This is an optimization exercise on Yosys and OpenROAD, whose aim is small area, not a production implementation. RTL that was checked went through simulation tests only; none was proved equivalent to the original. Some runs may be left out. An edit can pass the tests and still lose a function that they never use. For runs 5 to 8, only the layout was checked, not whether the RTL still works.

Run 1, wiring by layer:
Scale: 1 px per um.
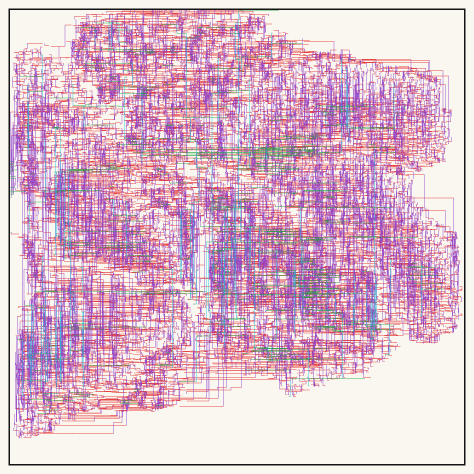
Run 1, routed clock nets over the placement:
Scale: 1 px per um.
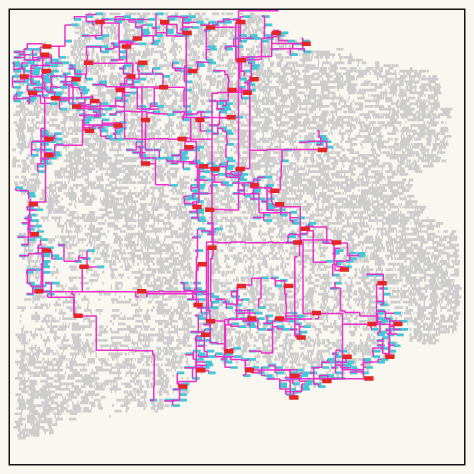
Run 1, routed metal per tile:
23 x 23 tiles, from black (low) to pale yellow (high), scaled to the fullest tile. Values are wire area over tile area, all layers added.
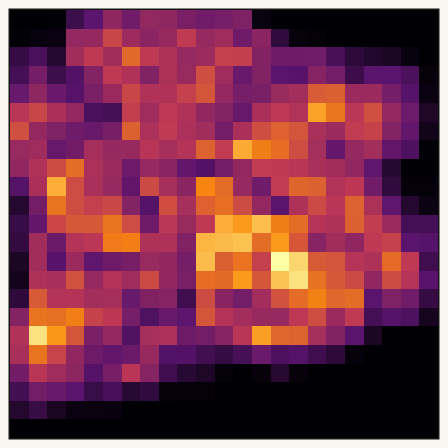
==> design.v <==
module fft(clk,rst,fir_data,fir_valid,fft_data,fft_valid,freq,fft_fin);
input clk;
input rst;
input fir_valid;
input [15:0] fir_data;
output reg fft_valid,fft_fin;
output reg [31:0] fft_data;
output reg [3:0] freq;
integer i;
parameter signed w0_r = 20'h10000, w0_i = 20'h00000;
parameter signed w1_r = 20'h0EC83, w1_i = 20'hF9E09;
parameter signed w2_r = 20'h0B504, w2_i = 20'hF4AFC;
parameter signed w3_r = 20'h061F7, w3_i = 20'hF137D;
parameter signed w4_r = 20'h00000, w4_i = 20'hF0000;
parameter signed w5_r = 20'hF9E09, w5_i = 20'hF137D;
parameter signed w6_r = 20'hF4AFC, w6_i = 20'hF4AFC;
parameter signed w7_r = 20'hF137D, w7_i = 20'hF9E09;
reg [ 3:0] count_st1;
reg      fft1_state;
reg      fft1_state_n;
reg [ 2:0] count_st2;
reg      fft2_state;
reg      fft2_state_n;
reg [ 1:0] count_st3;
reg      fft3_state;
reg      fft3_state_n;
reg [ 3:0]  count_st4;
reg      fft4_state;
reg      fft4_state_n;
reg [15:0] fft_fifo1 [7:0];
reg [23:0] fft_fifo2_r [3:0];
reg [23:0] fft_fifo2_i [3:0];
reg [15:0] fft_fifo3_r [1:0];
reg [15:0] fft_fifo3_i [1:0];
reg [15:0] fft_fifo4_r ;
reg [15:0] fft_fifo4_i ;
reg signed [19:0] fft_st1_coeff_r_r;
reg signed [19:0] fft_st1_coeff_i_r;
reg rounds1_r;
reg rounds1;
reg signed [19:0] fft_st2_coeff_r_r;
reg rounds2_r2;
reg rounds2_r;
reg rounds2;
reg signed [15:0] fft_st1_out_r;
reg               fft_st1_sel_r;
reg signed [19:0] fft_st1_coeff_r;
reg signed [19:0] fft_st1_coeff_i;
reg signed [23:0] fft_st1_mr_r;
reg signed [23:0] fft_st1_mi_r;
reg               fft_st1_sel_r2;
reg               fft_st2_en_r;
reg               fft_st2_en_r2;
reg signed [19:0] fft_st2_coeff_r;
reg signed [19:0] fft_st2_coeff_i;
reg signed [23:0] fft_st2_outr_r;
reg signed [23:0] fft_st2_outi_r;
reg signed [15:0] fft_st2_mr_r;
reg signed [15:0] fft_st2_mi_r;
reg               fft_st3_en_r;
reg               fft_st3_en_r2;
reg signed [15:0] fft_st3_outr_r;
reg signed [15:0] fft_st3_outi_r;
reg               fft_st4_en_r;
reg signed [15:0] fft_st4_outr_r;
reg signed [15:0] fft_st4_outi_r;
wire       fft_st1_sel = (count_st1>=4'd8);
wire[15:0] fft_fifo1_out = fft_fifo1[7]; 
wire[15:0] fft_st1_add = fft_fifo1_out+fir_data;  
wire[15:0] fft_st1_sub = fft_fifo1_out-fir_data;  
wire[15:0] fft_fifo1_in = (fft_st1_sel==1'b0)?fir_data:fft_st1_sub; 
wire[15:0] fft_st1_out  = (fft_st1_sel==1'b0)?fft_fifo1_out:fft_st1_add; 
wire signed [35:0] fft_st1_mr = fft_st1_coeff_r_r* fft_st1_out_r;
wire signed [35:0] fft_st1_mi = fft_st1_coeff_i_r* fft_st1_out_r;
wire       fft_st2_sel = (count_st2>=4'd4);
wire[23:0] fft_fifo2_r_out = fft_fifo2_r[3];
wire[23:0] fft_fifo2_i_out = fft_fifo2_i[3];
wire[23:0] fft_st2_r_add = fft_fifo2_r_out+fft_st1_mr_r;  
wire[23:0] fft_st2_i_add = fft_fifo2_i_out+fft_st1_mi_r;
wire[23:0] fft_st2_r_sub = fft_fifo2_r_out-fft_st1_mr_r; 
wire[23:0] fft_st2_i_sub = fft_fifo2_i_out-fft_st1_mi_r; 
wire[23:0] fft_fifo2_r_in = (fft_st2_sel==1'b0)?fft_st1_mr_r:fft_st2_r_sub;
wire[23:0] fft_fifo2_i_in = (fft_st2_sel==1'b0)?fft_st1_mi_r:fft_st2_i_sub;
reg [23:0] fft_fifo2_add ;
reg [23:0] fft_fifo2_sub ;
wire[23:0] fft_st2_r_out  = (fft_st2_sel==1'b0)?fft_fifo2_add:fft_st2_r_add;
wire[23:0] fft_st2_i_out  = (fft_st2_sel==1'b0)?fft_fifo2_sub:fft_st2_i_add;
wire signed [43:0] fft_st2_mr = fft_st2_coeff_r_r* fft_st2_outr_r;
wire signed [43:0] fft_st2_mi = fft_st2_coeff_r_r* fft_st2_outi_r;
wire       fft_st3_sel = (count_st3>=4'd2);
wire[15:0] fft_fifo3_r_out = fft_fifo3_r[1];
wire[15:0] fft_fifo3_i_out = fft_fifo3_i[1];
wire       rounds2r_r3 =fft_st2_mr_r[15]&rounds2_r2;
wire       rounds2i_r3 =fft_st2_mi_r[15]&rounds2_r2;
wire[15:0] fft_st3_r_add = fft_fifo3_r_out+fft_st2_mr_r+rounds2r_r3;  
wire[15:0] fft_st3_i_add = fft_fifo3_i_out+fft_st2_mi_r+rounds2i_r3;
wire[15:0] fft_st3_r_sub = fft_fifo3_r_out-fft_st2_mr_r-rounds2r_r3; 
wire[15:0] fft_st3_i_sub = fft_fifo3_i_out-fft_st2_mi_r-rounds2i_r3; 
wire[15:0] fft_fifo3_r_in = (fft_st3_sel==1'b0)?fft_st2_mr_r:fft_st3_r_sub;
wire[15:0] fft_fifo3_i_in = (fft_st3_sel==1'b0)?fft_st2_mi_r:fft_st3_i_sub;
wire[15:0] fft_st3_r_out  = (fft_st3_sel==1'b0)?fft_fifo3_r_out:fft_st3_r_add;
wire[15:0] fft_st3_i_out  = (fft_st3_sel==1'b0)?fft_fifo3_i_out:fft_st3_i_add;
wire[15:0] fft_st3_r_out2 = (count_st3==2'd1)? fft_st3_i_out:fft_st3_r_out;
wire[15:0] fft_st3_i_out2 = (count_st3==2'd1)? -fft_st3_r_out:fft_st3_i_out;
wire       fft_st4_sel = (count_st4[0]>=1'd1);
wire[15:0] fft_fifo4_r_out = fft_fifo4_r;
wire[15:0] fft_fifo4_i_out = fft_fifo4_i;
wire[15:0] fft_st4_r_add = fft_fifo4_r_out+fft_st3_outr_r;  
wire[15:0] fft_st4_i_add = fft_fifo4_i_out+fft_st3_outi_r;
wire[15:0] fft_st4_r_sub = fft_fifo4_r_out-fft_st3_outr_r; 
wire[15:0] fft_st4_i_sub = fft_fifo4_i_out-fft_st3_outi_r; 
wire[15:0] fft_fifo4_r_in = (fft_st4_sel==1'b0)?fft_st3_outr_r:fft_st4_r_sub;
wire[15:0] fft_fifo4_i_in = (fft_st4_sel==1'b0)?fft_st3_outi_r:fft_st4_i_sub;
wire[15:0] fft_st4_r_out  = (fft_st4_sel==1'b0)?fft_fifo4_r_out:fft_st4_r_add;
wire[15:0] fft_st4_i_out  = (fft_st4_sel==1'b0)?fft_fifo4_i_out:fft_st4_i_add;
reg [3:0] freq_o;
always@(posedge clk)
  if(rst)begin
    fft_data <=0;
    fft_valid<=0;
    freq<=0;
    fft_fin<=0;
  end
  else begin
   fft_data <= {fft_st4_r_out,fft_st4_i_out};
   fft_valid<= fft4_state;
   freq     <= freq_o;
   fft_fin  <= (count_st4==4'd0&fft4_state);
  end 
always@(*)
  case(count_st4)
  4'd1: freq_o = 4'd0;
  4'd2: freq_o = 4'd8;
  4'd3: freq_o = 4'd4;
  4'd4: freq_o = 4'd12;
  4'd5: freq_o = 4'd2;
  4'd6: freq_o = 4'd10;
  4'd7: freq_o = 4'd6;
  4'd8: freq_o = 4'd14;
  4'd9: freq_o = 4'd1;
  4'd10: freq_o = 4'd9;
  4'd11: freq_o = 4'd5;
  4'd12: freq_o = 4'd13;
  4'd13: freq_o = 4'd3;
  4'd14: freq_o = 4'd11;
  4'd15: freq_o = 4'd7;
  4'd0: freq_o = 4'd15;
  endcase
always@(*)
  case(fft4_state)
  1'b0: if(fft_st4_en_r==1'b1 & count_st4[0]>=1'd0) fft4_state_n=1'b1; else fft4_state_n=1'b0;
  1'b1: if(fft_st4_en_r==1'b0 & count_st4[0]==1'd0) fft4_state_n=1'b0; else fft4_state_n=1'b1;
  endcase
always@(posedge clk)
  if(rst) fft4_state <=  0;
  else    fft4_state <=  fft4_state_n;
always@(posedge clk)
  if(rst)                count_st4 <=0;
  else if(fft_st4_en_r||fft4_state) count_st4 <= count_st4+4'd1;
always@(posedge clk)
  if(rst) begin
    fft_fifo4_r<=0;
    fft_fifo4_i<=0;
  end
  else begin 
    fft_fifo4_r<=fft_fifo4_r_in;
    fft_fifo4_i<=fft_fifo4_i_in;
  end
always@(*)
  case(fft3_state)
  1'b0: if(fft_st3_en_r2==1'b1 & count_st3>=4'd1) fft3_state_n=1'b1; else fft3_state_n=1'b0;
  1'b1: if(fft_st3_en_r2==1'b0 & count_st3==4'd1) fft3_state_n=1'b0; else fft3_state_n=1'b1;
  endcase
always@(posedge clk)
  if(rst) fft3_state <=  0;
  else    fft3_state <=  fft3_state_n;
always@(posedge clk)begin 
  if(rst) begin
    count_st3 <=0;
  end
  else if(fft_st3_en_r2||fft3_state) begin 
    count_st3 <= count_st3+2'd1;
  end 
end
always@(posedge clk)begin 
  if(rst) begin
     for(i=0;i<=1;i=i+1)begin
       fft_fifo3_r[i]<=0;
       fft_fifo3_i[i]<=0;
     end
  end
  else begin 
    fft_fifo3_r[0]<=fft_fifo3_r_in;
    fft_fifo3_i[0]<=fft_fifo3_i_in;
    for(i=1;i<=1;i=i+1)begin
      fft_fifo3_r[i]<=fft_fifo3_r[i-1]; 
      fft_fifo3_i[i]<=fft_fifo3_i[i-1];
    end
  end 
end
always@(posedge clk)begin 
  if(rst) begin
   fft_st3_outr_r<=0;
   fft_st3_outi_r<=0;
    fft_st4_en_r  <=0;
  end
  else begin 
   fft_st3_outr_r<=fft_st3_r_out2;
   fft_st3_outi_r<=fft_st3_i_out2;
    fft_st4_en_r  <=fft3_state;
 end 
end
always@(posedge clk)begin
  if(rst)begin
    fft_st2_coeff_r_r<=0;
    rounds2_r<=0;
  end
  else begin
    fft_st2_coeff_r_r<= fft_st2_coeff_r;
    rounds2_r<=rounds2;
  end
end
always@(*)
  case(fft2_state)
  1'b0: if(fft_st2_en_r2==1'b1 & count_st2>=4'd3) fft2_state_n=1'b1; else fft2_state_n=1'b0;
  1'b1: if(fft_st2_en_r2==1'b0 & count_st2==4'd3) fft2_state_n=1'b0; else fft2_state_n=1'b1;
  endcase
always@(posedge clk)
  if(rst) fft2_state <=  0;
  else    fft2_state <=  fft2_state_n;
always@(posedge clk)begin 
  if(rst) begin
    count_st2 <=0;
  end
  else if(fft_st2_en_r2||fft2_state) begin 
    count_st2 <= count_st2+3'd1;
  end 
end
always@(posedge clk)begin 
  if(rst) begin
     for(i=0;i<=3;i=i+1)begin
       fft_fifo2_r[i]<=0;
       fft_fifo2_i[i]<=0;
     end
  end
  else begin 
    fft_fifo2_r[0]<=fft_fifo2_r_in;
    fft_fifo2_i[0]<=fft_fifo2_i_in;
    for(i=1;i<=3;i=i+1)begin
      fft_fifo2_r[i]<=fft_fifo2_r[i-1]; 
      fft_fifo2_i[i]<=fft_fifo2_i[i-1];
    end
  end 
end
always@(posedge clk)begin 
  if(rst) begin
   fft_st2_outr_r<=0;
   fft_st2_outi_r<=0;
    fft_st2_mr_r  <= 0;
    fft_st2_mi_r  <= 0;
    fft_st3_en_r  <=0;
    fft_st3_en_r2 <=0;
    rounds2_r2    <=0;    
  end
  else begin 
   fft_st2_outr_r<=fft_st2_r_out;
   fft_st2_outi_r<=fft_st2_i_out;
    fft_st2_mr_r  <= fft_st2_mr[39:24];
    fft_st2_mi_r  <= fft_st2_mi[39:24];
    fft_st3_en_r  <=fft2_state;
    fft_st3_en_r2 <=fft_st3_en_r;
    rounds2_r2    <=rounds2_r;
 end 
end
always@(*)begin
  rounds2 =1'b0;	
  case(count_st2)
  3'd1: begin fft_st2_coeff_r = w2_r;   rounds2 =1'b1; fft_fifo2_add = fft_fifo2_r_out+fft_fifo2_i_out;  fft_fifo2_sub = fft_fifo2_i_out-fft_fifo2_r_out; end
  3'd2: begin fft_st2_coeff_r = w0_r;   fft_fifo2_add = fft_fifo2_i_out;  fft_fifo2_sub = -fft_fifo2_r_out; end
  3'd3: begin fft_st2_coeff_r = w6_r;   rounds2 =1'b1; fft_fifo2_add = fft_fifo2_r_out-fft_fifo2_i_out;  fft_fifo2_sub = fft_fifo2_i_out+fft_fifo2_r_out;end
  default:  begin fft_st2_coeff_r = w0_r;  fft_fifo2_add = fft_fifo2_r_out;  fft_fifo2_sub = fft_fifo2_i_out;  end
  endcase
end
always@(posedge clk)begin
  if(rst)begin
    fft_st1_coeff_r_r<=0;
    fft_st1_coeff_i_r<=0;
    rounds1_r<=0;
  end
  else begin
    fft_st1_coeff_r_r<= fft_st1_coeff_r;
    fft_st1_coeff_i_r<= fft_st1_coeff_i;
    rounds1_r<=rounds1;
  end
end
always@(*)
  case(fft1_state)
  1'b0: if(fir_valid==1'b1 & count_st1>=4'd7) fft1_state_n=1'b1; else fft1_state_n=1'b0;
  1'b1: if(fir_valid==1'b0 & count_st1==4'd7) fft1_state_n=1'b0; else fft1_state_n=1'b1;
  endcase
always@(posedge clk)
  if(rst) fft1_state <=  0;
  else    fft1_state <=  fft1_state_n;
always@(posedge clk)begin 
  if(rst) begin
    count_st1 <=0;
  end
  else if(fir_valid||fft1_state) begin 
    count_st1 <= count_st1+4'd1;
  end 
end
always@(posedge clk)begin 
  if(rst) begin
    for(i=0;i<=7;i=i+1)
	  fft_fifo1[i]<=0;
  end
  else begin 
    fft_fifo1[0]<=fft_fifo1_in;
    for(i=1;i<=7;i=i+1)
	  fft_fifo1[i]<=fft_fifo1[i-1];
  end 
end
always@(posedge clk)begin 
  if(rst) begin
    fft_st1_out_r <=0;
    fft_st1_mr_r  <=0;
    fft_st1_mi_r  <=0;
    fft_st2_en_r  <=0;
    fft_st2_en_r2 <=0;
  end
  else begin 
    fft_st1_out_r <= fft_st1_out;
    fft_st1_mr_r  <= fft_st1_mr[31:8]+(rounds1_r&fft_st1_mr[35]);
    fft_st1_mi_r  <= fft_st1_mi[31:8]+(rounds1_r&fft_st1_mi[35]);
    fft_st2_en_r  <= fft1_state;
    fft_st2_en_r2 <= fft_st2_en_r;
  end 
end
always@(*)begin
  rounds1=1'b0;	
  case(count_st1)
  4'd1:  begin fft_st1_coeff_r = w1_r;  fft_st1_coeff_i = w1_i; rounds1=1'b1; end
  4'd2: begin fft_st1_coeff_r = w2_r;  fft_st1_coeff_i = w2_i;rounds1=1'b1; end
  4'd3: begin fft_st1_coeff_r = w3_r;  fft_st1_coeff_i = w3_i;rounds1=1'b1; end
  4'd4: begin fft_st1_coeff_r = w4_r;  fft_st1_coeff_i = w4_i; end
  4'd5: begin fft_st1_coeff_r = w5_r;  fft_st1_coeff_i = w5_i;rounds1=1'b1; end
  4'd6: begin fft_st1_coeff_r = w6_r;  fft_st1_coeff_i = w6_i;rounds1=1'b1; end
  4'd7: begin fft_st1_coeff_r = w7_r;  fft_st1_coeff_i = w7_i;rounds1=1'b1; end
  default:  begin fft_st1_coeff_r = w0_r;  fft_st1_coeff_i = w0_i; end
  endcase
end
endmodule 
==> run.sh <==
#!/bin/bash
# synth_recipe.tcl (not shown) runs the flow's synth.tcl, then flattens the netlist and writes it again
# the make line also repeats each setting of config.mk as NAME=value (left out here)
make -C /OpenROAD-flow-scripts/flow DESIGN_CONFIG=/design/flow/config.mk WORK_HOME=/design/flow/orfs CLKGATE_MAP_FILE= SYNTH_SCRIPT=/design/flow/synth_recipe.tcl finish
==> config.mk <==
export PLATFORM = sky130hd
export DESIGN_NAME = fft
export DESIGN_NICKNAME = fft
export VERILOG_FILES = /design/flow/design.v
export SDC_FILE = /design/flow/constraint.sdc
export NUM_CORES = 4
export LEC_CHECK = 0
export CAP_MARGIN = 20
export CORE_MARGIN = 2
export CORE_UTILIZATION = 40
export SLEW_MARGIN = 20
==> constraint.sdc <==
create_clock -name core_clock -period 12.0 [get_ports {clk}]
set_input_delay 2.4000 -clock core_clock [delete_from_list [all_inputs] [get_ports {clk}]]
set_output_delay 2.4000 -clock core_clock [all_outputs]
set_load 0.01 [all_outputs]
==> run summary, run 1 <==
met2 wire length 97.8 mm; Critical Path Source fft_st1_out_r[4]$_SDFF_PP0_; Reg-to-Reg End fft_st1_mr_r[20]$_SDFF_PP0_; Crit. path cell count 34; wl on met1 98.0 mm; Reg2Reg Launch Point fft_st1_out_r[4]$_SDFF_PP0_; Critical Path Sink fft_st1_mr_r[20]$_SDFF_PP0_; Synth Warn # 6; CTS sink count 678; Crit Path Class flip-flop to flip-flop; DR vias/cell 5.04; worst hold path stage count 1; Overflow after GRT 0; Post-synth top flop dfxtp_1; clk buf depth 3; multi-input logic cell count 5,907; busiest grt layer met2; Final setup viols 0; Core ar. 202,000 um2; Setup TNS 0 ns; share of the synthesized area in the top cell type 32.9%; crit-path max cell delay 0.89 ns; total of fill cells in the finished design 19,641; Req. time, crit path 12.58 ns; ranking of synthesized cells by area fa_1 (33%), dfxtp_1 (17%), ha_1 (12%); multi-input logic area 59,400 um2; slew margin rel. 24.3%; initial DRC count 3,338; synth cell count leaders inv_1 (1,859), fa_1 (1,333), ha_1 (795); PortBufs 56; main combinational cell family by area after synthesis adder cells; drt drc 0; number of clock buffers in the layout 103; vias in the first global route 59,725; Die Ht 454 um; post-synthesis sequential area ratio 16.8%; Placer Congestion 0.942; DP Wirelength 173 mm; register area 13,600 um2; most frequent cells in the layout inv_1 (1,858), fa_1 (1,333), ha_1 (794); CTS Hold Bufs 0; post-route clock period utilization 80.3%; fin crit period 9.64 ns; XOR/XNOR share of the synthesized area 4.03%; Arrival @ worst endpoint 10.22 ns; Non-CTS buffers 91; final hold vios 0; max frequency 0.104 GHz; Slew Viols, Final 0; Mapped Area 81,000 um2; multi-input combinational area share 68.0%; status finished clean; Critical path buffers and inverters 6; Syn Area/Cell 9.28 um2; fin nets 10,767; Non-clock buffers, area share 0.977%; FF+latch count, synth 678; RSZ-0062 raised after global routing no; Die X 454 um; R2R cell count 34; Slowest cell on crit path dfxtp_1; CP Max Fanout 20; Startpoint Class flip-flop; postcts setup bufs 0; ClkCell Share 3.64%; WHS Endpoint fft_fifo2_i[3][11]$_SDFF_PP0_; Seq/total area 15.6%
Notes on 'wiring by layer' above:
green -> M3  # wire length 8,950 um
cyan -> M4  # wire length 6,120 um
purple -> M2  # wire length 97.8 mm
red -> M1  # wire length 98.0 mm
drt wl/cell: 18.6 um
GRT Util Overall: 20.9%
final WL: 211 mm

Notes on 'routed clock nets over the placement' above:
magenta -> clock wires  # length 10,300 um
red -> clock-net drivers  # count 82
cyan -> flip-flops  # count 678
routed clock nets = 83
Worst Clk Skew: 0.0437 ns

Notes on 'routed metal per tile' above:
mean over tiles = 0.16
tiles over half the peak = 23%
emptiest ninth of the die = bottom right
DR vias: 57,237

==> run 1: sequential cells by signal, indices dropped and copies added (netlist names), 8 cells and up <==
| name | count |
|---|---|
| fft_fifo3_r | 32 |
| fft_st1_coeff_r_r | 12 |
| fft_st1_out_r | 16 |
| fft_st1_coeff_i_r | 8 |
| fft_fifo1 | 128 |
| fft_st2_outr_r | 24 |
| fft_st1_mi_r | 24 |
| fft_st3_outr_r | 16 |
| fft_fifo2_i | 96 |
| fft_st3_outi_r | 16 |
| fft_st1_mr_r | 24 |
| fft_fifo4_i | 16 |
| fft_data | 32 |
| fft_fifo3_i | 32 |
| fft_fifo2_r | 96 |
| fft_st2_mi_r | 16 |
| fft_fifo4_r | 16 |
| fft_st2_outi_r | 24 |
| fft_st2_mr_r | 16 |
==> run 1: stage by stage <==
stage	util, %	worst slack, ns	instances	hold WS (ns)
2_1_floorplan	-	3.64	8735	0.414
3_3_place_gp	41.7	2.60	11208	0.416
3_5_place_dp	41.7	2.42	11208	0.420
4_1_cts	43.3	2.39	11362	0.403
5_1_grt	43.3	1.67	11362	0.427
6_report	43.3	2.36	11363	0.412
Run 1, CTS result over the die:
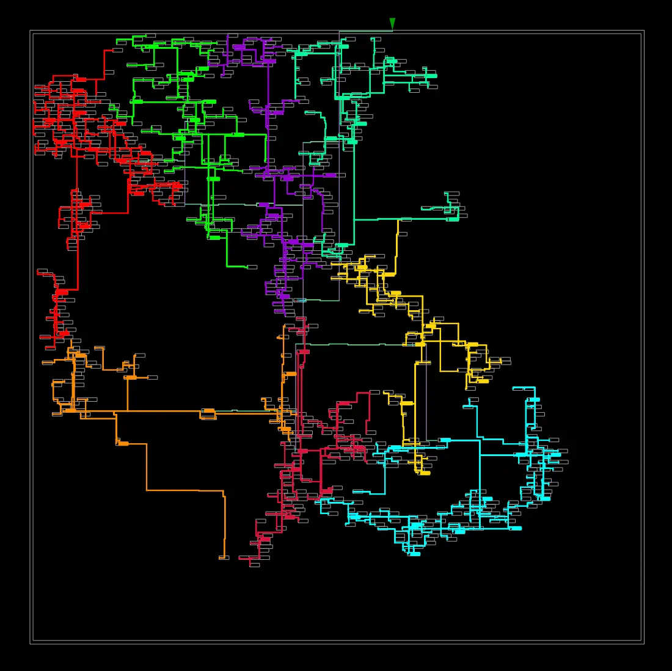

==> run 2: a larger rewrite; changed files in full <==
==> design.v <==
module fft(clk,rst,fir_data,fir_valid,fft_data,fft_valid,freq,fft_fin);
input clk;
input rst;
input fir_valid;
input [15:0] fir_data;
output fft_valid,fft_fin;
output [31:0] fft_data;
output [3:0] freq;
integer i;
reg [3:0] cnt;
reg       run, fv, outv;
wire      adv = fir_valid | run;
always @(posedge clk)
  if (rst) begin
    cnt <= 4'd0; run <= 1'b0; fv <= 1'b0; outv <= 1'b0;
  end else begin
    if (adv) cnt <= cnt + 4'd1;
    run <= adv;
    if (adv && cnt == 4'd15) fv <= fir_valid;
    if (run && cnt == 4'd1)  outv <= fv;
  end
wire [3:0] q1 = cnt - 4'd1;    
wire [3:0] q2 = cnt - 4'd2;    
wire [3:0] q3 = cnt - 4'd3;    
assign fft_valid = outv;
assign fft_fin   = outv & (cnt == 4'd1);
assign freq      = {q2[0], q2[1], q2[2], q2[3]};
reg  [15:0] f1 [0:7];
wire [15:0] f1o = f1[7];
wire [15:0] a1 = f1o + fir_data;
wire [15:0] b1 = f1o - fir_data;
reg  [15:0] s1r;
always @(posedge clk) begin
  f1[0] <= cnt[3] ? b1 : fir_data;
  for (i = 1; i < 8; i = i + 1) f1[i] <= f1[i-1];
  s1r <= cnt[3] ? a1 : f1o;
end
wire signed [31:0] se = {{16{s1r[15]}}, s1r};
wire signed [31:0] mA = (se <<< 16) - (se <<< 12) - (se <<< 10) + (se <<< 7) + (se <<< 2) - se;    
wire signed [31:0] mB = (se <<< 15) - (se <<< 13) + (se <<< 9) - (se <<< 3) - se;                 
wire signed [31:0] mC = (se <<< 15) + (se <<< 14) - (se <<< 12) + (se <<< 10) + (se <<< 8) + (se <<< 2);  
wire s_pos = ~s1r[15] & (|s1r);
wire s_neg = s1r[15];
wire z8 = ~(|s1r[7:0]);
wire z6 = ~(|s1r[5:0]);
reg [31:0] mr, mi;
reg negr, negi, lzr, lzi;
wire rnd1 = ~q1[3] & (|q1[1:0]);
always @* begin
  mr = se <<< 16; mi = 32'd0; negr = 1'b0; negi = 1'b0; lzr = 1'b1; lzi = 1'b1;
  if (!q1[3]) case (q1[2:0])
    3'd0: begin mr = se <<< 16; mi = 32'd0; end
    3'd1: begin mr = mA; mi = mB; negi = 1'b1; lzr = z8; lzi = z8; end
    3'd2: begin mr = mC; mi = mC; negi = 1'b1; lzr = z6; lzi = z6; end
    3'd3: begin mr = mB; mi = mA; negi = 1'b1; lzr = z8; lzi = z8; end
    3'd4: begin mr = 32'd0; mi = se <<< 16; negi = 1'b1; end
    3'd5: begin mr = mB; mi = mA; negr = 1'b1; negi = 1'b1; lzr = z8; lzi = z8; end
    3'd6: begin mr = mC; mi = mC; negr = 1'b1; negi = 1'b1; lzr = z6; lzi = z6; end
    3'd7: begin mr = mA; mi = mB; negr = 1'b1; negi = 1'b1; lzr = z8; lzi = z8; end
  endcase
end
wire [23:0] Br = (negr ? ~mr[31:8] : mr[31:8]) + (negr & lzr) + (rnd1 & (negr ? s_pos : s_neg));
wire [23:0] Bi = (negi ? ~mi[31:8] : mi[31:8]) + (negi & lzi) + (rnd1 & (negi ? s_pos : s_neg));
reg  [23:0] f2r [0:3];
reg  [23:0] f2i [0:3];
wire [23:0] Fr = f2r[3];
wire [23:0] Fi = f2i[3];
wire sel2 = q1[2];
wire [1:0] r2 = q1[1:0];
reg  [23:0] ar, br_, ai, bi_;
reg  cr, ci;
always @* begin
  if (sel2) begin
    ar = Fr; br_ = Br; cr = 1'b0;
    ai = Fi; bi_ = Bi; ci = 1'b0;
  end else case (r2)
    2'd0: begin ar = Fr; br_ = 24'd0; cr = 1'b0; ai = Fi; bi_ = 24'd0; ci = 1'b0; end
    2'd1: begin ar = Fr; br_ = Fi;    cr = 1'b0; ai = Fi; bi_ = ~Fr;   ci = 1'b1; end
    2'd2: begin ar = Fi; br_ = 24'd0; cr = 1'b0; ai = 24'd0; bi_ = ~Fr; ci = 1'b1; end
    default: begin ar = Fr; br_ = ~Fi; cr = 1'b1; ai = Fi; bi_ = Fr;  ci = 1'b0; end
  endcase
end
wire [23:0] vr = ar + br_ + cr;
wire [23:0] vi = ai + bi_ + ci;
wire [23:0] Dr = Fr - Br;
wire [23:0] Di = Fi - Bi;
always @(posedge clk) begin
  f2r[0] <= sel2 ? Dr : Br;
  f2i[0] <= sel2 ? Di : Bi;
  for (i = 1; i < 4; i = i + 1) begin f2r[i] <= f2r[i-1]; f2i[i] <= f2i[i-1]; end
end
wire mulC = ~sel2 & r2[0];
wire neg2 = ~sel2 & (r2 == 2'd3);
wire signed [39:0] vre = {{16{vr[23]}}, vr};
wire signed [39:0] vie = {{16{vi[23]}}, vi};
wire signed [39:0] Pr = (vre <<< 15) + (vre <<< 14) - (vre <<< 12) + (vre <<< 10) + (vre <<< 8) + (vre <<< 2);
wire signed [39:0] Pi = (vie <<< 15) + (vie <<< 14) - (vie <<< 12) + (vie <<< 10) + (vie <<< 8) + (vie <<< 2);
wire [15:0] or2 = mulC ? ((neg2 ? ~Pr[39:24] : Pr[39:24]) + (neg2 & ~(|vr[21:0]))) : vr[23:8];
wire [15:0] oi2 = mulC ? ((neg2 ? ~Pi[39:24] : Pi[39:24]) + (neg2 & ~(|vi[21:0]))) : vi[23:8];
reg [15:0] s2r, s2i;
reg rf;
always @(posedge clk) begin
  s2r <= or2; s2i <= oi2; rf <= mulC;
end
reg  [15:0] f3r [0:1];
reg  [15:0] f3i [0:1];
wire [15:0] Gr = f3r[1];
wire [15:0] Gi = f3i[1];
wire sel3 = q2[1];
wire rr3 = rf & s2r[15];
wire ri3 = rf & s2i[15];
wire [15:0] u_r = Gr + s2r + rr3;
wire [15:0] u_i = Gi + s2i + ri3;
wire [15:0] d_r = Gr - s2r - rr3;
wire [15:0] d_i = Gi - s2i - ri3;
wire rot3 = (q2[1:0] == 2'd1);
reg [15:0] s3r, s3i;
always @(posedge clk) begin
  f3r[0] <= sel3 ? d_r : s2r;
  f3i[0] <= sel3 ? d_i : s2i;
  f3r[1] <= f3r[0];
  f3i[1] <= f3i[0];
  s3r <= sel3 ? u_r : (rot3 ? Gi : Gr);
  s3i <= sel3 ? u_i : (rot3 ? -Gr : Gi);
end
reg  [15:0] f4r, f4i;
wire sel4 = q3[0];
always @(posedge clk) begin
  f4r <= sel4 ? f4r - s3r : s3r;
  f4i <= sel4 ? f4i - s3i : s3i;
end
assign fft_data = sel4 ? {f4r + s3r, f4i + s3i} : {f4r, f4i};
endmodule
Run 2, CTS result over the die:
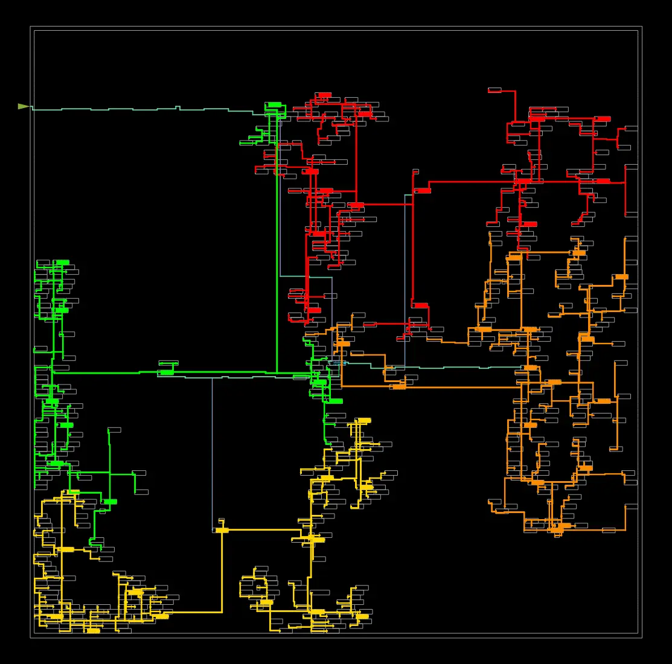
clock buffer count from CTS: 55
CTS sink count: 504
Seq cells: 504

Run 2, routed metal per tile:
Scale: 1 px per um. 35 x 35 tiles, from black (low) to pale yellow (high), scaled to the fullest tile. Values are wire area over tile area, all layers added.
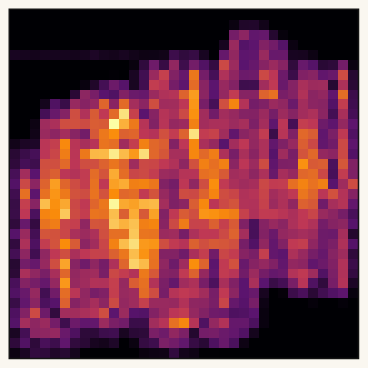
final WL: 137 mm
GRT Util Overall: 22.3%

==> run summary, run 2 <==
RSZ-0062 raised after global routing yes; Largest regs f1 x128, f2i x96, f2r x96; complex-gate fraction of the synthesized area 17.0%; most frequent cells in the layout buf_4 (922), inv_1 (735), ha_1 (614); wl on met1 56.1 mm; postcts setup bufs 47; synth cell count leaders inv_1 (755), ha_1 (656), dfxtp_1 (504); Post-synth top flop dfxtp_1; Hold Slack 0.315 ns; status failed layout checks; slew margin rel. 33.8%; largest net degree at the start of global routing 99; placed cell areas 56,100 um2; ranking of synthesized cells by area dfxtp_1 (21%), ha_1 (17%), fa_1 (13%); Antenna diodes 0; largest register by flop count f1; crit-path max cell delay 0.54 ns; post-route clock period utilization 102%; share of cells above drive strength 1 23.8%; Clock Latency Late Sink 0.66 ns; Worst Clk Skew 0.0110 ns; busiest grt layer met2; PortBufs 56; fin crit period 12.29 ns; max FFs per register 128; clock slew at the register clock pins of the worst setup and hold paths 0.07 ns; Post-Place Cells 7,764; Die Ht 348 um; share of the synthesized area in the top cell type 21.3%; post-layout util 51.8%; CTS Hold Bufs 0; Mapped Area 47,300 um2; Arrival @ worst endpoint 12.89 ns; XOR/XNOR share of the synthesized area 7.82%; max frequency 0.0814 GHz; Startpoint Class flip-flop; register area 10,100 um2; fin nets 7,372; Final setup viols 4; H-tree depth 2; main combinational cell family by area after synthesis adder cells; Critical path buffers and inverters 13; multi-input logic area 35,900 um2; CP Max Fanout 7; met2 wire length 69.9 mm; FF+latch count, synth 504; post-layout worst setup margin -0.290 ns; Syn Area/Cell 8.65 um2; Crit Path Class flip-flop to flip-flop; DR vias/cell 5.11; clk buf depth 3; Post-Layout Cell Count 7,971; Slowest cell on crit path fa_1; number of antenna-violating nets in the routed design 0; Req. time, crit path 12.60 ns; Die Footprint 121,000 um2; Core ar. 118,000 um2; pre-CTS setup slack -0.689 ns; total of fill cells in the finished design 10,909; DP Wirelength 112 mm; post-synthesis sequential area ratio 21.3%; Synth Warn # 6; Setup TNS -0.692 ns; Die X 348 um; final hold vios 0; drt drc 0; SO Faults setup timing; Overflow after GRT 0; Placer Congestion 0.942; Slew Viols, Final 0; initial DRC count 1,887; vias in the first global route 41,461
Run 2, layout detail:
Region (248, 74) to (273, 99) um. Cells in grey, sequential cells in the stronger grey; small squares are vias.
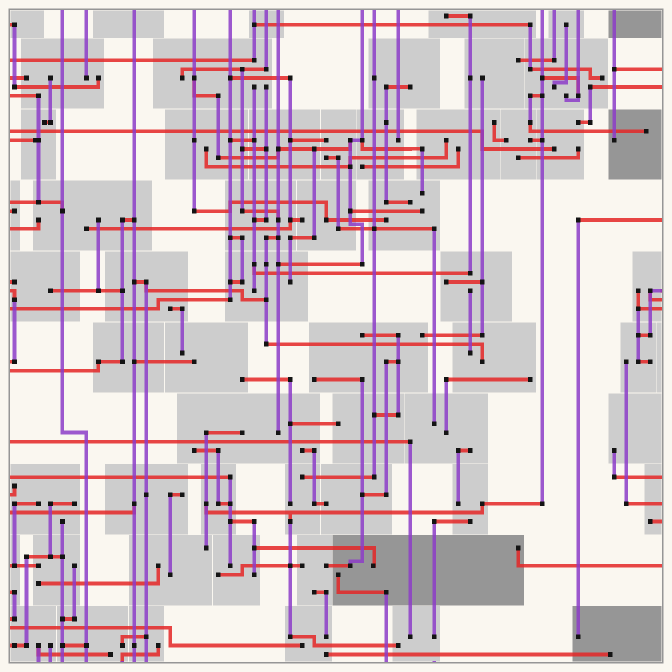
purple -> M2
red -> M1
cells with their middle in the window = 46
most frequent = nand2_1 (7), buf_4 (7), xnor2_1 (6)
netlist names of flops here include = s2i (1)
sequential cells in the window = 1

Run 2, wiring by layer:
Scale: 1.5 px per um.
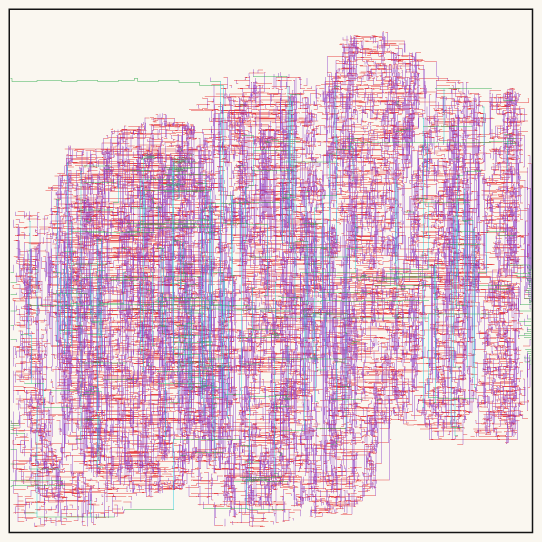
drt wl/cell: 17.2 um
DR vias: 40,728

## run 2: final timing paths
path               startpoint          endpoint  slack (ns)  depth (start not counted)
min reg2reg  f1[6][9]$_DFF_P_  f1[7][9]$_DFF_P_        0.32                          0
max           s1r[15]$_DFF_P_   s2r[15]$_DFF_P_       -0.29                         54
max reg2reg   s1r[15]$_DFF_P_   s2r[15]$_DFF_P_       -0.29                         54
min          f1[6][9]$_DFF_P_  f1[7][9]$_DFF_P_        0.32                          0
## run 2: cell families after synthesis
logic type	after synthesis
multiplexers	129
flip-flops	504
AND/OR/NAND/NOR	1265
XOR/XNOR	418
AO/OA/AOI/OAI	1270
buffers and inverters	913
adder cells (fa/ha/maj)	968
## run 2: layout make-up
type | instances | share of cell area [%]
timing repair buffer | 1018 | 13.2
clock inverter | 34 | 0.849
tap | 1536 | 3.16
multi-input combinational | 4050 | 59.0
inverter | 760 | 4.70
clock buffer | 69 | 2.53
sequential | 504 | 16.6
Run 2, routed clock nets over the placement:
Scale: 1.5 px per um.
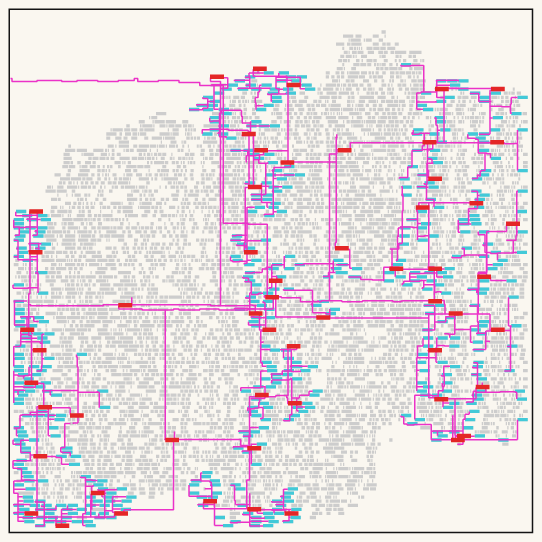

## Run 3: large edit since run 2, in outline
design.v: 133 -> 1741 lines; modules unchanged: 0
  fft: edited, 133 -> 1723 lines
  fft_rca: new, 12 lines
  fft_fa: new, 6 lines
==> module fft_fa as of run 3 <==
module fft_fa (a, b, c, s, co);
input  a, b, c;
output s, co;
assign s  = a ^ b ^ c;
assign co = (a & b) | (a & c) | (b & c);
endmodule
==> module fft_rca as of run 3 <==
module fft_rca #(parameter W = 16) (a, b, ci, s);
input  [W-1:0] a;
input  [W-1:0] b;
input          ci;
output [W-1:0] s;
wire [W:0] c;
assign c[0] = ci;
genvar k;
generate for (k = 0; k < W; k = k + 1) begin : g
  fft_fa u (.a(a[k]), .b(b[k]), .c(c[k]), .s(s[k]), .co(c[k+1]));
end endgenerate
endmodule
--- a/config.mk
+++ b/config.mk
@@ -8,4 +8,9 @@
 export CAP_MARGIN = 20
 export CORE_MARGIN = 2
-export CORE_UTILIZATION = 40
+export CORE_UTILIZATION = 65
+export CTS_CLUSTER_DIAMETER = 50
+export CTS_CLUSTER_SIZE = 25
+export PLACE_DENSITY = 0.75
 export SLEW_MARGIN = 20
+export SYNTH_HIERARCHICAL = 1
+export SYNTH_MINIMUM_KEEP_SIZE = 0
Run 3, routed clock nets over the placement:
Scale: 2 px per um.
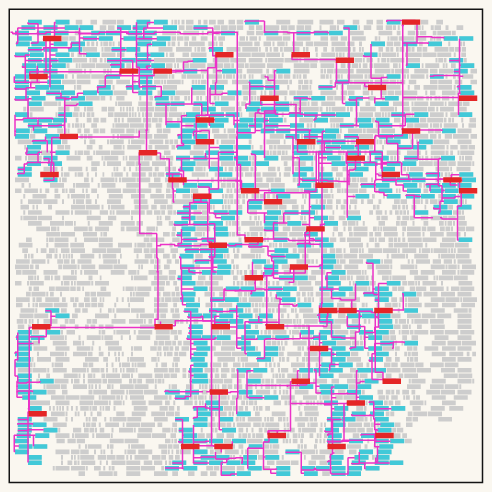
Worst Clk Skew: 0.0306 ns
Clock Latency Late Sink: 0.62 ns

Run 3, layout detail:
Region (164, 46) to (189, 71) um. Cells in grey, sequential cells in the stronger grey; small squares are vias.
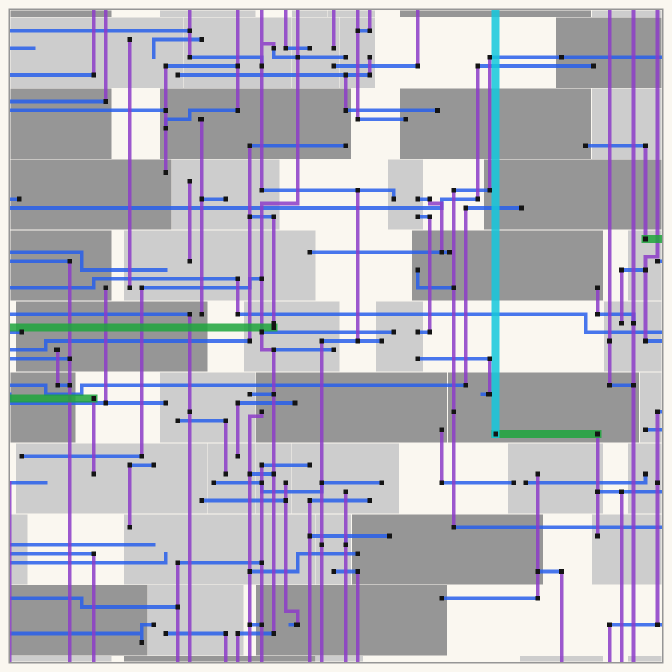

Run 3, wiring by layer:
Scale: 2 px per um.
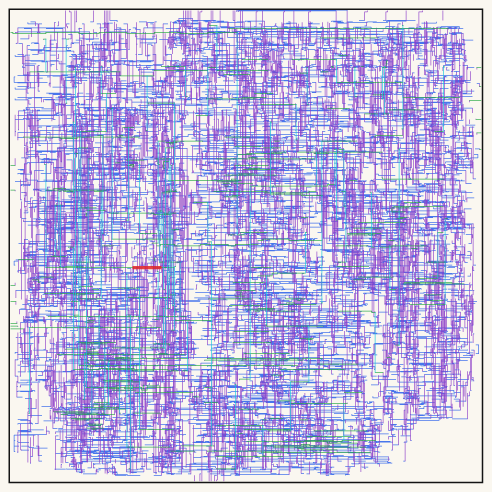
cyan -> M4  # wire length 3,220 um
blue -> M1  # wire length 33.4 mm
red -> M5  # wire length 12.9 um
purple -> M2  # wire length 40.0 mm
green -> M3  # wire length 4,160 um

Run 3, routed metal per tile:
Scale: 1.5 px per um. 24 x 24 tiles, from black (low) to pale yellow (high), scaled to the fullest tile. Values are wire area over tile area, all layers added.
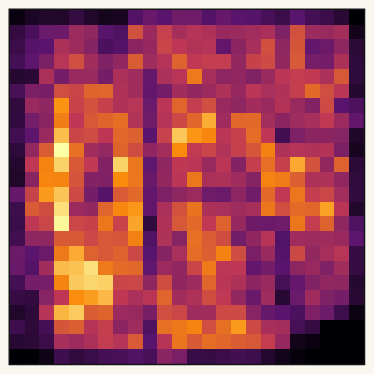
DR vias: 21,840
GRT Util Overall: 30.3%
drt wl/cell: 20.8 um
final WL: 80.8 mm

==> run summary, run 3 <==
status finished clean; XOR/XNOR share of the synthesized area 2.71%; number of gates resized after cts 35; Critical Path Source cnt[0]$_SDFFE_PP0P_; crit-path max cell delay 0.49 ns; Post-Place Cells 3,780; Post-synth top flop dfxtp_1; initial DRC count 1,527; clk buf depth 3; post-layout util 73.0%; DP Wirelength 62.8 mm; clock slew at the register clock pins of the worst setup and hold paths 0.08 ns; most used cell, CP fa_1; RSZ-0062 raised after global routing no; main combinational cell family by area after synthesis adder cells; WHS Endpoint f2r[2][19]$_DFF_P_; number of antenna-violating nets in the routed design 0; PortBufs 56; post-route clock period utilization 97.7%; Core ar. 52,900 um2; Die Ht 236 um; Hold Crit Class flip-flop to flip-flop; max_cap viols 0; complex-gate fraction of the synthesized area 7.17%; Boundary Pins 57; fin nets 3,833; Syn Area/Cell 11.3 um2; post-layout worst setup margin 0.279 ns; TritonCTS clock tree built; Crit Path Class flip-flop to primary output; Synth Warn # 12; Synth Area in Adders 36.5%; CTS root buf clkbuf_16; reg2reg setup slack 0.48 ns; Antenna diodes 0; Setup TNS 0 ns; share of cells above drive strength 1 11.7%; Mapped Area 35,000 um2; Placer Congestion 0.942; initial antenna violation count 1; first-pass GRT wire length 131 mm; top cell type by total area after synthesis fa_1; Slew Viols, Final 0; worst hold path stage count 0; synth cell count leaders fa_1 (584), dfxtp_1 (583), nand2_1 (314); post-synthesis sequential area ratio 33.4%; initial core utilization 66.1%; largest net degree at the start of global routing 122; Area Overhead vs Synth 10.4%; multiplexer share of the synthesized area 7.90%; Slowest cell on crit path fa_1; register area 11,700 um2; CTS sink count 583; commonest non-fill, non-tap cell in the layout dfxtp_1; Post-Layout Cell Count 3,880; Slew @ Worst Pin 1.09 ns; Reg-to-Reg End vrr[23]$_DFF_P_; FF+latch count, synth 583; Rows 84; clock buffer count from CTS 51; slew margin rel. 26.8%; H-tree depth 2; HP Start f2r[1][19]$_DFF_P_; most frequent cells in the layout dfxtp_1 (581), fa_1 (543), nand2_1 (310); placed cell areas 36,500 um2; fin crit period 11.72 ns; DR pass1 iterations 6; Req. time, crit path 9.60 ns; max FFs per register 128; CP Max Fanout 3; Distinct cells, synth 52; Overflow after GRT 0; final hold vios 0; most common cell in the synthesized netlist fa_1; Die X 236 um; Critical Path Sink fft_data[31]; Reg2Reg Launch Point cnt[1]$_SDFFE_PP0P_; largest register by flop count f1; drt drc 0; Layout Cell Area excl Fill 38,600 um2; total of fill cells in the finished design 3,668; Die Footprint 55,700 um2; postcts setup bufs 0; multi-input logic area 21,900 um2; Synth Area in Simple Gates 7.75%; number of synthesized flops with an enable pin 0; vias in the first global route 24,053; Largest regs f1 x128, f2i x96, f2r x96; CTS Hold Bufs 0; Arrival @ worst endpoint 9.32 ns; share of the synthesized area in the top cell type 33.4%; Final setup viols 0; ys async rst share 0%; R2R cell count 32; ranking of synthesized cells by area fa_1 (33%), dfxtp_1 (33%), mux2_2 (4.2%); DR vias/cell 5.63; max frequency 0.0853 GHz; Hold Slack 0.317 ns; critical path endpoint category primary output; pre-CTS setup slack 0.0792 ns; Startpoint Class flip-flop; Post-Syn Instances 3,099
==> run 3: Yosys stat by module (local to each module, per instance), a selection <==
| module | copies in the design | area (um2) | flops+latches |
|---|---|---|---|
| fft | 1 | 23300 | 583 |
| fft_fa | 584 | 20.0 | 0 |
==> run 3: final cells by class <==
| cell class | count | area share (%) |
|---|---|---|
| timing repair buffer | 127 | 2.91 |
| inverter | 274 | 2.67 |
| multi-input combinational | 2112 | 56.9 |
| clock buffer | 54 | 3.44 |
| clock inverter | 42 | 1.60 |
| sequential | 583 | 30.3 |
| tap | 688 | 2.23 |
==> run 3: critical path, delay by kind of cell (launching register included) <==
family,cells,cell delay (ns)
adder cells (fa/ha/maj),19,7.08
flip-flops,1,0.37
buffers and inverters,4,0.57
AND/OR/NAND/NOR,3,0.30
multiplexers,1,0.26
AO/OA/AOI/OAI,1,0.13
==> run 3: layer usage <==
metal	GRT usage [%]	share of wire, %	vias to the layer above
met2	51.6	50	625
met1	39.6	41	11041
met3	4.19	5.2	185
met5	0	0.015	-
li1	-	-	9987
met4	11.8	4.0	2
Run 3, the routed nets:
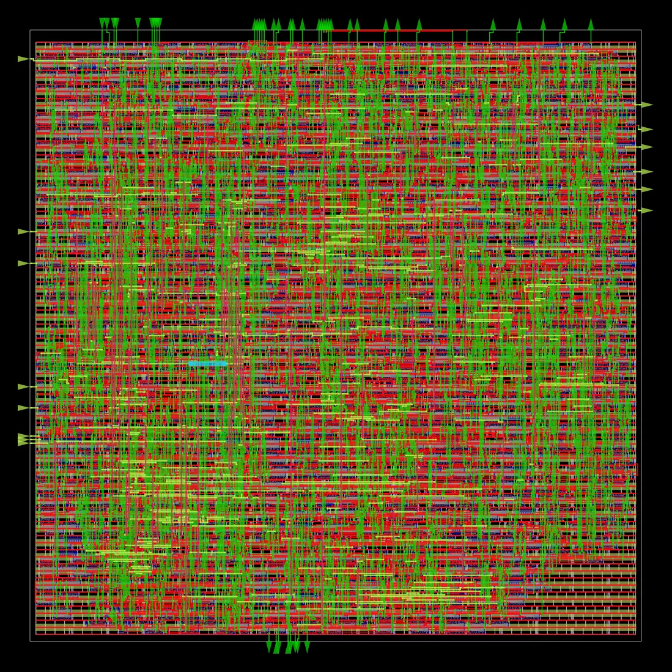

==> run 4, diff against run 3 <==
--- a/config.mk
+++ b/config.mk
@@ -8,8 +8,6 @@
 export CAP_MARGIN = 20
 export CORE_MARGIN = 2
 export CORE_UTILIZATION = 65
-export CTS_CLUSTER_DIAMETER = 50
-export CTS_CLUSTER_SIZE = 25
 export PLACE_DENSITY = 0.75
 export SLEW_MARGIN = 20
 export SYNTH_HIERARCHICAL = 1
Run 4, the routed nets:
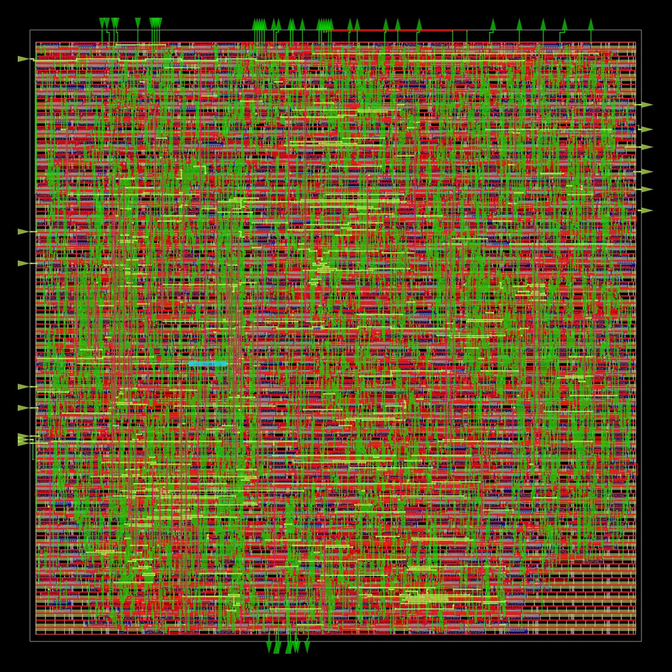
met2 wire length: 39.9 mm
uppermost routed layer: met5
met3 wire length: 3.80 mm
final WL: 80.7 mm
drt wl/cell: 20.7 um

Run 4, routed metal per tile:
Scale: 1.5 px per um. 24 x 24 tiles, from black (low) to pale yellow (high), scaled to the fullest tile. Values are wire area over tile area, all layers added.
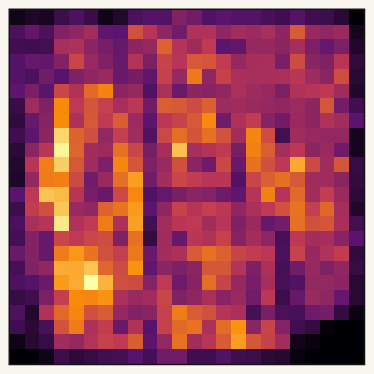
fullest tile = 0.57
tiles over half the peak = 30%
mean over tiles = 0.23

Run 4, wiring by layer:
Scale: 2 px per um.
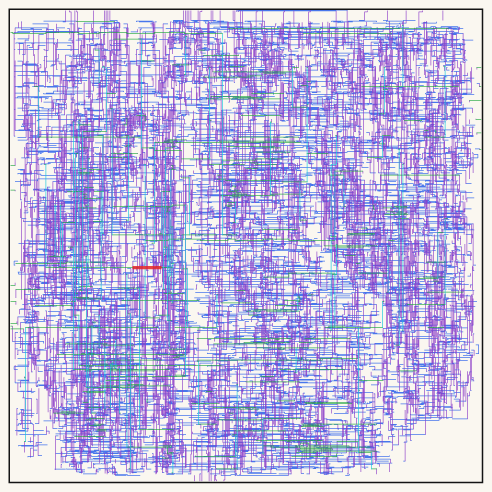
GRT Util Overall: 30.2%
DR vias: 21,863

Run 4, CTS result over the die:
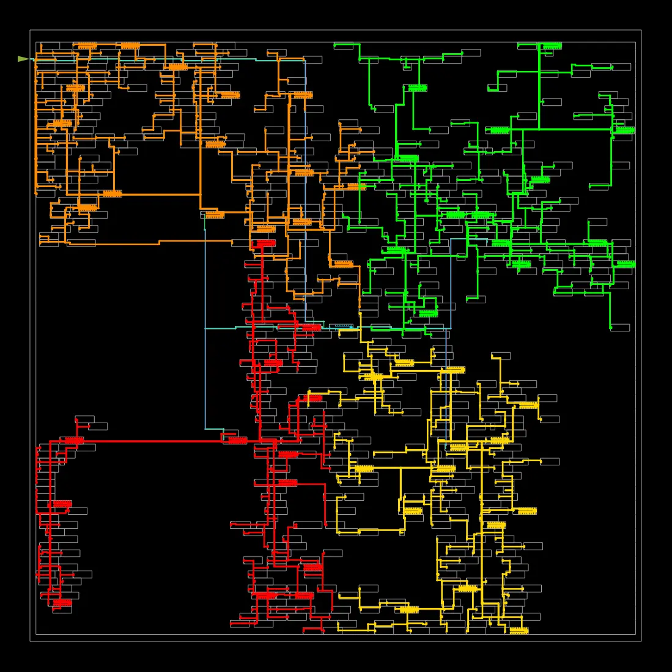
CTS sink count: 583
H-tree depth: 2
Seq cells: 583
CTS root buf: clkbuf_16

==> run summary, run 4 <==
status finished clean; most common cell in the synthesized netlist fa_1; Hold Slack 0.312 ns; Non-clock buffers, area share 2.91%; Reg2Reg Launch Point cnt[1]$_SDFFE_PP0P_; DP Wirelength 62.8 mm; top cell type by total area after synthesis fa_1; crit-path max cell delay 0.54 ns; Rows 84; ys async rst share 0%; DR vias/cell 5.62; Seq/total area 30.3%; Slew Viols, Final 0; TritonCTS clock tree built; Synth Area in Simple Gates 7.75%; Inverters 274; post-route clock period utilization 97.7%; postcts setup bufs 0; Overflow after GRT 0; max FFs per register 128; Post-Syn Instances 3,099; post-layout worst setup margin 0.279 ns; Slew @ Worst Pin 1.08 ns; Post-Place Cells 3,780; Die Footprint 55,700 um2; Slowest cell on crit path fa_2; max_cap viols 0; share of cells above drive strength 1 11.7%; Final setup viols 0; RSZ-0062 raised after global routing yes; critical path endpoint category primary output; multi-input logic cell count 2,112; Post-synth top flop dfxtp_1; CTS Hold Bufs 0; most frequent cells in the layout dfxtp_1 (581), fa_1 (549), nand2_1 (310); Reg-to-Reg End vrr[23]$_DFF_P_; share of the synthesized area in the top cell type 33.4%; fin nets 3,840; Die X 236 um; tap cell count 688; max frequency 0.0853 GHz; number of antenna-violating nets in the routed design 0; total of fill cells in the finished design 3,678; Critical path buffers and inverters 5; Placer Congestion 0.942; most used cell, CP fa_2; Mapped Area 35,000 um2; top cell category multi-input gates; Non-CTS buffers 127; ClkCell Share 5.04%; Clock Latency Late Sink 0.61 ns; number of synthesized flops with an enable pin 0; FF+latch count, synth 583; clock buffer count from CTS 58; CP Max Fanout 3; Hold Crit Class flip-flop to flip-flop; Synth Area in Adders 36.5%; Area Overhead vs Synth 10.4%; ranking of synthesized cells by area fa_1 (33%), dfxtp_1 (33%), mux2_2 (4.2%); Boundary Pins 57; reg2reg setup slack 0.40 ns; clock slew at the register clock pins of the worst setup and hold paths 0.07 ns; initial antenna violation count 1; first-pass GRT wire length 130 mm; Req. time, crit path 9.60 ns; number of clock buffers in the layout 73; fin crit period 11.72 ns; post-synthesis sequential area ratio 33.4%; Post-Layout Cell Count 3,890; number of gates resized after cts 30; Die Ht 236 um; XOR/XNOR share of the synthesized area 2.71%; Worst Clk Skew 0.0178 ns; multi-input combinational area share 56.9%; Antenna diodes 0; clk buf depth 3; largest net degree at the start of global routing 122; CP delay by family, top adder cells; placed cell areas 36,500 um2; Core ar. 52,900 um2; R2R cell count 32; Synth Warn # 12; Crit Path Class flip-flop to primary output; multi-input logic area 21,900 um2; pre-CTS setup slack 0.0792 ns; complex-gate fraction of the synthesized area 7.17%; slew margin rel. 27.3%; Syn Area/Cell 11.3 um2; drt drc 0; worst hold path stage count 0; Largest regs f1 x128, f2i x96, f2r x96; WHS Endpoint f2r[2][19]$_DFF_P_; multiplexer share of the synthesized area 7.90%; initial core utilization 66.1%; Distinct cells, synth 52; synth cell count leaders fa_1 (584), dfxtp_1 (583), nand2_1 (314); PortBufs 56; main combinational cell family by area after synthesis adder cells; HP Start f2r[1][19]$_DFF_P_; Setup TNS 0 ns; final hold vios 0; Startpoint Class flip-flop; DR pass1 iterations 6; vias in the first global route 23,942; Arrival @ worst endpoint 9.32 ns; Layout Cell Area excl Fill 38,600 um2; register area 11,700 um2; post-layout util 73.0%; largest register by flop count f1; initial DRC count 1,640
==> run 4: cell count changes in the layout (fill, tap and decap cells not counted), sizes merged <==
cell and change:
bufinv +1, inv -15, clkbuf +19, clkinvlp +5
==> run 4: per-layer routing <==
| layer | GRT usage (%) | wire length, um | share of wire (%) |
|---|---|---|---|
| met1 | 39.7 | 33800 | 42 |
| met2 | 51.3 | 39900 | 49 |
| met3 | 3.94 | 3800 | 4.7 |
| met4 | 11.5 | 3100 | 3.8 |
| met5 | 0 | 12 | 0.015 |
==> run 4: worst max-delay path by stage <==
stage                        startpoint              end  slack (ns)  depth (start not counted)
finish              cnt[0]$_SDFFE_PP0P_     fft_data[15]        0.28                         29
global route        cnt[0]$_SDFFE_PP0P_     fft_data[15]       -0.05                         29
CTS                 cnt[0]$_SDFFE_PP0P_     fft_data[15]       -0.10                         29
detailed placement  cnt[0]$_SDFFE_PP0P_     fft_data[15]        0.08                         29
global placement    cnt[0]$_SDFFE_PP0P_     fft_data[15]        0.23                         29
floorplan           cnt[0]$_SDFFE_PP0P_  vrr[23]$_DFF_P_        0.25                         33
Run 4, routed clock nets over the placement:
Scale: 2 px per um.
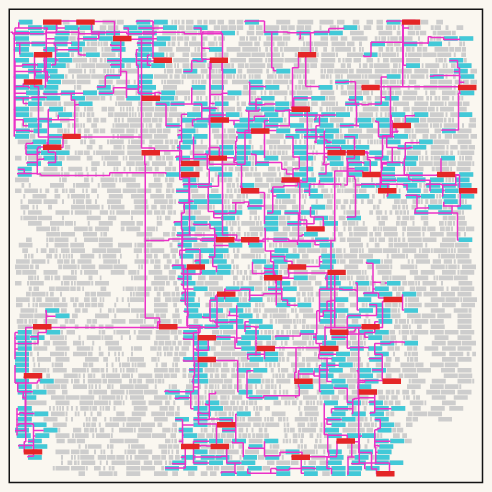

==> run 5, diff against run 4 <==
--- a/design.v
+++ b/design.v
@@ -1103,12 +1103,14 @@
     default: begin ar = Fr; br_ = ~Fi; cr = 1'b1; ai = Fi;   bi_ = Fr;    ci = 1'b0; end
   endcase
 end
-wire [23:0] vr, vi, Dr, Di;
+wire [23:0] vr, Dr, Di;
+wire [23:8] vi;
 fft_rca #(24) u_vr (.a(ar), .b(br_), .ci(cr), .s(vr));
-fft_rca #(24) u_vi (.a(ai), .b(bi_), .ci(ci), .s(vi));
+fft_rcah #(24, 8) u_vi (.a(ai), .b(bi_), .ci(ci), .s(vi[23:8]));
 fft_rca #(24) u_dr (.a(Fr), .b(~Brr), .ci(1'b1), .s(Dr));
 fft_rca #(24) u_di (.a(Fi), .b(~Bir), .ci(1'b1), .s(Di));
-reg [23:0] vrr, vir, wx;
+reg [23:0] vrr, wx;
+reg [23:8] vir;
 always @(posedge clk) begin
   f2r[0] <= sel2 ? Dr : Brr;
   f2i[0] <= sel2 ? Di : Bir;
@@ -1694,32 +1696,32 @@
 wire rf   = ~qs[2] & qs[0];
 wire rr3  = rf & s2r[15];
 wire ri3  = rf & s2i[15];
+wire rot3 = (qs[1:0] == 2'd1);
 wire [15:0] u_r, u_i, d_r, d_i;
-fft_rca #(16) u_ur (.a(Gr), .b(s2r),  .ci(rr3),  .s(u_r));
-fft_rca #(16) u_ui (.a(Gi), .b(s2i),  .ci(ri3),  .s(u_i));
+fft_rca #(16) u_ur (.a(rot3 ? Gi : Gr), .b(s2r & {16{sel3}}),  .ci(rr3 & sel3),  .s(u_r));
+fft_rca #(16) u_ui (.a(rot3 ? Gr : Gi), .b(s2i & {16{sel3}}),  .ci(ri3 & sel3),  .s(u_i));
 fft_rca #(16) u_dr3 (.a(Gr), .b(~s2r), .ci(~rr3), .s(d_r));
 fft_rca #(16) u_di3 (.a(Gi), .b(~s2i), .ci(~ri3), .s(d_i));
-wire rot3 = (qs[1:0] == 2'd1);
 always @(posedge clk) begin
   f3r[0] <= sel3 ? d_r : s2r;
   f3i[0] <= sel3 ? d_i : s2i;
   f3r[1] <= f3r[0];
   f3i[1] <= f3i[0];
 end
-wire [15:0] yr = sel3 ? u_r : (rot3 ? Gi : Gr);
-wire [15:0] yi = sel3 ? u_i : (rot3 ? Gr : Gi);
+wire [15:0] yr = u_r;
+wire [15:0] yi = u_i;
 reg  [15:0] f4r, f4i;
 wire sel4 = qs[0];
 wire [15:0] ar4, sr4, ai4, si4;
-fft_rca #(16) u_ar4 (.a(f4r), .b(yr),  .ci(1'b0), .s(ar4));
+fft_rca #(16) u_ar4 (.a(f4r), .b(yr & {16{sel4}}),  .ci(1'b0), .s(ar4));
 fft_rca #(16) u_sr4 (.a(f4r), .b(~yr), .ci(1'b1), .s(sr4));
-fft_rca #(16) u_ai4 (.a(f4i), .b(yi),  .ci(1'b0), .s(ai4));
+fft_rca #(16) u_ai4 (.a(f4i), .b(yi & {16{sel4}}),  .ci(1'b0), .s(ai4));
 fft_rca #(16) u_si4 (.a(f4i), .b(~yi), .ci(1'b1), .s(si4));
 always @(posedge clk) begin
   f4r <= sel4 ? sr4 : yr;
   f4i <= sel4 ? (rot3 ? ai4 : si4) : yi;
 end
-assign fft_data = sel4 ? {ar4, (rot3 ? si4 : ai4)} : {f4r, f4i};
+assign fft_data = {ar4, (rot3 ? si4 : ai4)};
 endmodule
 module fft_rca #(parameter W = 16) (a, b, ci, s);
 input  [W-1:0] a;
@@ -1733,6 +1735,22 @@
   fft_fa u (.a(a[k]), .b(b[k]), .c(c[k]), .s(s[k]), .co(c[k+1]));
 end endgenerate
 endmodule
+module fft_rcah #(parameter W = 24, parameter L = 8) (a, b, ci, s);
+input  [W-1:0] a;
+input  [W-1:0] b;
+input          ci;
+output [W-1:L] s;
+wire [W:0] c;
+assign c[0] = ci;
+genvar k;
+generate for (k = 0; k < W; k = k + 1) begin : g
+  if (k < L) begin : lo
+    assign c[k+1] = (a[k] & b[k]) | (a[k] & c[k]) | (b[k] & c[k]);
+  end else begin : hi
+    fft_fa u (.a(a[k]), .b(b[k]), .c(c[k]), .s(s[k]), .co(c[k+1]));
+  end
+end endgenerate
+endmodule
 module fft_fa (a, b, c, s, co);
 input  a, b, c;
 output s, co;
--- a/config.mk
+++ b/config.mk
@@ -8,6 +8,7 @@
 export CAP_MARGIN = 20
 export CORE_MARGIN = 2
 export CORE_UTILIZATION = 65
+export CTS_BUF_LIST = sky130_fd_sc_hd__clkbuf_4
 export PLACE_DENSITY = 0.75
 export SLEW_MARGIN = 20
 export SYNTH_HIERARCHICAL = 1
Run 5, routed clock nets over the placement:
Scale: 2 px per um.
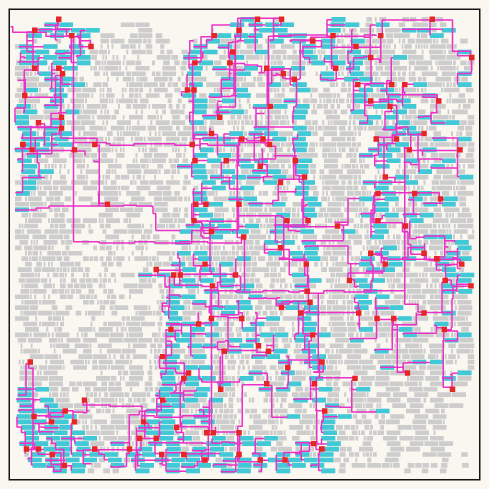
Clock Latency Late Sink: 0.99 ns

Run 5, wiring by layer:
Scale: 2 px per um.
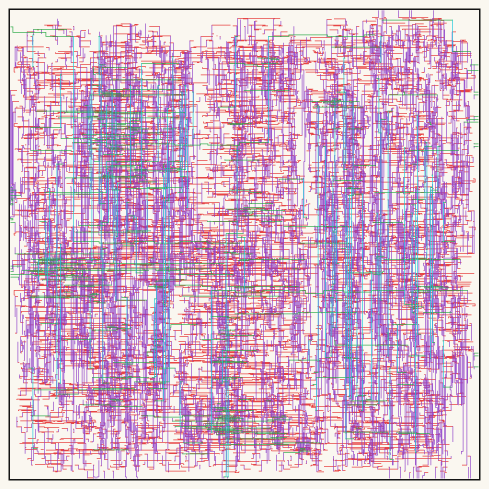
DR vias: 21,970
final WL: 82.0 mm
GRT Util Overall: 31.4%

==> run summary, run 5 <==
multi-input combinational area share 56.5%; Syn Area/Cell 11.5 um2; number of antenna-violating nets in the routed design 0; post-layout worst setup margin 0.189 ns; Rows 84; Non-CTS buffers 114; Seq cells 583; routing usage on met3 6.15%; uppermost routed layer met4; Die X 235 um; post-synthesis sequential area ratio 33.8%; max frequency 0.0847 GHz; CTS sink count 583; Slew Viols, Final 0; Setup TNS 0 ns; PortBufs 56; Synth Warn # 12; multi-input logic area 21,500 um2; placed cell areas 35,900 um2; max FFs per register 128; reg2reg setup slack 0.44 ns; Largest regs f1 x128, f2i x96, f2r x96; CP delay by family, top adder cells; DP Wirelength 63.9 mm; Startpoint Class flip-flop; met1 usage 36.1%; largest register by flop count f1; Worst Clk Skew 0.0759 ns; Post-Place Cells 3,680; Reg2Reg Launch Point cnt[0]$_SDFFE_PP0P_; initial core utilization 65.7%; ClkCell Share 5.17%; Post-Layout Cell Count 3,947; FF+latch count, synth 583; multi-input logic cell count 2,020; Overflow after GRT 0; wl on met1 30.7 mm; post-layout util 72.5%; Slew @ Worst Pin 1.21 ns; multiplexer share of the synthesized area 7.84%; WHS Endpoint f2r[1][23]$_DFF_P_; Post-synth top flop dfxtp_1; Area Overhead vs Synth 10.4%; clock slew at the register clock pins of the worst setup and hold paths 0.07 ns; Hold Crit Class flip-flop to flip-flop; busiest grt layer met2; initial antenna violation count 2; ys async rst share 0%; Die Ht 235 um; fin nets 3,821; Core ar. 52,600 um2; main combinational cell family by area after synthesis adder cells; status finished clean; ranking of synthesized cells by area dfxtp_1 (34%), fa_1 (33%), mux2_2 (4.9%)
Run 5, the routed nets:
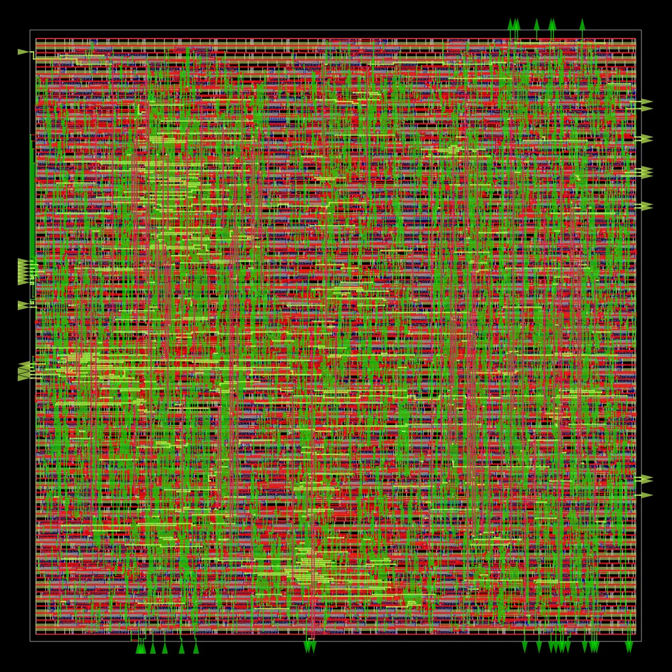
met2 wire length: 42.0 mm
drt wl/cell: 20.8 um

Run 5, CTS result over the die:
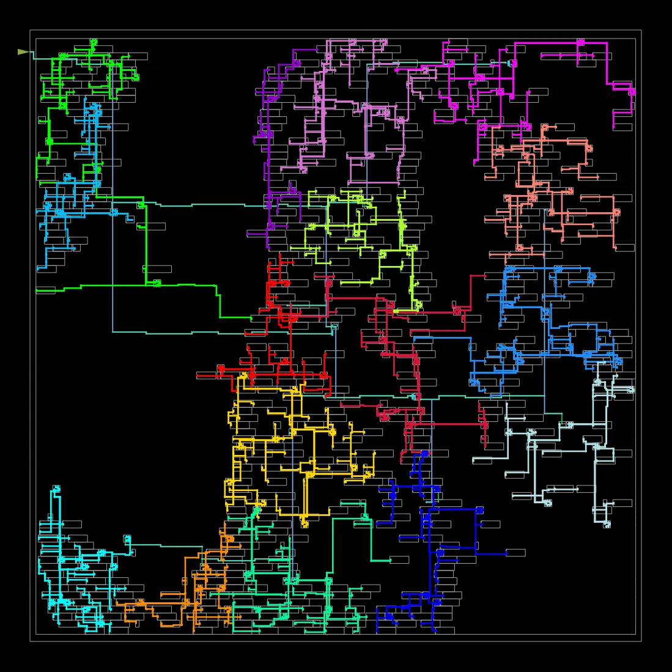
CTS root buf: clkbuf_4
H-tree depth: 4
clock buffer count from CTS: 148

## run 5: cell count changes after synthesis, moves of 15 or more
cell,previous run,this run
a211oi_1,40,25
a21oi_1,96,77
and2_1,55,88
mux2_2,129,151
mux2i_1,128,99
nand2_1,314,239
nand3_1,8,26
nor2_1,150,176
nor2b_1,27,10
o211ai_1,23,1
o21ai_0,207,149
o221ai_1,0,24
## run 5: how the worst max path moves through the flow
stage                         from               to  slack, ns  cells past startpoint
2_1_floorplan  cnt[0]$_SDFFE_PP0P_  vrr[23]$_DFF_P_       0.33                     33
5_1_grt        cnt[0]$_SDFFE_PP0P_     fft_data[31]      -0.05                     26
3_3_place_gp   cnt[1]$_SDFFE_PP0P_     fft_data[15]       0.32                     26
3_5_place_dp   cnt[1]$_SDFFE_PP0P_     fft_data[15]       0.09                     26
6_report       cnt[0]$_SDFFE_PP0P_     fft_data[31]       0.19                     26
4_1_cts        cnt[0]$_SDFFE_PP0P_     fft_data[15]      0.007                     26
## run 5: repair_timing
| action | CTS | global route |
|---|---|---|
| pin swaps | 3 | 3 |
| resized for setup | 52 | 28 |
| buffers inserted | 3 | 1 |
| gates cloned | 0 | 0 |
| endpoints found under the setup margin | 6 | 5 |
Run 5, layout detail:
Region (163, 46) to (188, 71) um. Cells in grey, sequential cells in the stronger grey; small squares are vias.
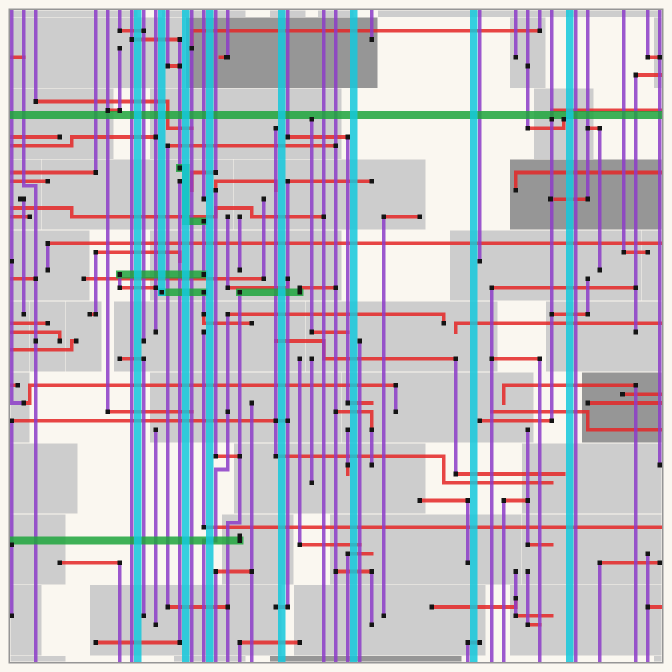

==> run 6, diff against run 5 <==
--- a/config.mk
+++ b/config.mk
@@ -8,7 +8,9 @@
 export CAP_MARGIN = 20
 export CORE_MARGIN = 2
 export CORE_UTILIZATION = 65
-export CTS_BUF_LIST = sky130_fd_sc_hd__clkbuf_4
+export CTS_BUF_LIST = sky130_fd_sc_hd__clkbuf_8
+export CTS_CLUSTER_DIAMETER = 50
+export CTS_CLUSTER_SIZE = 16
 export PLACE_DENSITY = 0.75
 export SLEW_MARGIN = 20
 export SYNTH_HIERARCHICAL = 1
Run 6, layout detail:
Region (163, 46) to (188, 71) um. Cells in grey, sequential cells in the stronger grey; small squares are vias.
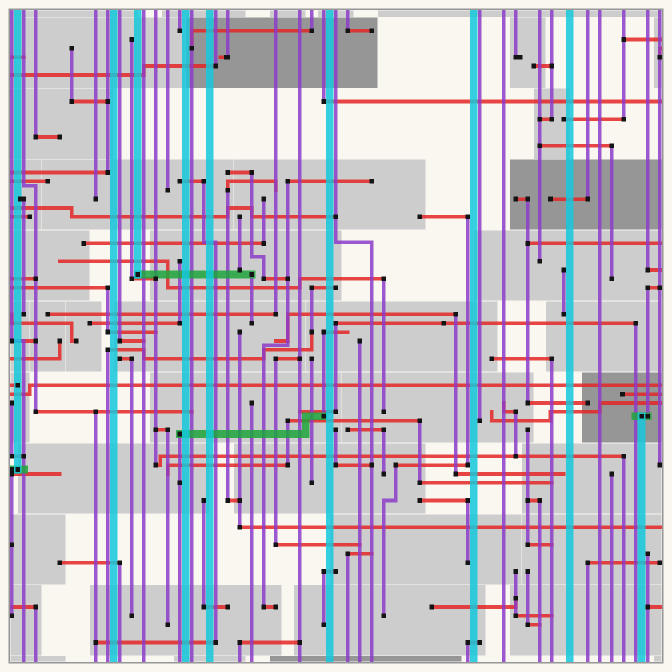
green -> M3
red -> M1
cyan -> M4
purple -> M2
sequential cells in the window = 2
cells with their middle in the window = 28
most frequent = fa_1 (18), inv_1 (4), dfxtp_1 (2)
netlist names of flops here include = f4r (1), h (1)

Run 6, wiring by layer:
Scale: 2 px per um.
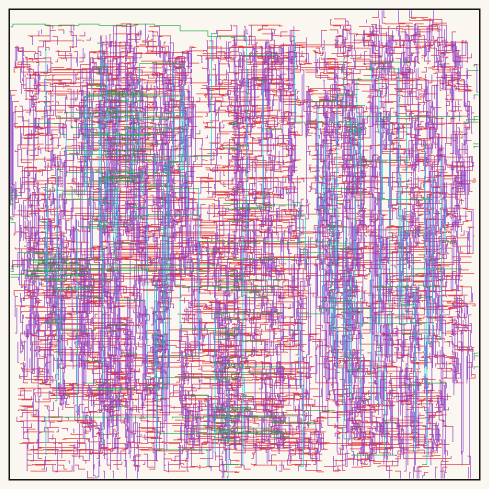
drt wl/cell: 21.2 um
final WL: 80.1 mm

==> run summary, run 6 <==
max_cap viols 0; busiest grt layer met2; post-layout worst setup margin 0.269 ns; Startpoint Class flip-flop; most common cell in the synthesized netlist dfxtp_1; share of the synthesized area in the top cell type 33.8%; Hold Slack 0.281 ns; placed cell areas 35,900 um2; Setup TNS 0 ns; CTS sink count 583; top cell type by total area after synthesis dfxtp_1; status finished clean; wl on met1 30.1 mm; Worst Clk Skew 0.0613 ns; slew margin rel. 22.0%; Synth Warn # 12; Antenna diodes 0; RSZ-0062 raised after global routing no; synth cell count leaders dfxtp_1 (583), fa_1 (576), inv_1 (276); met2 usage 53.6%; main combinational cell family by area after synthesis adder cells; Slew @ Worst Pin 1.17 ns; CP delay by family, top adder cells; clock slew at the register clock pins of the worst setup and hold paths 0.11 ns; fin nets 3,727; Slowest cell on crit path fa_2; first-pass GRT wire length 127 mm; complex-gate fraction of the synthesized area 6.57%; met1 usage 36.0%; Overflow after GRT 0; Post-Layout Cell Count 3,773; Clock Latency Late Sink 0.72 ns; uppermost routed layer met4; Post-Place Cells 3,680; met2 wire length 40.8 mm; DR vias 21,395; Hold Crit Class flip-flop to flip-flop; max frequency 0.0852 GHz; Placer Congestion 0.970; Rows 84; final hold vios 0; fin crit period 11.73 ns; ys async rst share 0%; Syn Area/Cell 11.5 um2; met3 wire length 3.99 mm; number of synthesized flops with an enable pin 0; Post-Syn Instances 3,006; Slew Viols, Final 0; Critical Path Sink fft_data[15]; pre-CTS setup slack 0.0939 ns; Crit. path cell count 25; Req. time, crit path 9.60 ns; multi-input logic area 21,500 um2; crit-path max cell delay 0.56 ns; max FFs per register 128; post-synthesis sequential area ratio 33.8%; GRT Util Overall 30.6%; register area 11,700 um2; CP Max Fanout 3; HP Start f2r[0][17]$_DFF_P_; Layout Cell Area excl Fill 37,100 um2; share of cells above drive strength 1 11.8%; Synth Area in Simple Gates 7.88%; Critical path buffers and inverters 3; Reg2Reg Launch Point cnt[0]$_SDFFE_PP0P_; XOR/XNOR share of the synthesized area 2.81%; Die Footprint 55,000 um2; number of antenna-violating nets in the routed design 0; worst hold path stage count 0; Distinct cells, synth 62; total of fill cells in the finished design 3,801; Post-synth top flop dfxtp_1; Crit Path Class flip-flop to primary output; Critical Path Source cnt[0]$_SDFFE_PP0P_; Synth Area in Adders 36.4%; FF+latch count, synth 583; post-route clock period utilization 97.8%; clk buf depth 3; post-layout util 70.7%; critical path endpoint category primary output; Arrival @ worst endpoint 9.33 ns; Reg-to-Reg End vrr[23]$_DFF_P_; Core ar. 52,600 um2; TritonCTS clock tree built; Final setup viols 0; DP Wirelength 63.9 mm; ranking of synthesized cells by area dfxtp_1 (34%), fa_1 (33%), mux2_2 (4.9%); Largest regs f1 x128, f2i x96, f2r x96; drt drc 0; Die Ht 235 um; Die X 235 um; R2R cell count 34; most frequent cells in the layout dfxtp_1 (580), fa_1 (549), inv_1 (269); vias in the first global route 23,183; commonest non-fill, non-tap cell in the layout dfxtp_1; routing usage on met3 4.80%; largest net degree at the start of global routing 105; DR vias/cell 5.67; largest register by flop count f1; Boundary Pins 57; multiplexer share of the synthesized area 7.84%; PortBufs 56; initial DRC count 1,367; DR pass1 iterations 7; most used cell, CP fa_1; initial core utilization 65.7%; WHS Endpoint f2r[1][17]$_DFF_P_; initial antenna violation count 0; Mapped Area 34,500 um2; Area Overhead vs Synth 7.51%; reg2reg setup slack 0.38 ns
Run 6, CTS result over the die:
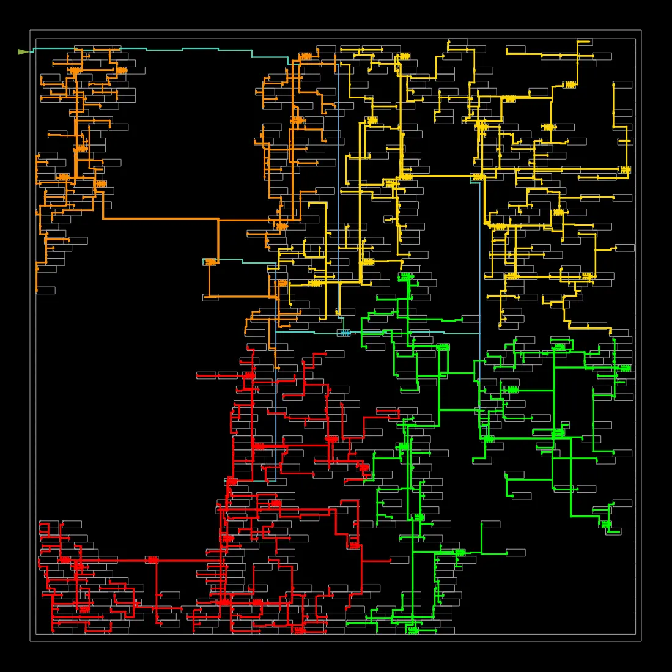
CTS root buf: clkbuf_8
clock buffer count from CTS: 54
H-tree depth: 2

Run 6, routed metal per tile:
Scale: 1.5 px per um. 23 x 23 tiles, from black (low) to pale yellow (high), scaled to the fullest tile. Values are wire area over tile area, all layers added.
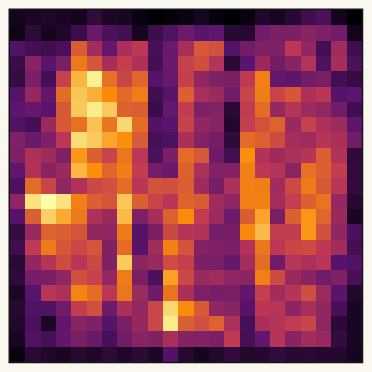
tiles over half the peak = 33%
fullest tile = 0.59
nearly empty tiles = 0.90%
mean over tiles = 0.24
densest ninth of the die = left middle

-- run 6: what timing repair did --
action                                  CTS  global route
setup buffers                             3             1
hold buffers                              0             0
pin swaps                                 0             3
resized for setup                        16            37
endpoints found under the setup margin    4             5
gates cloned                              0             0
-- run 6: worst register-to-register path, delay by kind of cell (launching register included) --
kind / cells / cell delay [ns]
flip-flops: 1 / 0.37
buffers and inverters: 2 / 0.34
adder cells (fa/ha/maj): 25 / 10.06
AO/OA/AOI/OAI: 5 / 0.59
AND/OR/NAND/NOR: 2 / 0.12
-- run 6: modules after synthesis, one instance, submodules excluded, excerpt --
| module | copies in the design | cells inside | area [um2] |
|---|---|---|---|
| fft_fa | 576 | 1 | 20.0 |
| fft | 1 | 2417 | 22900 |
-- run 6: cell type report --
class | count | share of cell area (%)
inverter | 279 | 2.83
sequential | 583 | 31.5
timing repair buffer | 114 | 2.75
clock inverter | 34 | 0.822
multi-input combinational | 2020 | 57.8
tap | 688 | 2.32
clock buffer | 55 | 2.04
Run 6, routed clock nets over the placement:
Scale: 2 px per um.
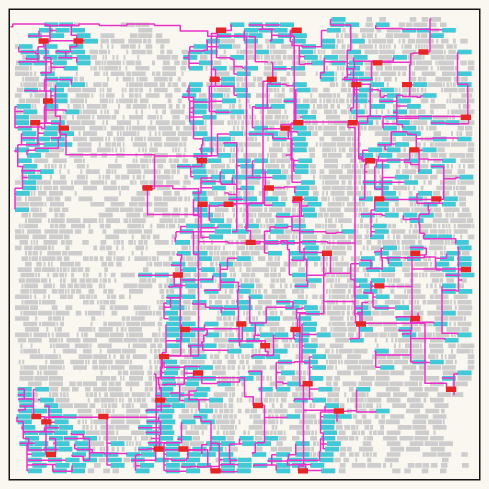

==> run 7, diff against run 6 <==
--- a/config.mk
+++ b/config.mk
@@ -8,9 +8,7 @@
 export CAP_MARGIN = 20
 export CORE_MARGIN = 2
 export CORE_UTILIZATION = 65
-export CTS_BUF_LIST = sky130_fd_sc_hd__clkbuf_8
-export CTS_CLUSTER_DIAMETER = 50
-export CTS_CLUSTER_SIZE = 16
+export CTS_BUF_LIST = sky130_fd_sc_hd__clkbuf_4 sky130_fd_sc_hd__clkbuf_8 sky130_fd_sc_hd__clkbuf_16
 export PLACE_DENSITY = 0.75
 export SLEW_MARGIN = 20
 export SYNTH_HIERARCHICAL = 1
Run 7, routed clock nets over the placement:
Scale: 2 px per um.
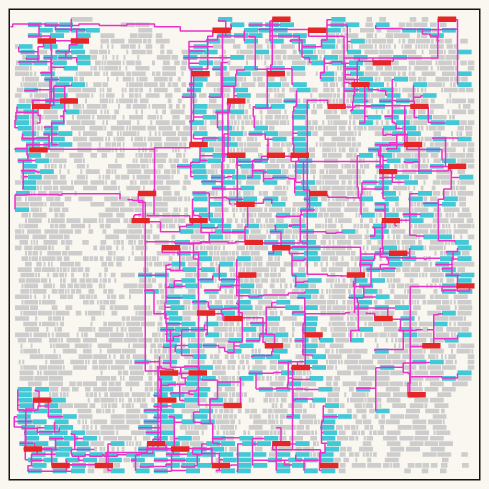
magenta -> clock wires  # length 6,680 um
red -> clock-net drivers  # count 57
cyan -> flip-flops  # count 583
flops lie = spread over the die
routed clock nets = 58
Worst Clk Skew: 0.0362 ns

Run 7, routed metal per tile:
Scale: 1.5 px per um. 23 x 23 tiles, from black (low) to pale yellow (high), scaled to the fullest tile. Values are wire area over tile area, all layers added.
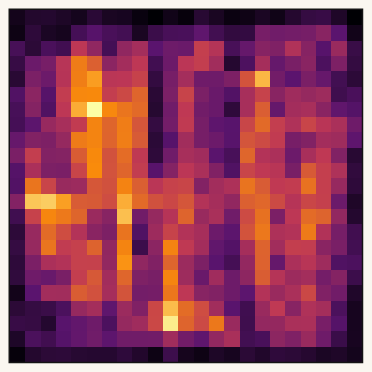
nearly empty tiles = 0.80%
tiles over half the peak = 27%
fullest tile = 0.65
final WL: 81.7 mm
DR vias: 21,459
drt wl/cell: 21.5 um
GRT Util Overall: 31.1%

Run 7, wiring by layer:
Scale: 2 px per um.
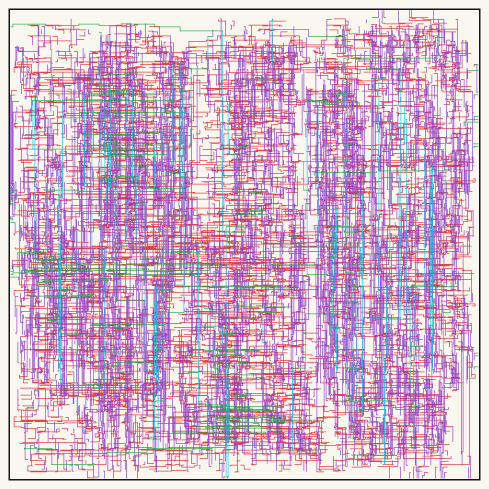
green -> M3  # wire length 4,100 um
cyan -> M4  # wire length 5,390 um
red -> M1  # wire length 30.6 mm
purple -> M2  # wire length 41.6 mm

Run 7, layout detail:
Region (163, 46) to (188, 71) um. Cells in grey, sequential cells in the stronger grey; small squares are vias.
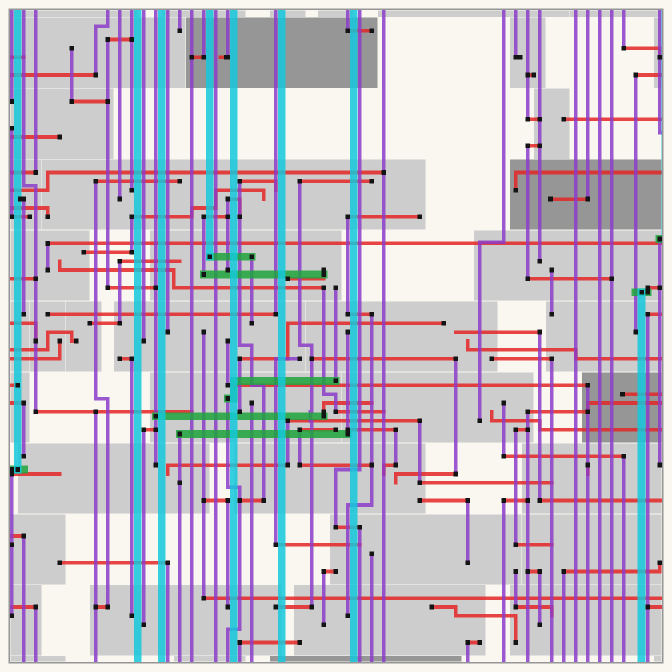
purple -> M2
cyan -> M4
red -> M1
green -> M3
sequential cells in the window = 2
most frequent = fa_1 (19), inv_1 (4), dfxtp_1 (2)
netlist names of flops here include = f4r (1), h (1)
cells with their middle in the window = 28

==> run summary, run 7 <==
clk buf depth 3; uppermost routed layer met4; ranking of synthesized cells by area dfxtp_1 (34%), fa_1 (33%), mux2_2 (4.9%); Setup TNS 0 ns; initial antenna violation count 0; most frequent cells in the layout dfxtp_1 (580), fa_1 (565), inv_1 (274); slew margin rel. 19.7%; Hold Slack 0.292 ns; Slew @ Worst Pin 1.20 ns; multiplexer share of the synthesized area 7.84%; status finished clean; main combinational cell family by area after synthesis adder cells; share of the synthesized area in the top cell type 33.8%; register area 11,700 um2; Req. time, crit path 9.60 ns; Mapped Area 34,500 um2; largest net degree at the start of global routing 105; XOR/XNOR share of the synthesized area 2.81%; Hold Crit Class flip-flop to flip-flop; Layout Cell Area excl Fill 38,100 um2; multi-input logic area 21,400 um2; clock buffer count from CTS 57; met2 wire length 41.6 mm; fin nets 3,730; Final setup viols 0; Boundary Pins 57; Synth Area in Simple Gates 7.88%; pre-CTS setup slack 0.0939 ns; number of synthesized flops with an enable pin 0; Area Overhead vs Synth 10.4%; met2 usage 54.3%; max frequency 0.0842 GHz; share of cells above drive strength 1 11.6%; Post-Place Cells 3,680; CP delay by family, top adder cells; drt drc 0; Die Ht 235 um; DR vias/cell 5.66; initial core utilization 65.7%; crit-path max cell delay 0.58 ns; Distinct cells, synth 62; most used cell, CP fa_1; Crit Path Class flip-flop to primary output; Syn Area/Cell 11.5 um2; Synth Warn # 12; clock slew at the register clock pins of the worst setup and hold paths 0.06 ns; number of antenna-violating nets in the routed design 0; placed cell areas 35,900 um2; Arrival @ worst endpoint 9.48 ns; H-tree depth 2; Post-Layout Cell Count 3,792; fin crit period 11.88 ns; critical path endpoint category primary output; Post-Syn Instances 3,006; commonest non-fill, non-tap cell in the layout dfxtp_1; post-synthesis sequential area ratio 33.8%; Clock Latency Late Sink 0.64 ns; Post-synth top flop dfxtp_1; CTS sink count 583; ys async rst share 0%; Die X 235 um; post-layout util 72.6%; CP Max Fanout 3; initial DRC count 1,522; post-route clock period utilization 99.0%; final hold vios 0; Slew Viols, Final 0; vias in the first global route 23,365; complex-gate fraction of the synthesized area 6.57%; RSZ-0062 raised after global routing yes; met3 wire length 4.10 mm; routing usage on met3 4.77%; Synth Area in Adders 36.4%; Largest regs f1 x128, f2i x96, f2r x96; PortBufs 56; Rows 84; met1 usage 36.5%; TritonCTS clock tree built; first-pass GRT wire length 129 mm; Placer Congestion 0.970; max FFs per register 128; largest register by flop count f1; synth cell count leaders dfxtp_1 (583), fa_1 (576), inv_1 (276); total of fill cells in the finished design 3,643; Core ar. 52,600 um2; DP Wirelength 63.9 mm; post-layout worst setup margin 0.119 ns; most common cell in the synthesized netlist dfxtp_1; Antenna diodes 0
==> run 7: cell counts after synthesis <==
Identical to the previous run, type by type.
==> run 7: path summary, 6_finish.rpt <==
kind	slack, ns	to	cells after the start	startpoint
max	0.12	fft_data[31]	26	cnt[0]$_SDFFE_PP0P_
min	0.29	f2r[2][20]$_DFF_P_	0	f2r[1][20]$_DFF_P_
max reg2reg	0.31	vrr[23]$_DFF_P_	31	cnt[1]$_SDFFE_PP0P_
min reg2reg	0.29	f2r[2][20]$_DFF_P_	0	f2r[1][20]$_DFF_P_
==> run 7: timing repair <==
action                                  in CTS  in global routing
pin swaps                                    0                  2
hold buffers                                 0                  0
gates resized for setup                     19                  8
setup buffers                                2                  2
endpoints found under the setup margin       4                  5
==> run 7: per-module statistics from Yosys, one instance, submodules excluded, a selection <==
module  copies in the design  cells inside
fft                        1          2417
fft_fa                   576             1
==> run 7: cell type report <==
type	count	area share [%]
Clock buffer	72	4.24
Inverter	279	2.76
Multi-Input combinational cell	2020	56.1
Tap cell	688	2.26
Sequential cell	583	30.6
Clock inverter	36	1.29
Timing Repair Buffer	114	2.69
Run 7, CTS result over the die:
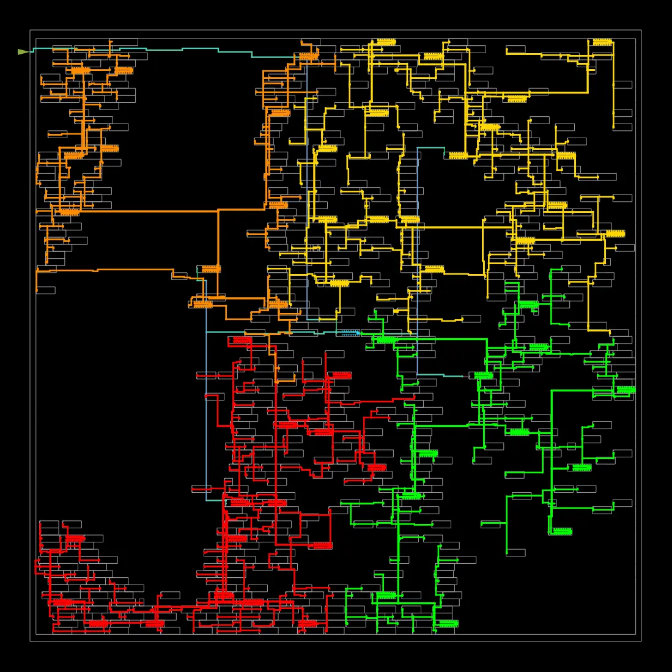

==> run 8: too many edits to list; what changed since run 7 <==
design.v: 1759 -> 2292 lines; modules unchanged: 2
  fft: edited, 1725 -> 2274 lines
  removed: fft_rcah
--- a/config.mk
+++ b/config.mk
@@ -8,7 +8,5 @@
 export CAP_MARGIN = 20
 export CORE_MARGIN = 2
-export CORE_UTILIZATION = 65
-export CTS_BUF_LIST = sky130_fd_sc_hd__clkbuf_4 sky130_fd_sc_hd__clkbuf_8 sky130_fd_sc_hd__clkbuf_16
-export PLACE_DENSITY = 0.75
+export CORE_UTILIZATION = 40
 export SLEW_MARGIN = 20
 export SYNTH_HIERARCHICAL = 1
Run 8, CTS result over the die:
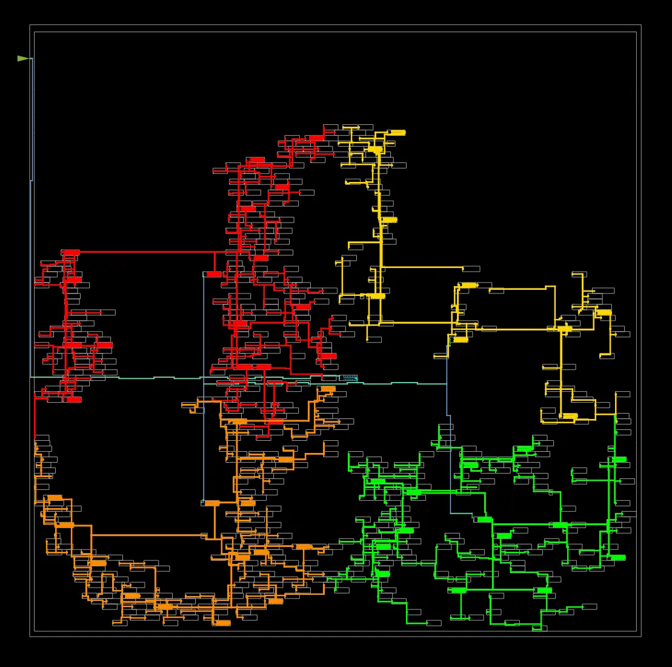
Seq cells: 551
CTS sink count: 551
CTS root buf: clkbuf_16

Run 8, routed clock nets over the placement:
Scale: 1.5 px per um.
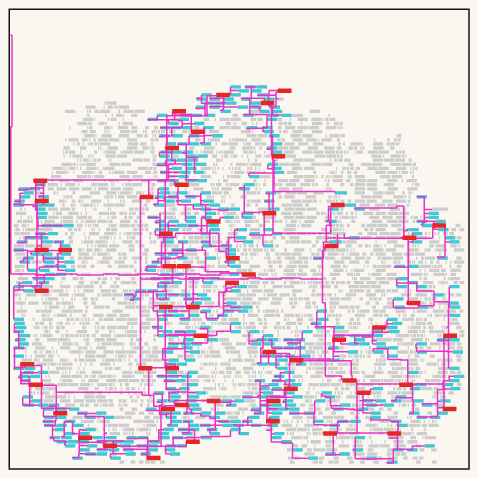
red -> clock-net drivers  # count 56
cyan -> flip-flops  # count 551
magenta -> clock wires  # length 6,810 um
flops lie = spread over the die

Run 8, layout detail:
Region (217, 64) to (242, 89) um. Cells in grey, sequential cells in the stronger grey; small squares are vias.
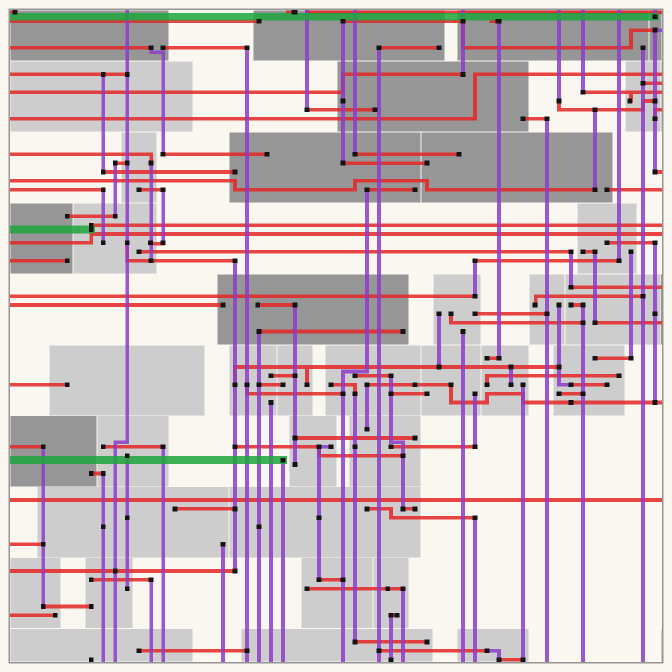
green -> M3
red -> M1
purple -> M2
most frequent = dfxtp_1 (7), nand2_1 (4), a21oi_1 (3)
cells with their middle in the window = 30
sequential cells in the window = 7
netlist names of flops here include = s2i (3), f4i (2), s2r (2)

Run 8, wiring by layer:
Scale: 1.5 px per um.
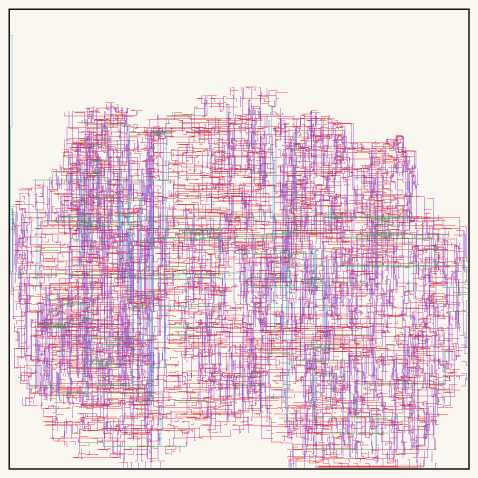
green -> M3  # wire length 3,550 um
purple -> M2  # wire length 40.7 mm
cyan -> M4  # wire length 2,300 um
red -> M1  # wire length 35.6 mm

==> run summary, run 8 <==
status finished clean; total of fill cells in the finished design 8,329; top cell type by total area after synthesis fa_1; Post-synth top flop dfxtp_1; drt wl/cell 18.7 um; clk buf depth 3; multi-input logic area 24,000 um2; share of cells above drive strength 1 11.2%; post-layout util 45.3%; Arrival @ worst endpoint 9.31 ns; post-synthesis sequential area ratio 30.3%; slew margin rel. 31.5%; clock slew at the register clock pins of the worst setup and hold paths 0.06 ns; DR vias/cell 4.86; initial core utilization 40.4%; Core ar. 90,000 um2; tap cell count 1,176; placed cell areas 38,600 um2; DP Wirelength 66.0 mm; largest net degree at the start of global routing 138; number of clock buffers in the layout 66; share of the synthesized area in the top cell type 38.6%; Antenna diodes 1; fin nets 3,983; FF+latch count, synth 551; Die X 306 um; multiplexer share of the synthesized area 6.96%; Startpoint Class flip-flop; number of synthesized flops with an enable pin 0; CP delay by family, top adder cells; Req. time, crit path 9.60 ns; Largest regs f1 x128, f2i x96, f2r x96; Die Ht 306 um; most frequent cells in the layout fa_1 (677), dfxtp_1 (549), inv_1 (277); Slew Viols, Final 0; Inverters 280; TritonCTS clock tree built; DR pass1 iterations 5; RSZ-0062 raised after global routing yes; first-pass GRT wire length 131 mm; final WL 82.2 mm; most used cell, CP fa_1; main combinational cell family by area after synthesis adder cells; crit-path max cell delay 0.48 ns; Die Footprint 93,300 um2; register area 11,000 um2; pre-CTS setup slack 0.0230 ns; post-layout worst setup margin 0.287 ns; post-route clock period utilization 97.6%; Synth Area in Adders 41.6%; CTS Hold Bufs 0; top cell category multi-input gates; Post-Layout Cell Count 4,401; Mapped Area 36,400 um2; Clock Latency Late Sink 0.65 ns; synth cell count leaders fa_1 (702), dfxtp_1 (551), nand2_1 (278); multi-input combinational area share 58.8%; Synth Area in Simple Gates 7.56%; ranking of synthesized cells by area fa_1 (39%), dfxtp_1 (30%), mux2_2 (3.7%); multi-input logic cell count 2,153; max FFs per register 128; Crit Path Class flip-flop to primary output; max_cap viols 0; commonest non-fill, non-tap cell in the layout fa_1; Boundary Pins 57; ClkCell Share 5.01%; vias in the first global route 23,141; ys async rst share 0%; Rows 110; clock buffer count from CTS 56; fin crit period 11.71 ns; Post-Syn Instances 3,093; Layout Cell Area excl Fill 40,800 um2; Overflow after GRT 0; max frequency 0.0854 GHz; initial DRC count 1,240; Hold Slack 0.309 ns; XOR/XNOR share of the synthesized area 3.32%; Hold Crit Class flip-flop to flip-flop; Worst Clk Skew 0.0593 ns; Slowest cell on crit path fa_1; H-tree depth 2; Seq/total area 27.1%; Synth Warn # 12; CP Max Fanout 4; Setup TNS 0 ns; Post-Place Cells 4,295; initial antenna violation count 0; number of antenna-violating nets in the routed design 0; largest register by flop count f1; PortBufs 56; Area Overhead vs Synth 12.1%; Placer Congestion 0.877; complex-gate fraction of the synthesized area 5.78%; drt drc 0; critical path endpoint category primary output; Final setup viols 0; Non-CTS buffers 136; most common cell in the synthesized netlist fa_1; Critical path buffers and inverters 3; GRT Util Overall 18.2%; Non-clock buffers, area share 2.91%
[run 8: cell types whose count changed in the layout (fill, tap and decap cells not counted), moves of 25 or more]
cell / delta
nor2_1: -45
dfxtp_1: -31
buf_4: +25
fa_1: +112
a21oi_1: -27
o21ai_0: +40
mux2_2: -31
and2_1: -29
nand2_1: +36
xnor2_1: +25
[run 8: routing by layer]
metal  track usage [%]  wire length [um]  vias up
li1                  -                 -     9988
met1              23.7             35600    10878
met2              31.3             40700      438
met3              2.77              3550      106
met4              5.54              2300        0
met5                 0                 0        -
[run 8: path summary, 6_finish.rpt]
path	startpoint	end	slack (ns)	cells after the start
min reg2reg	f3r[0][2]$_DFF_P_	f3r[1][2]$_DFF_P_	0.31	0
max reg2reg	cnt[0]$_SDFFE_PP0P_	vrr[23]$_DFF_P_	0.38	30
min	f3r[0][2]$_DFF_P_	f3r[1][2]$_DFF_P_	0.31	0
max	cnt[0]$_SDFFE_PP0P_	fft_data[31]	0.29	27
[run 8: what timing repair did]
item	4_1_cts	5_1_grt
setup endpoints to repair	3	5
pin swaps	0	1
setup buffers	0	1
gates cloned	0	0
endpoints found under the hold margin	0	0
resized for setup	32	21
Run 8, routed metal per tile:
Scale: 1 px per um. 31 x 31 tiles, from black (low) to pale yellow (high), scaled to the fullest tile. Values are wire area over tile area, all layers added.
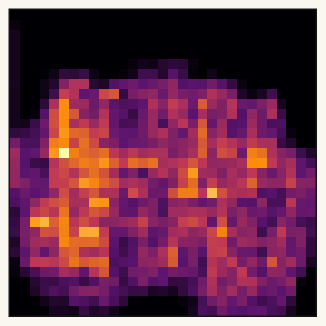

==> run 9: too many edits to list; what changed since run 8 <==
design.v: 2292 -> 2385 lines; modules unchanged: 2
  fft: edited, 2274 -> 2367 lines
Run 9, routed metal per tile:
Scale: 1 px per um. 31 x 31 tiles, from black (low) to pale yellow (high), scaled to the fullest tile. Values are wire area over tile area, all layers added.
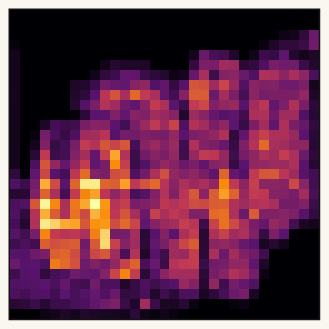
final WL: 82.3 mm
drt wl/cell: 17.9 um
DR vias: 22,201
GRT Util Overall: 18.0%

Run 9, CTS result over the die:
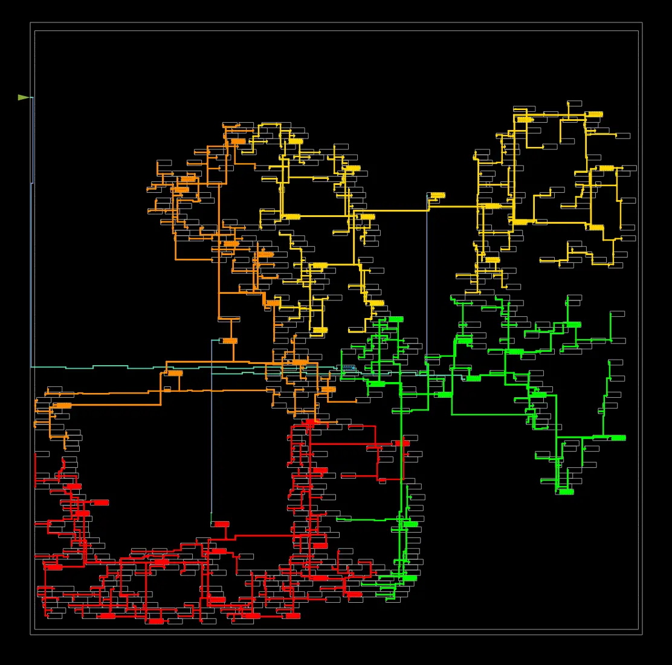
clock buffer count from CTS: 57
CTS sink count: 567

Run 9, wiring by layer:
Scale: 1.5 px per um.
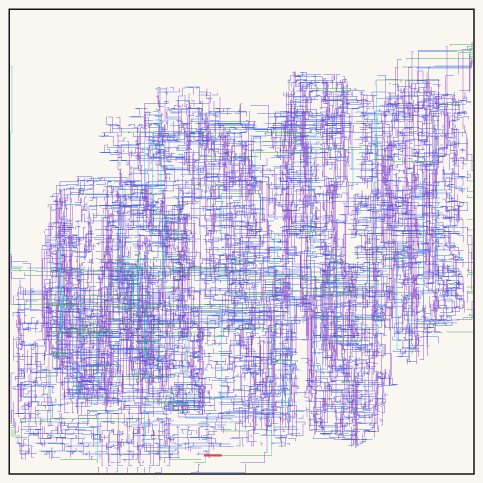

Run 9, routed clock nets over the placement:
Scale: 1.5 px per um.
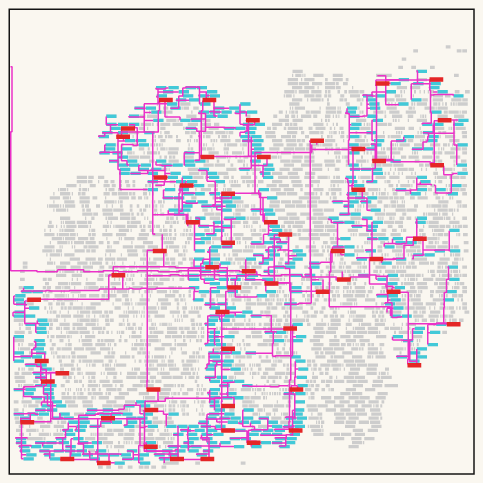
red -> clock-net drivers  # count 57
cyan -> flip-flops  # count 567
magenta -> clock wires  # length 6,910 um
routed clock nets = 58
flops lie = spread over the die
Clock Latency Late Sink: 0.65 ns
Worst Clk Skew: 0.0397 ns

==> run summary, run 9 <==
slew margin rel. 26.0%; max frequency 0.0852 GHz; fin nets 4,092; crit-path max cell delay 0.47 ns; R2R cell count 32; post-synthesis sequential area ratio 30.5%; multiplexer share of the synthesized area 6.79%; complex-gate fraction of the synthesized area 6.02%; drt drc 0; reg2reg setup slack 0.68 ns; placed cell areas 39,400 um2; XOR/XNOR share of the synthesized area 3.49%; Post-Place Cells 4,471; Final setup viols 0; post-layout util 45.3%; Synth Area in Adders 40.5%; PortBufs 56; synth cell count leaders fa_1 (703), dfxtp_1 (567), nand2_1 (322); Reg-to-Reg End vir[23]$_DFF_P_; top cell type by total area after synthesis fa_1; critical path endpoint category primary output; initial core utilization 40.4%; Req. time, crit path 9.60 ns; Placer Congestion 0.907; ys async rst share 0%; worst hold path stage count 0; Die X 309 um; Die Footprint 95,400 um2; Post-Syn Instances 3,211; DP Wirelength 66.3 mm; largest register by flop count f1; RSZ-0062 raised after global routing no; Synth Warn # 12; Critical path buffers and inverters 3; Die Ht 309 um; DR vias/cell 4.84; Startpoint Class flip-flop; CP Max Fanout 8; ranking of synthesized cells by area fa_1 (38%), dfxtp_1 (31%), mux2_2 (3.8%); Setup TNS 0 ns; CTS Hold Bufs 0; Layout Cell Area excl Fill 41,700 um2; FF+latch count, synth 567; number of antenna-violating nets in the routed design 0; post-layout worst setup margin 0.266 ns; CP delay by family, top adder cells; Hold Crit Class flip-flop to flip-flop; most common cell in the synthesized netlist fa_1; fin crit period 11.73 ns; first-pass GRT wire length 133 mm; Distinct cells, synth 73; Area Overhead vs Synth 12.1%; number of synthesized flops with an enable pin 0; initial antenna violation count 1; postcts setup bufs 0; WHS Endpoint f2r[3][11]$_DFF_P_; most used cell, CP fa_1; share of the synthesized area in the top cell type 37.9%; pre-CTS setup slack 0.463 ns; CTS root buf clkbuf_16; DR pass1 iterations 5; Slowest cell on crit path clkdlybuf4s50_1; commonest non-fill, non-tap cell in the layout fa_1; Crit. path cell count 23; status finished clean; Critical Path Sink fft_data[31]; Crit Path Class flip-flop to primary output; clk buf depth 3; final hold vios 0; HP Start f2r[2][11]$_DFF_P_; number of gates resized after cts 2; Synth Area in Simple Gates 8.38%; max FFs per register 128; share of cells above drive strength 1 11.1%; TritonCTS clock tree built; Largest regs f1 x128, f2i x96, f2r x96; max_cap viols 0; post-route clock period utilization 97.8%; Slew @ Worst Pin 1.10 ns; H-tree depth 2; clock slew at the register clock pins of the worst setup and hold paths 0.06 ns; largest net degree at the start of global routing 98; Boundary Pins 57; Arrival @ worst endpoint 9.33 ns; vias in the first global route 24,031; Mapped Area 37,200 um2; Post-synth top flop dfxtp_1; Reg2Reg Launch Point cnt[0]$_SDFFE_PP0P_
[run 9: area by class of cell]
class / count / area [um2]
fill: 8564 / 50300
tap: 1243 / 1560
multi-input combinational: 2256 / 24500
sequential: 567 / 11400
timing repair buffer: 130 / 1130
inverter: 284 / 1070
clock buffer: 70 / 1560
clock inverter: 38 / 499
[run 9: stage by stage]
stage | hold WS (ns)
finish | 0.295
global route | 0.295
CTS | 0.283
detailed placement | 0.312
global placement | 0.310
floorplan | 0.310
[run 9: routing by layer]
metal	share of wire (%)	track usage [%]	vias up	wire length, um
li1	-	-	10411	-
met1	43	23.1	11194	35300
met2	50	31.3	444	41000
met3	4.2	2.45	150	3420
met4	3.1	6.04	2	2520
met5	0.012	0	-	10
Run 9, layout detail:
Region (219, 65) to (244, 90) um. Cells in grey, sequential cells in the stronger grey; small squares are vias.
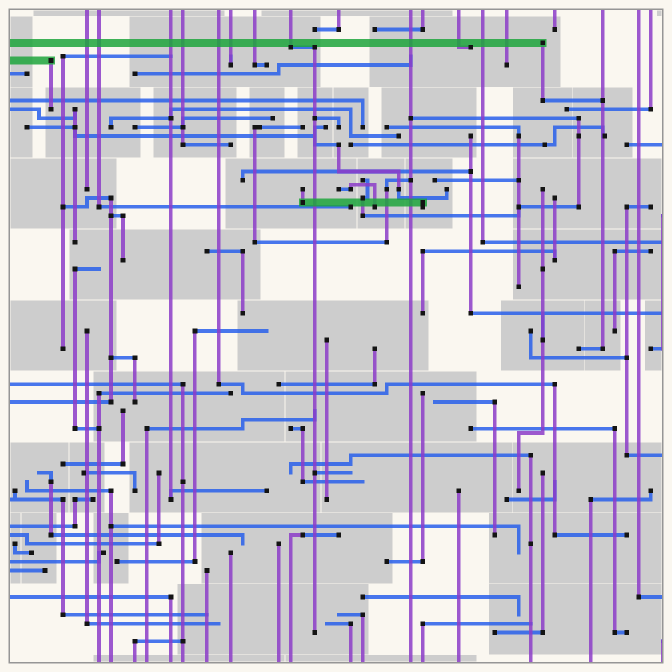

==> run 10: too many edits to list; what changed since run 9 <==
design.v: 2385 -> 1664 lines; modules unchanged: 2
  fft: edited, 2367 -> 1630 lines
  fft_rcah: new, 16 lines
==> module fft_rcah as of run 10 <==
module fft_rcah #(parameter W = 24, parameter L = 8) (a, b, ci, s);
input  [W-1:0] a;
input  [W-1:0] b;
input          ci;
output [W-1:L] s;
wire [W:0] c;
assign c[0] = ci;
genvar k;
generate for (k = 0; k < W; k = k + 1) begin : g
  if (k < L) begin : lo
    assign c[k+1] = (a[k] & b[k]) | (a[k] & c[k]) | (b[k] & c[k]);
  end else begin : hi
    fft_fa u (.a(a[k]), .b(b[k]), .c(c[k]), .s(s[k]), .co(c[k+1]));
  end
end endgenerate
endmodule
--- a/config.mk
+++ b/config.mk
@@ -6,8 +6,12 @@
 export NUM_CORES = 4
 export LEC_CHECK = 0
-export CAP_MARGIN = 20
+export CAP_MARGIN = 0
 export CORE_MARGIN = 2
-export CORE_UTILIZATION = 40
-export SLEW_MARGIN = 20
+export CORE_UTILIZATION = 65
+export CTS_BUF_LIST = sky130_fd_sc_hd__clkbuf_8
+export CTS_CLUSTER_DIAMETER = 50
+export CTS_CLUSTER_SIZE = 16
+export PLACE_DENSITY = 0.75
+export SLEW_MARGIN = 0
 export SYNTH_HIERARCHICAL = 1
 export SYNTH_MINIMUM_KEEP_SIZE = 0
Run 10, layout detail:
Region (161, 45) to (186, 70) um. Cells in grey, sequential cells in the stronger grey; small squares are vias.
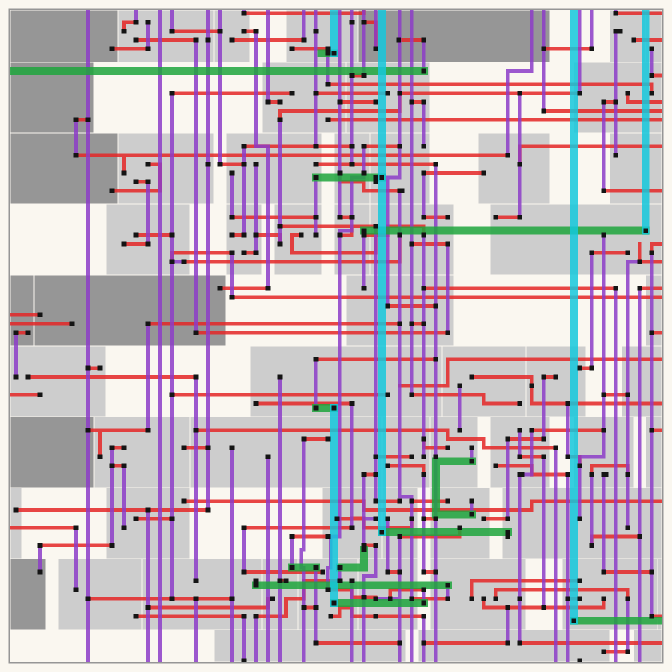

Run 10, routed clock nets over the placement:
Scale: 2 px per um.
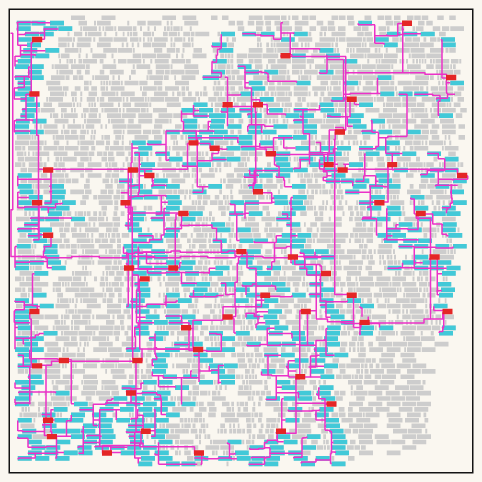
cyan -> flip-flops  # count 588
red -> clock-net drivers  # count 54
magenta -> clock wires  # length 6,200 um
flops lie = spread over the die

Run 10, routed metal per tile:
Scale: 1.5 px per um. 23 x 23 tiles, from black (low) to pale yellow (high), scaled to the fullest tile. Values are wire area over tile area, all layers added.
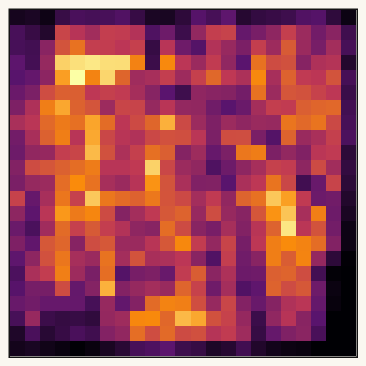
fullest tile = 0.52
densest ninth of the die = left middle
mean over tiles = 0.22
nearly empty tiles = 2.5%
tiles over half the peak = 38%
GRT Util Overall: 29.3%
drt wl/cell: 20.1 um
DR vias: 20,482
final WL: 74.3 mm

Run 10, CTS result over the die:
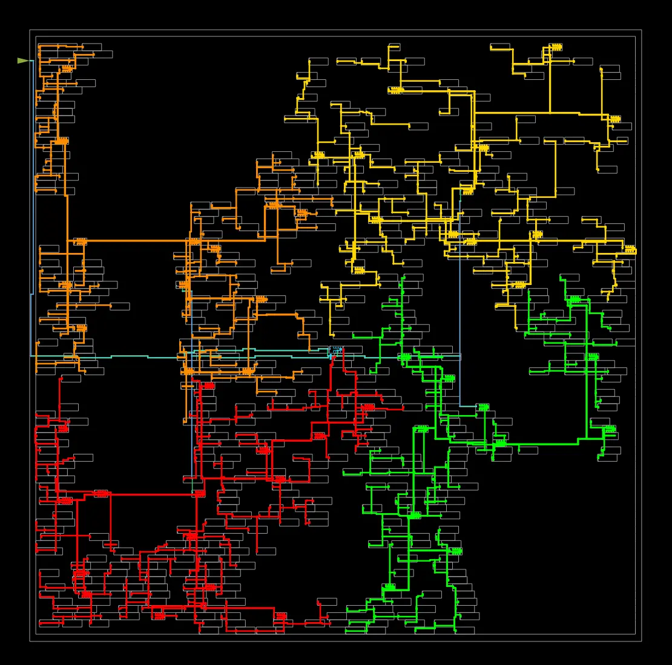
CTS root buf: clkbuf_8
CTS sink count: 588
clock buffer count from CTS: 54
Seq cells: 588

==> run summary, run 10 <==
Synth Area in Adders 35.1%; post-layout util 70.7%; critical path endpoint category primary output; Boundary Pins 57; DR vias/cell 5.53; status finished clean; Slew @ Worst Pin 1.24 ns; Die Ht 231 um; Synth Warn # 12; Slowest cell on crit path fa_2; Seq/total area 32.6%; fin nets 3,621; TritonCTS clock tree built; commonest non-fill, non-tap cell in the layout dfxtp_1; DR pass1 iterations 5; share of cells above drive strength 1 11.0%; max FFs per register 128; Startpoint Class flip-flop; ys async rst share 0%; Hold Slack 0.315 ns; largest net degree at the start of global routing 88; clk buf depth 3; Post-Place Cells 3,606; post-route clock period utilization 97.7%; share of the synthesized area in the top cell type 35.1%; Setup TNS 0 ns; XOR/XNOR share of the synthesized area 2.30%; final hold vios 0; ClkCell Share 3.12%; drt drc 0; first-pass GRT wire length 121 mm; Post-Layout Cell Count 3,702; synth cell count leaders dfxtp_1 (588), fa_1 (537), inv_1 (279); max_cap viols 0; ranking of synthesized cells by area dfxtp_1 (35%), fa_1 (32%), mux2_2 (4.4%); Arrival @ worst endpoint 9.32 ns; postcts setup bufs 0; PortBufs 56; tap cell count 680; Post-synth top flop dfxtp_1; Largest regs f1 x128, f2i x96, f2r x96; Layout Cell Area excl Fill 36,100 um2; most used cell, CP fa_1; H-tree depth 2; placed cell areas 34,800 um2; initial core utilization 65.5%; Die X 231 um; number of synthesized flops with an enable pin 0; largest register by flop count f1; Non-CTS buffers 105; max frequency 0.0853 GHz; Inverters 280; slew margin rel. 17.1%; Post-Syn Instances 2,940; Worst Clk Skew 0.0351 ns; Crit Path Class flip-flop to primary output; number of clock buffers in the layout 61; Mapped Area 33,500 um2; vias in the first global route 22,205; Die Footprint 53,400 um2; top cell type by total area after synthesis dfxtp_1; complex-gate fraction of the synthesized area 7.02%; post-synthesis sequential area ratio 35.1%; crit-path max cell delay 0.55 ns; number of antenna-violating nets in the routed design 0; Slew Viols, Final 0; number of gates resized after cts 16; Clock Latency Late Sink 0.68 ns; Syn Area/Cell 11.4 um2; Req. time, crit path 9.60 ns; Synth Area in Simple Gates 7.78%; FF+latch count, synth 588; Non-clock buffers, area share 2.61%; initial antenna violation count 1; top cell category multi-input gates; most frequent cells in the layout dfxtp_1 (583), fa_1 (516), inv_1 (267); fin crit period 11.72 ns; Area Overhead vs Synth 7.80%; post-layout worst setup margin 0.277 ns; Antenna diodes 1; CP Max Fanout 6; Rows 83; Overflow after GRT 0; DP Wirelength 59.2 mm; multi-input combinational area share 56.3%; multiplexer share of the synthesized area 7.94%; CTS Hold Bufs 0; register area 11,800 um2; Placer Congestion 0.923; multi-input logic area 20,300 um2; Distinct cells, synth 59; Core ar. 51,100 um2; main combinational cell family by area after synthesis adder cells; pre-CTS setup slack 0.212 ns; clock slew at the register clock pins of the worst setup and hold paths 0.09 ns; Final setup viols 0; most common cell in the synthesized netlist dfxtp_1; Hold Crit Class flip-flop to flip-flop; initial DRC count 1,555; total of fill cells in the finished design 3,817; multi-input logic cell count 1,960
run 10: cell types whose count changed after synthesis, moves of 45 or more:
cell / delta
nand2_1: -118
a211oi_1: +47
fa_1: -166
o21ai_0: -50
xnor2_1: -75
nor2_1: +45
a21oi_1: +48
run 10: path summary, 6_finish.rpt:
| path | startpoint | to | slack (ns) | cells after the start |
|---|---|---|---|---|
| setup / recovery | cnt[1]$_SDFFE_PP0P_ | fft_data[15] | 0.28 | 25 |
| hold / removal | f1[5][10]$_DFF_P_ | f1[6][10]$_DFF_P_ | 0.32 | 0 |
| setup reg to reg | qb[1]$_DFF_P_ | vrr[23]$_DFF_P_ | 0.47 | 33 |
| hold reg to reg | f1[5][10]$_DFF_P_ | f1[6][10]$_DFF_P_ | 0.32 | 0 |
run 10: critical path, delay by kind of cell (launching register included):
family                   cells  cell delay, ns
flip-flops                   1            0.41
multiplexers                 1            0.27
buffers and inverters        3            0.40
AND/OR/NAND/NOR              2            0.32
adder cells (fa/ha/maj)     19            7.26
run 10: per-layer routing:
layer  share of wire, %  routed length (um)  GRT usage (%)
met2                 50               37500           50.7
met1                 41               30600           37.8
met3                4.2                3120           3.40
met4                4.1                3070           11.6
met5                  0                   0              0

## Gallery

The routed nets.
image #1
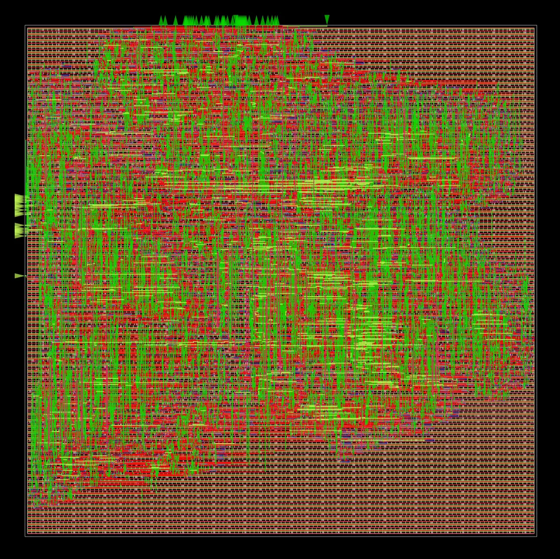
image #2
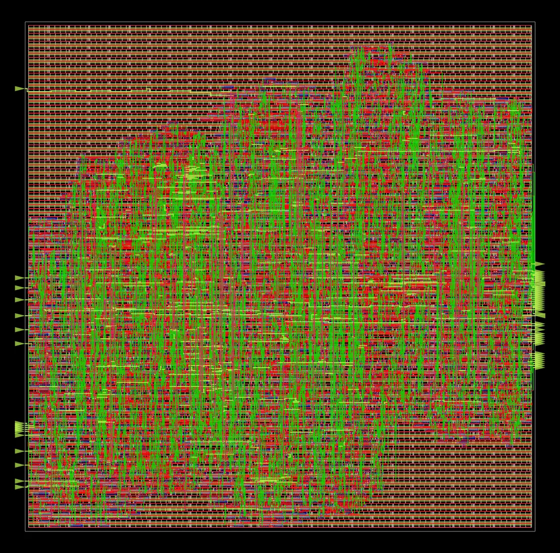
image #3
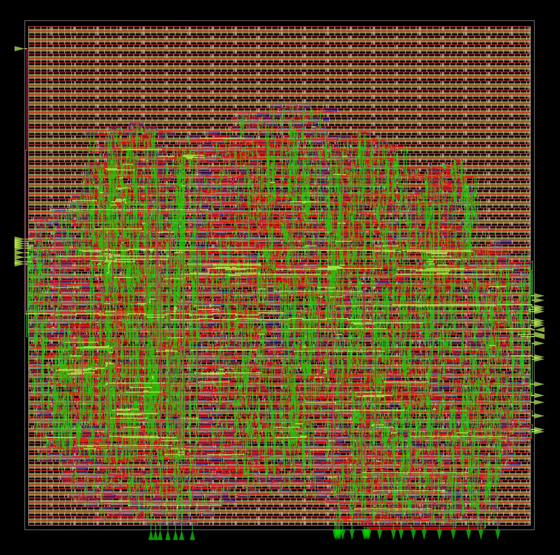
image #4
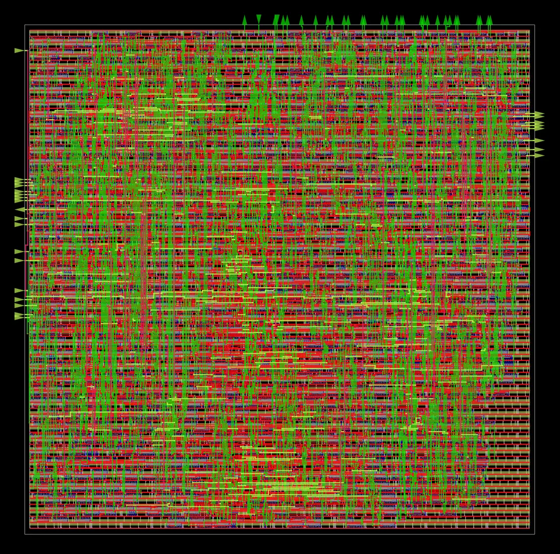
image #5
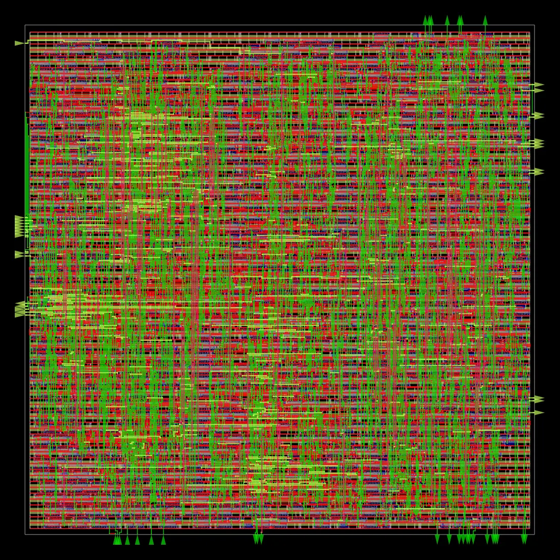
image #6
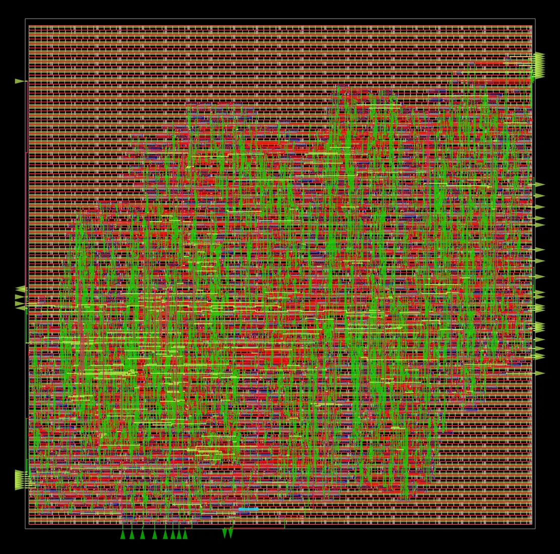
- most wire: image #1
Run 9 is image #6.
Run 6 is image #5.
Run 2 is image #2.
Run 8 is image #3.
Run 1 is image #1.
Run 10 is image #4.

what the ideal ports hide:
In the flow no input, the clock included, has a driving cell. The finished layouts below were timed again as built, in two steps.
Step 1 (the two cells are an assumption about what drives the block):
set clk [get_ports {clk}]
set_driving_cell -lib_cell sky130_fd_sc_hd__clkbuf_16 $clk
set_driving_cell -lib_cell sky130_fd_sc_hd__buf_2 [delete_from_list [all_inputs] $clk]
Step 2 also shifts input and output timing later by t, the mid clock arrival at the registers, as if the neighbouring blocks saw the same clock.
a / b / c = no drivers / after step 1 / after step 2; a / b = the first two.
| run | t (ns) | slack for setup (ns) | worst hold slack (ns) | worst setup path after step 2 | slew at the worst register clock pin (ns) |
|---|---|---|---|---|---|
| run 1 | 0.752 | 2.358 / 2.358 / 2.358 | 0.412 / 0.412 / 0.412 | register to register | 0.07 / 0.07 |
| run 2 | 0.730 | -0.290 / -0.290 / -0.290 | 0.315 / 0.315 / 0.315 | register to register | 0.07 / 0.07 |
| run 3 | 0.666 | 0.279 / 0.216 / 0.477 | 0.317 / 0.317 / 0.317 | register to register | 0.09 / 0.09 |
| run 4 | 0.665 | 0.279 / 0.218 / 0.399 | 0.312 / 0.312 / 0.312 | register to register | 0.07 / 0.07 |
| run 5 | 1.007 | 0.189 / 0.127 / 0.435 | 0.267 / 0.267 / 0.267 | register to register | 0.10 / 0.10 |
| run 6 | 0.746 | 0.269 / 0.214 / 0.385 | 0.281 / 0.281 / 0.281 | register to register | 0.11 / 0.11 |
| run 7 | 0.676 | 0.119 / 0.063 / 0.311 | 0.292 / 0.292 / 0.292 | register to register | 0.07 / 0.07 |
| run 8 | 0.691 | 0.287 / 0.219 / 0.383 | 0.309 / 0.309 / 0.309 | register to register | 0.07 / 0.07 |
| run 9 | 0.699 | 0.266 / 0.201 / 0.679 | 0.295 / 0.295 / 0.295 | register to register | 0.07 / 0.07 |
| run 10 | 0.715 | 0.277 / 0.220 / 0.466 | 0.315 / 0.315 / 0.315 | register to register | 0.10 / 0.10 |
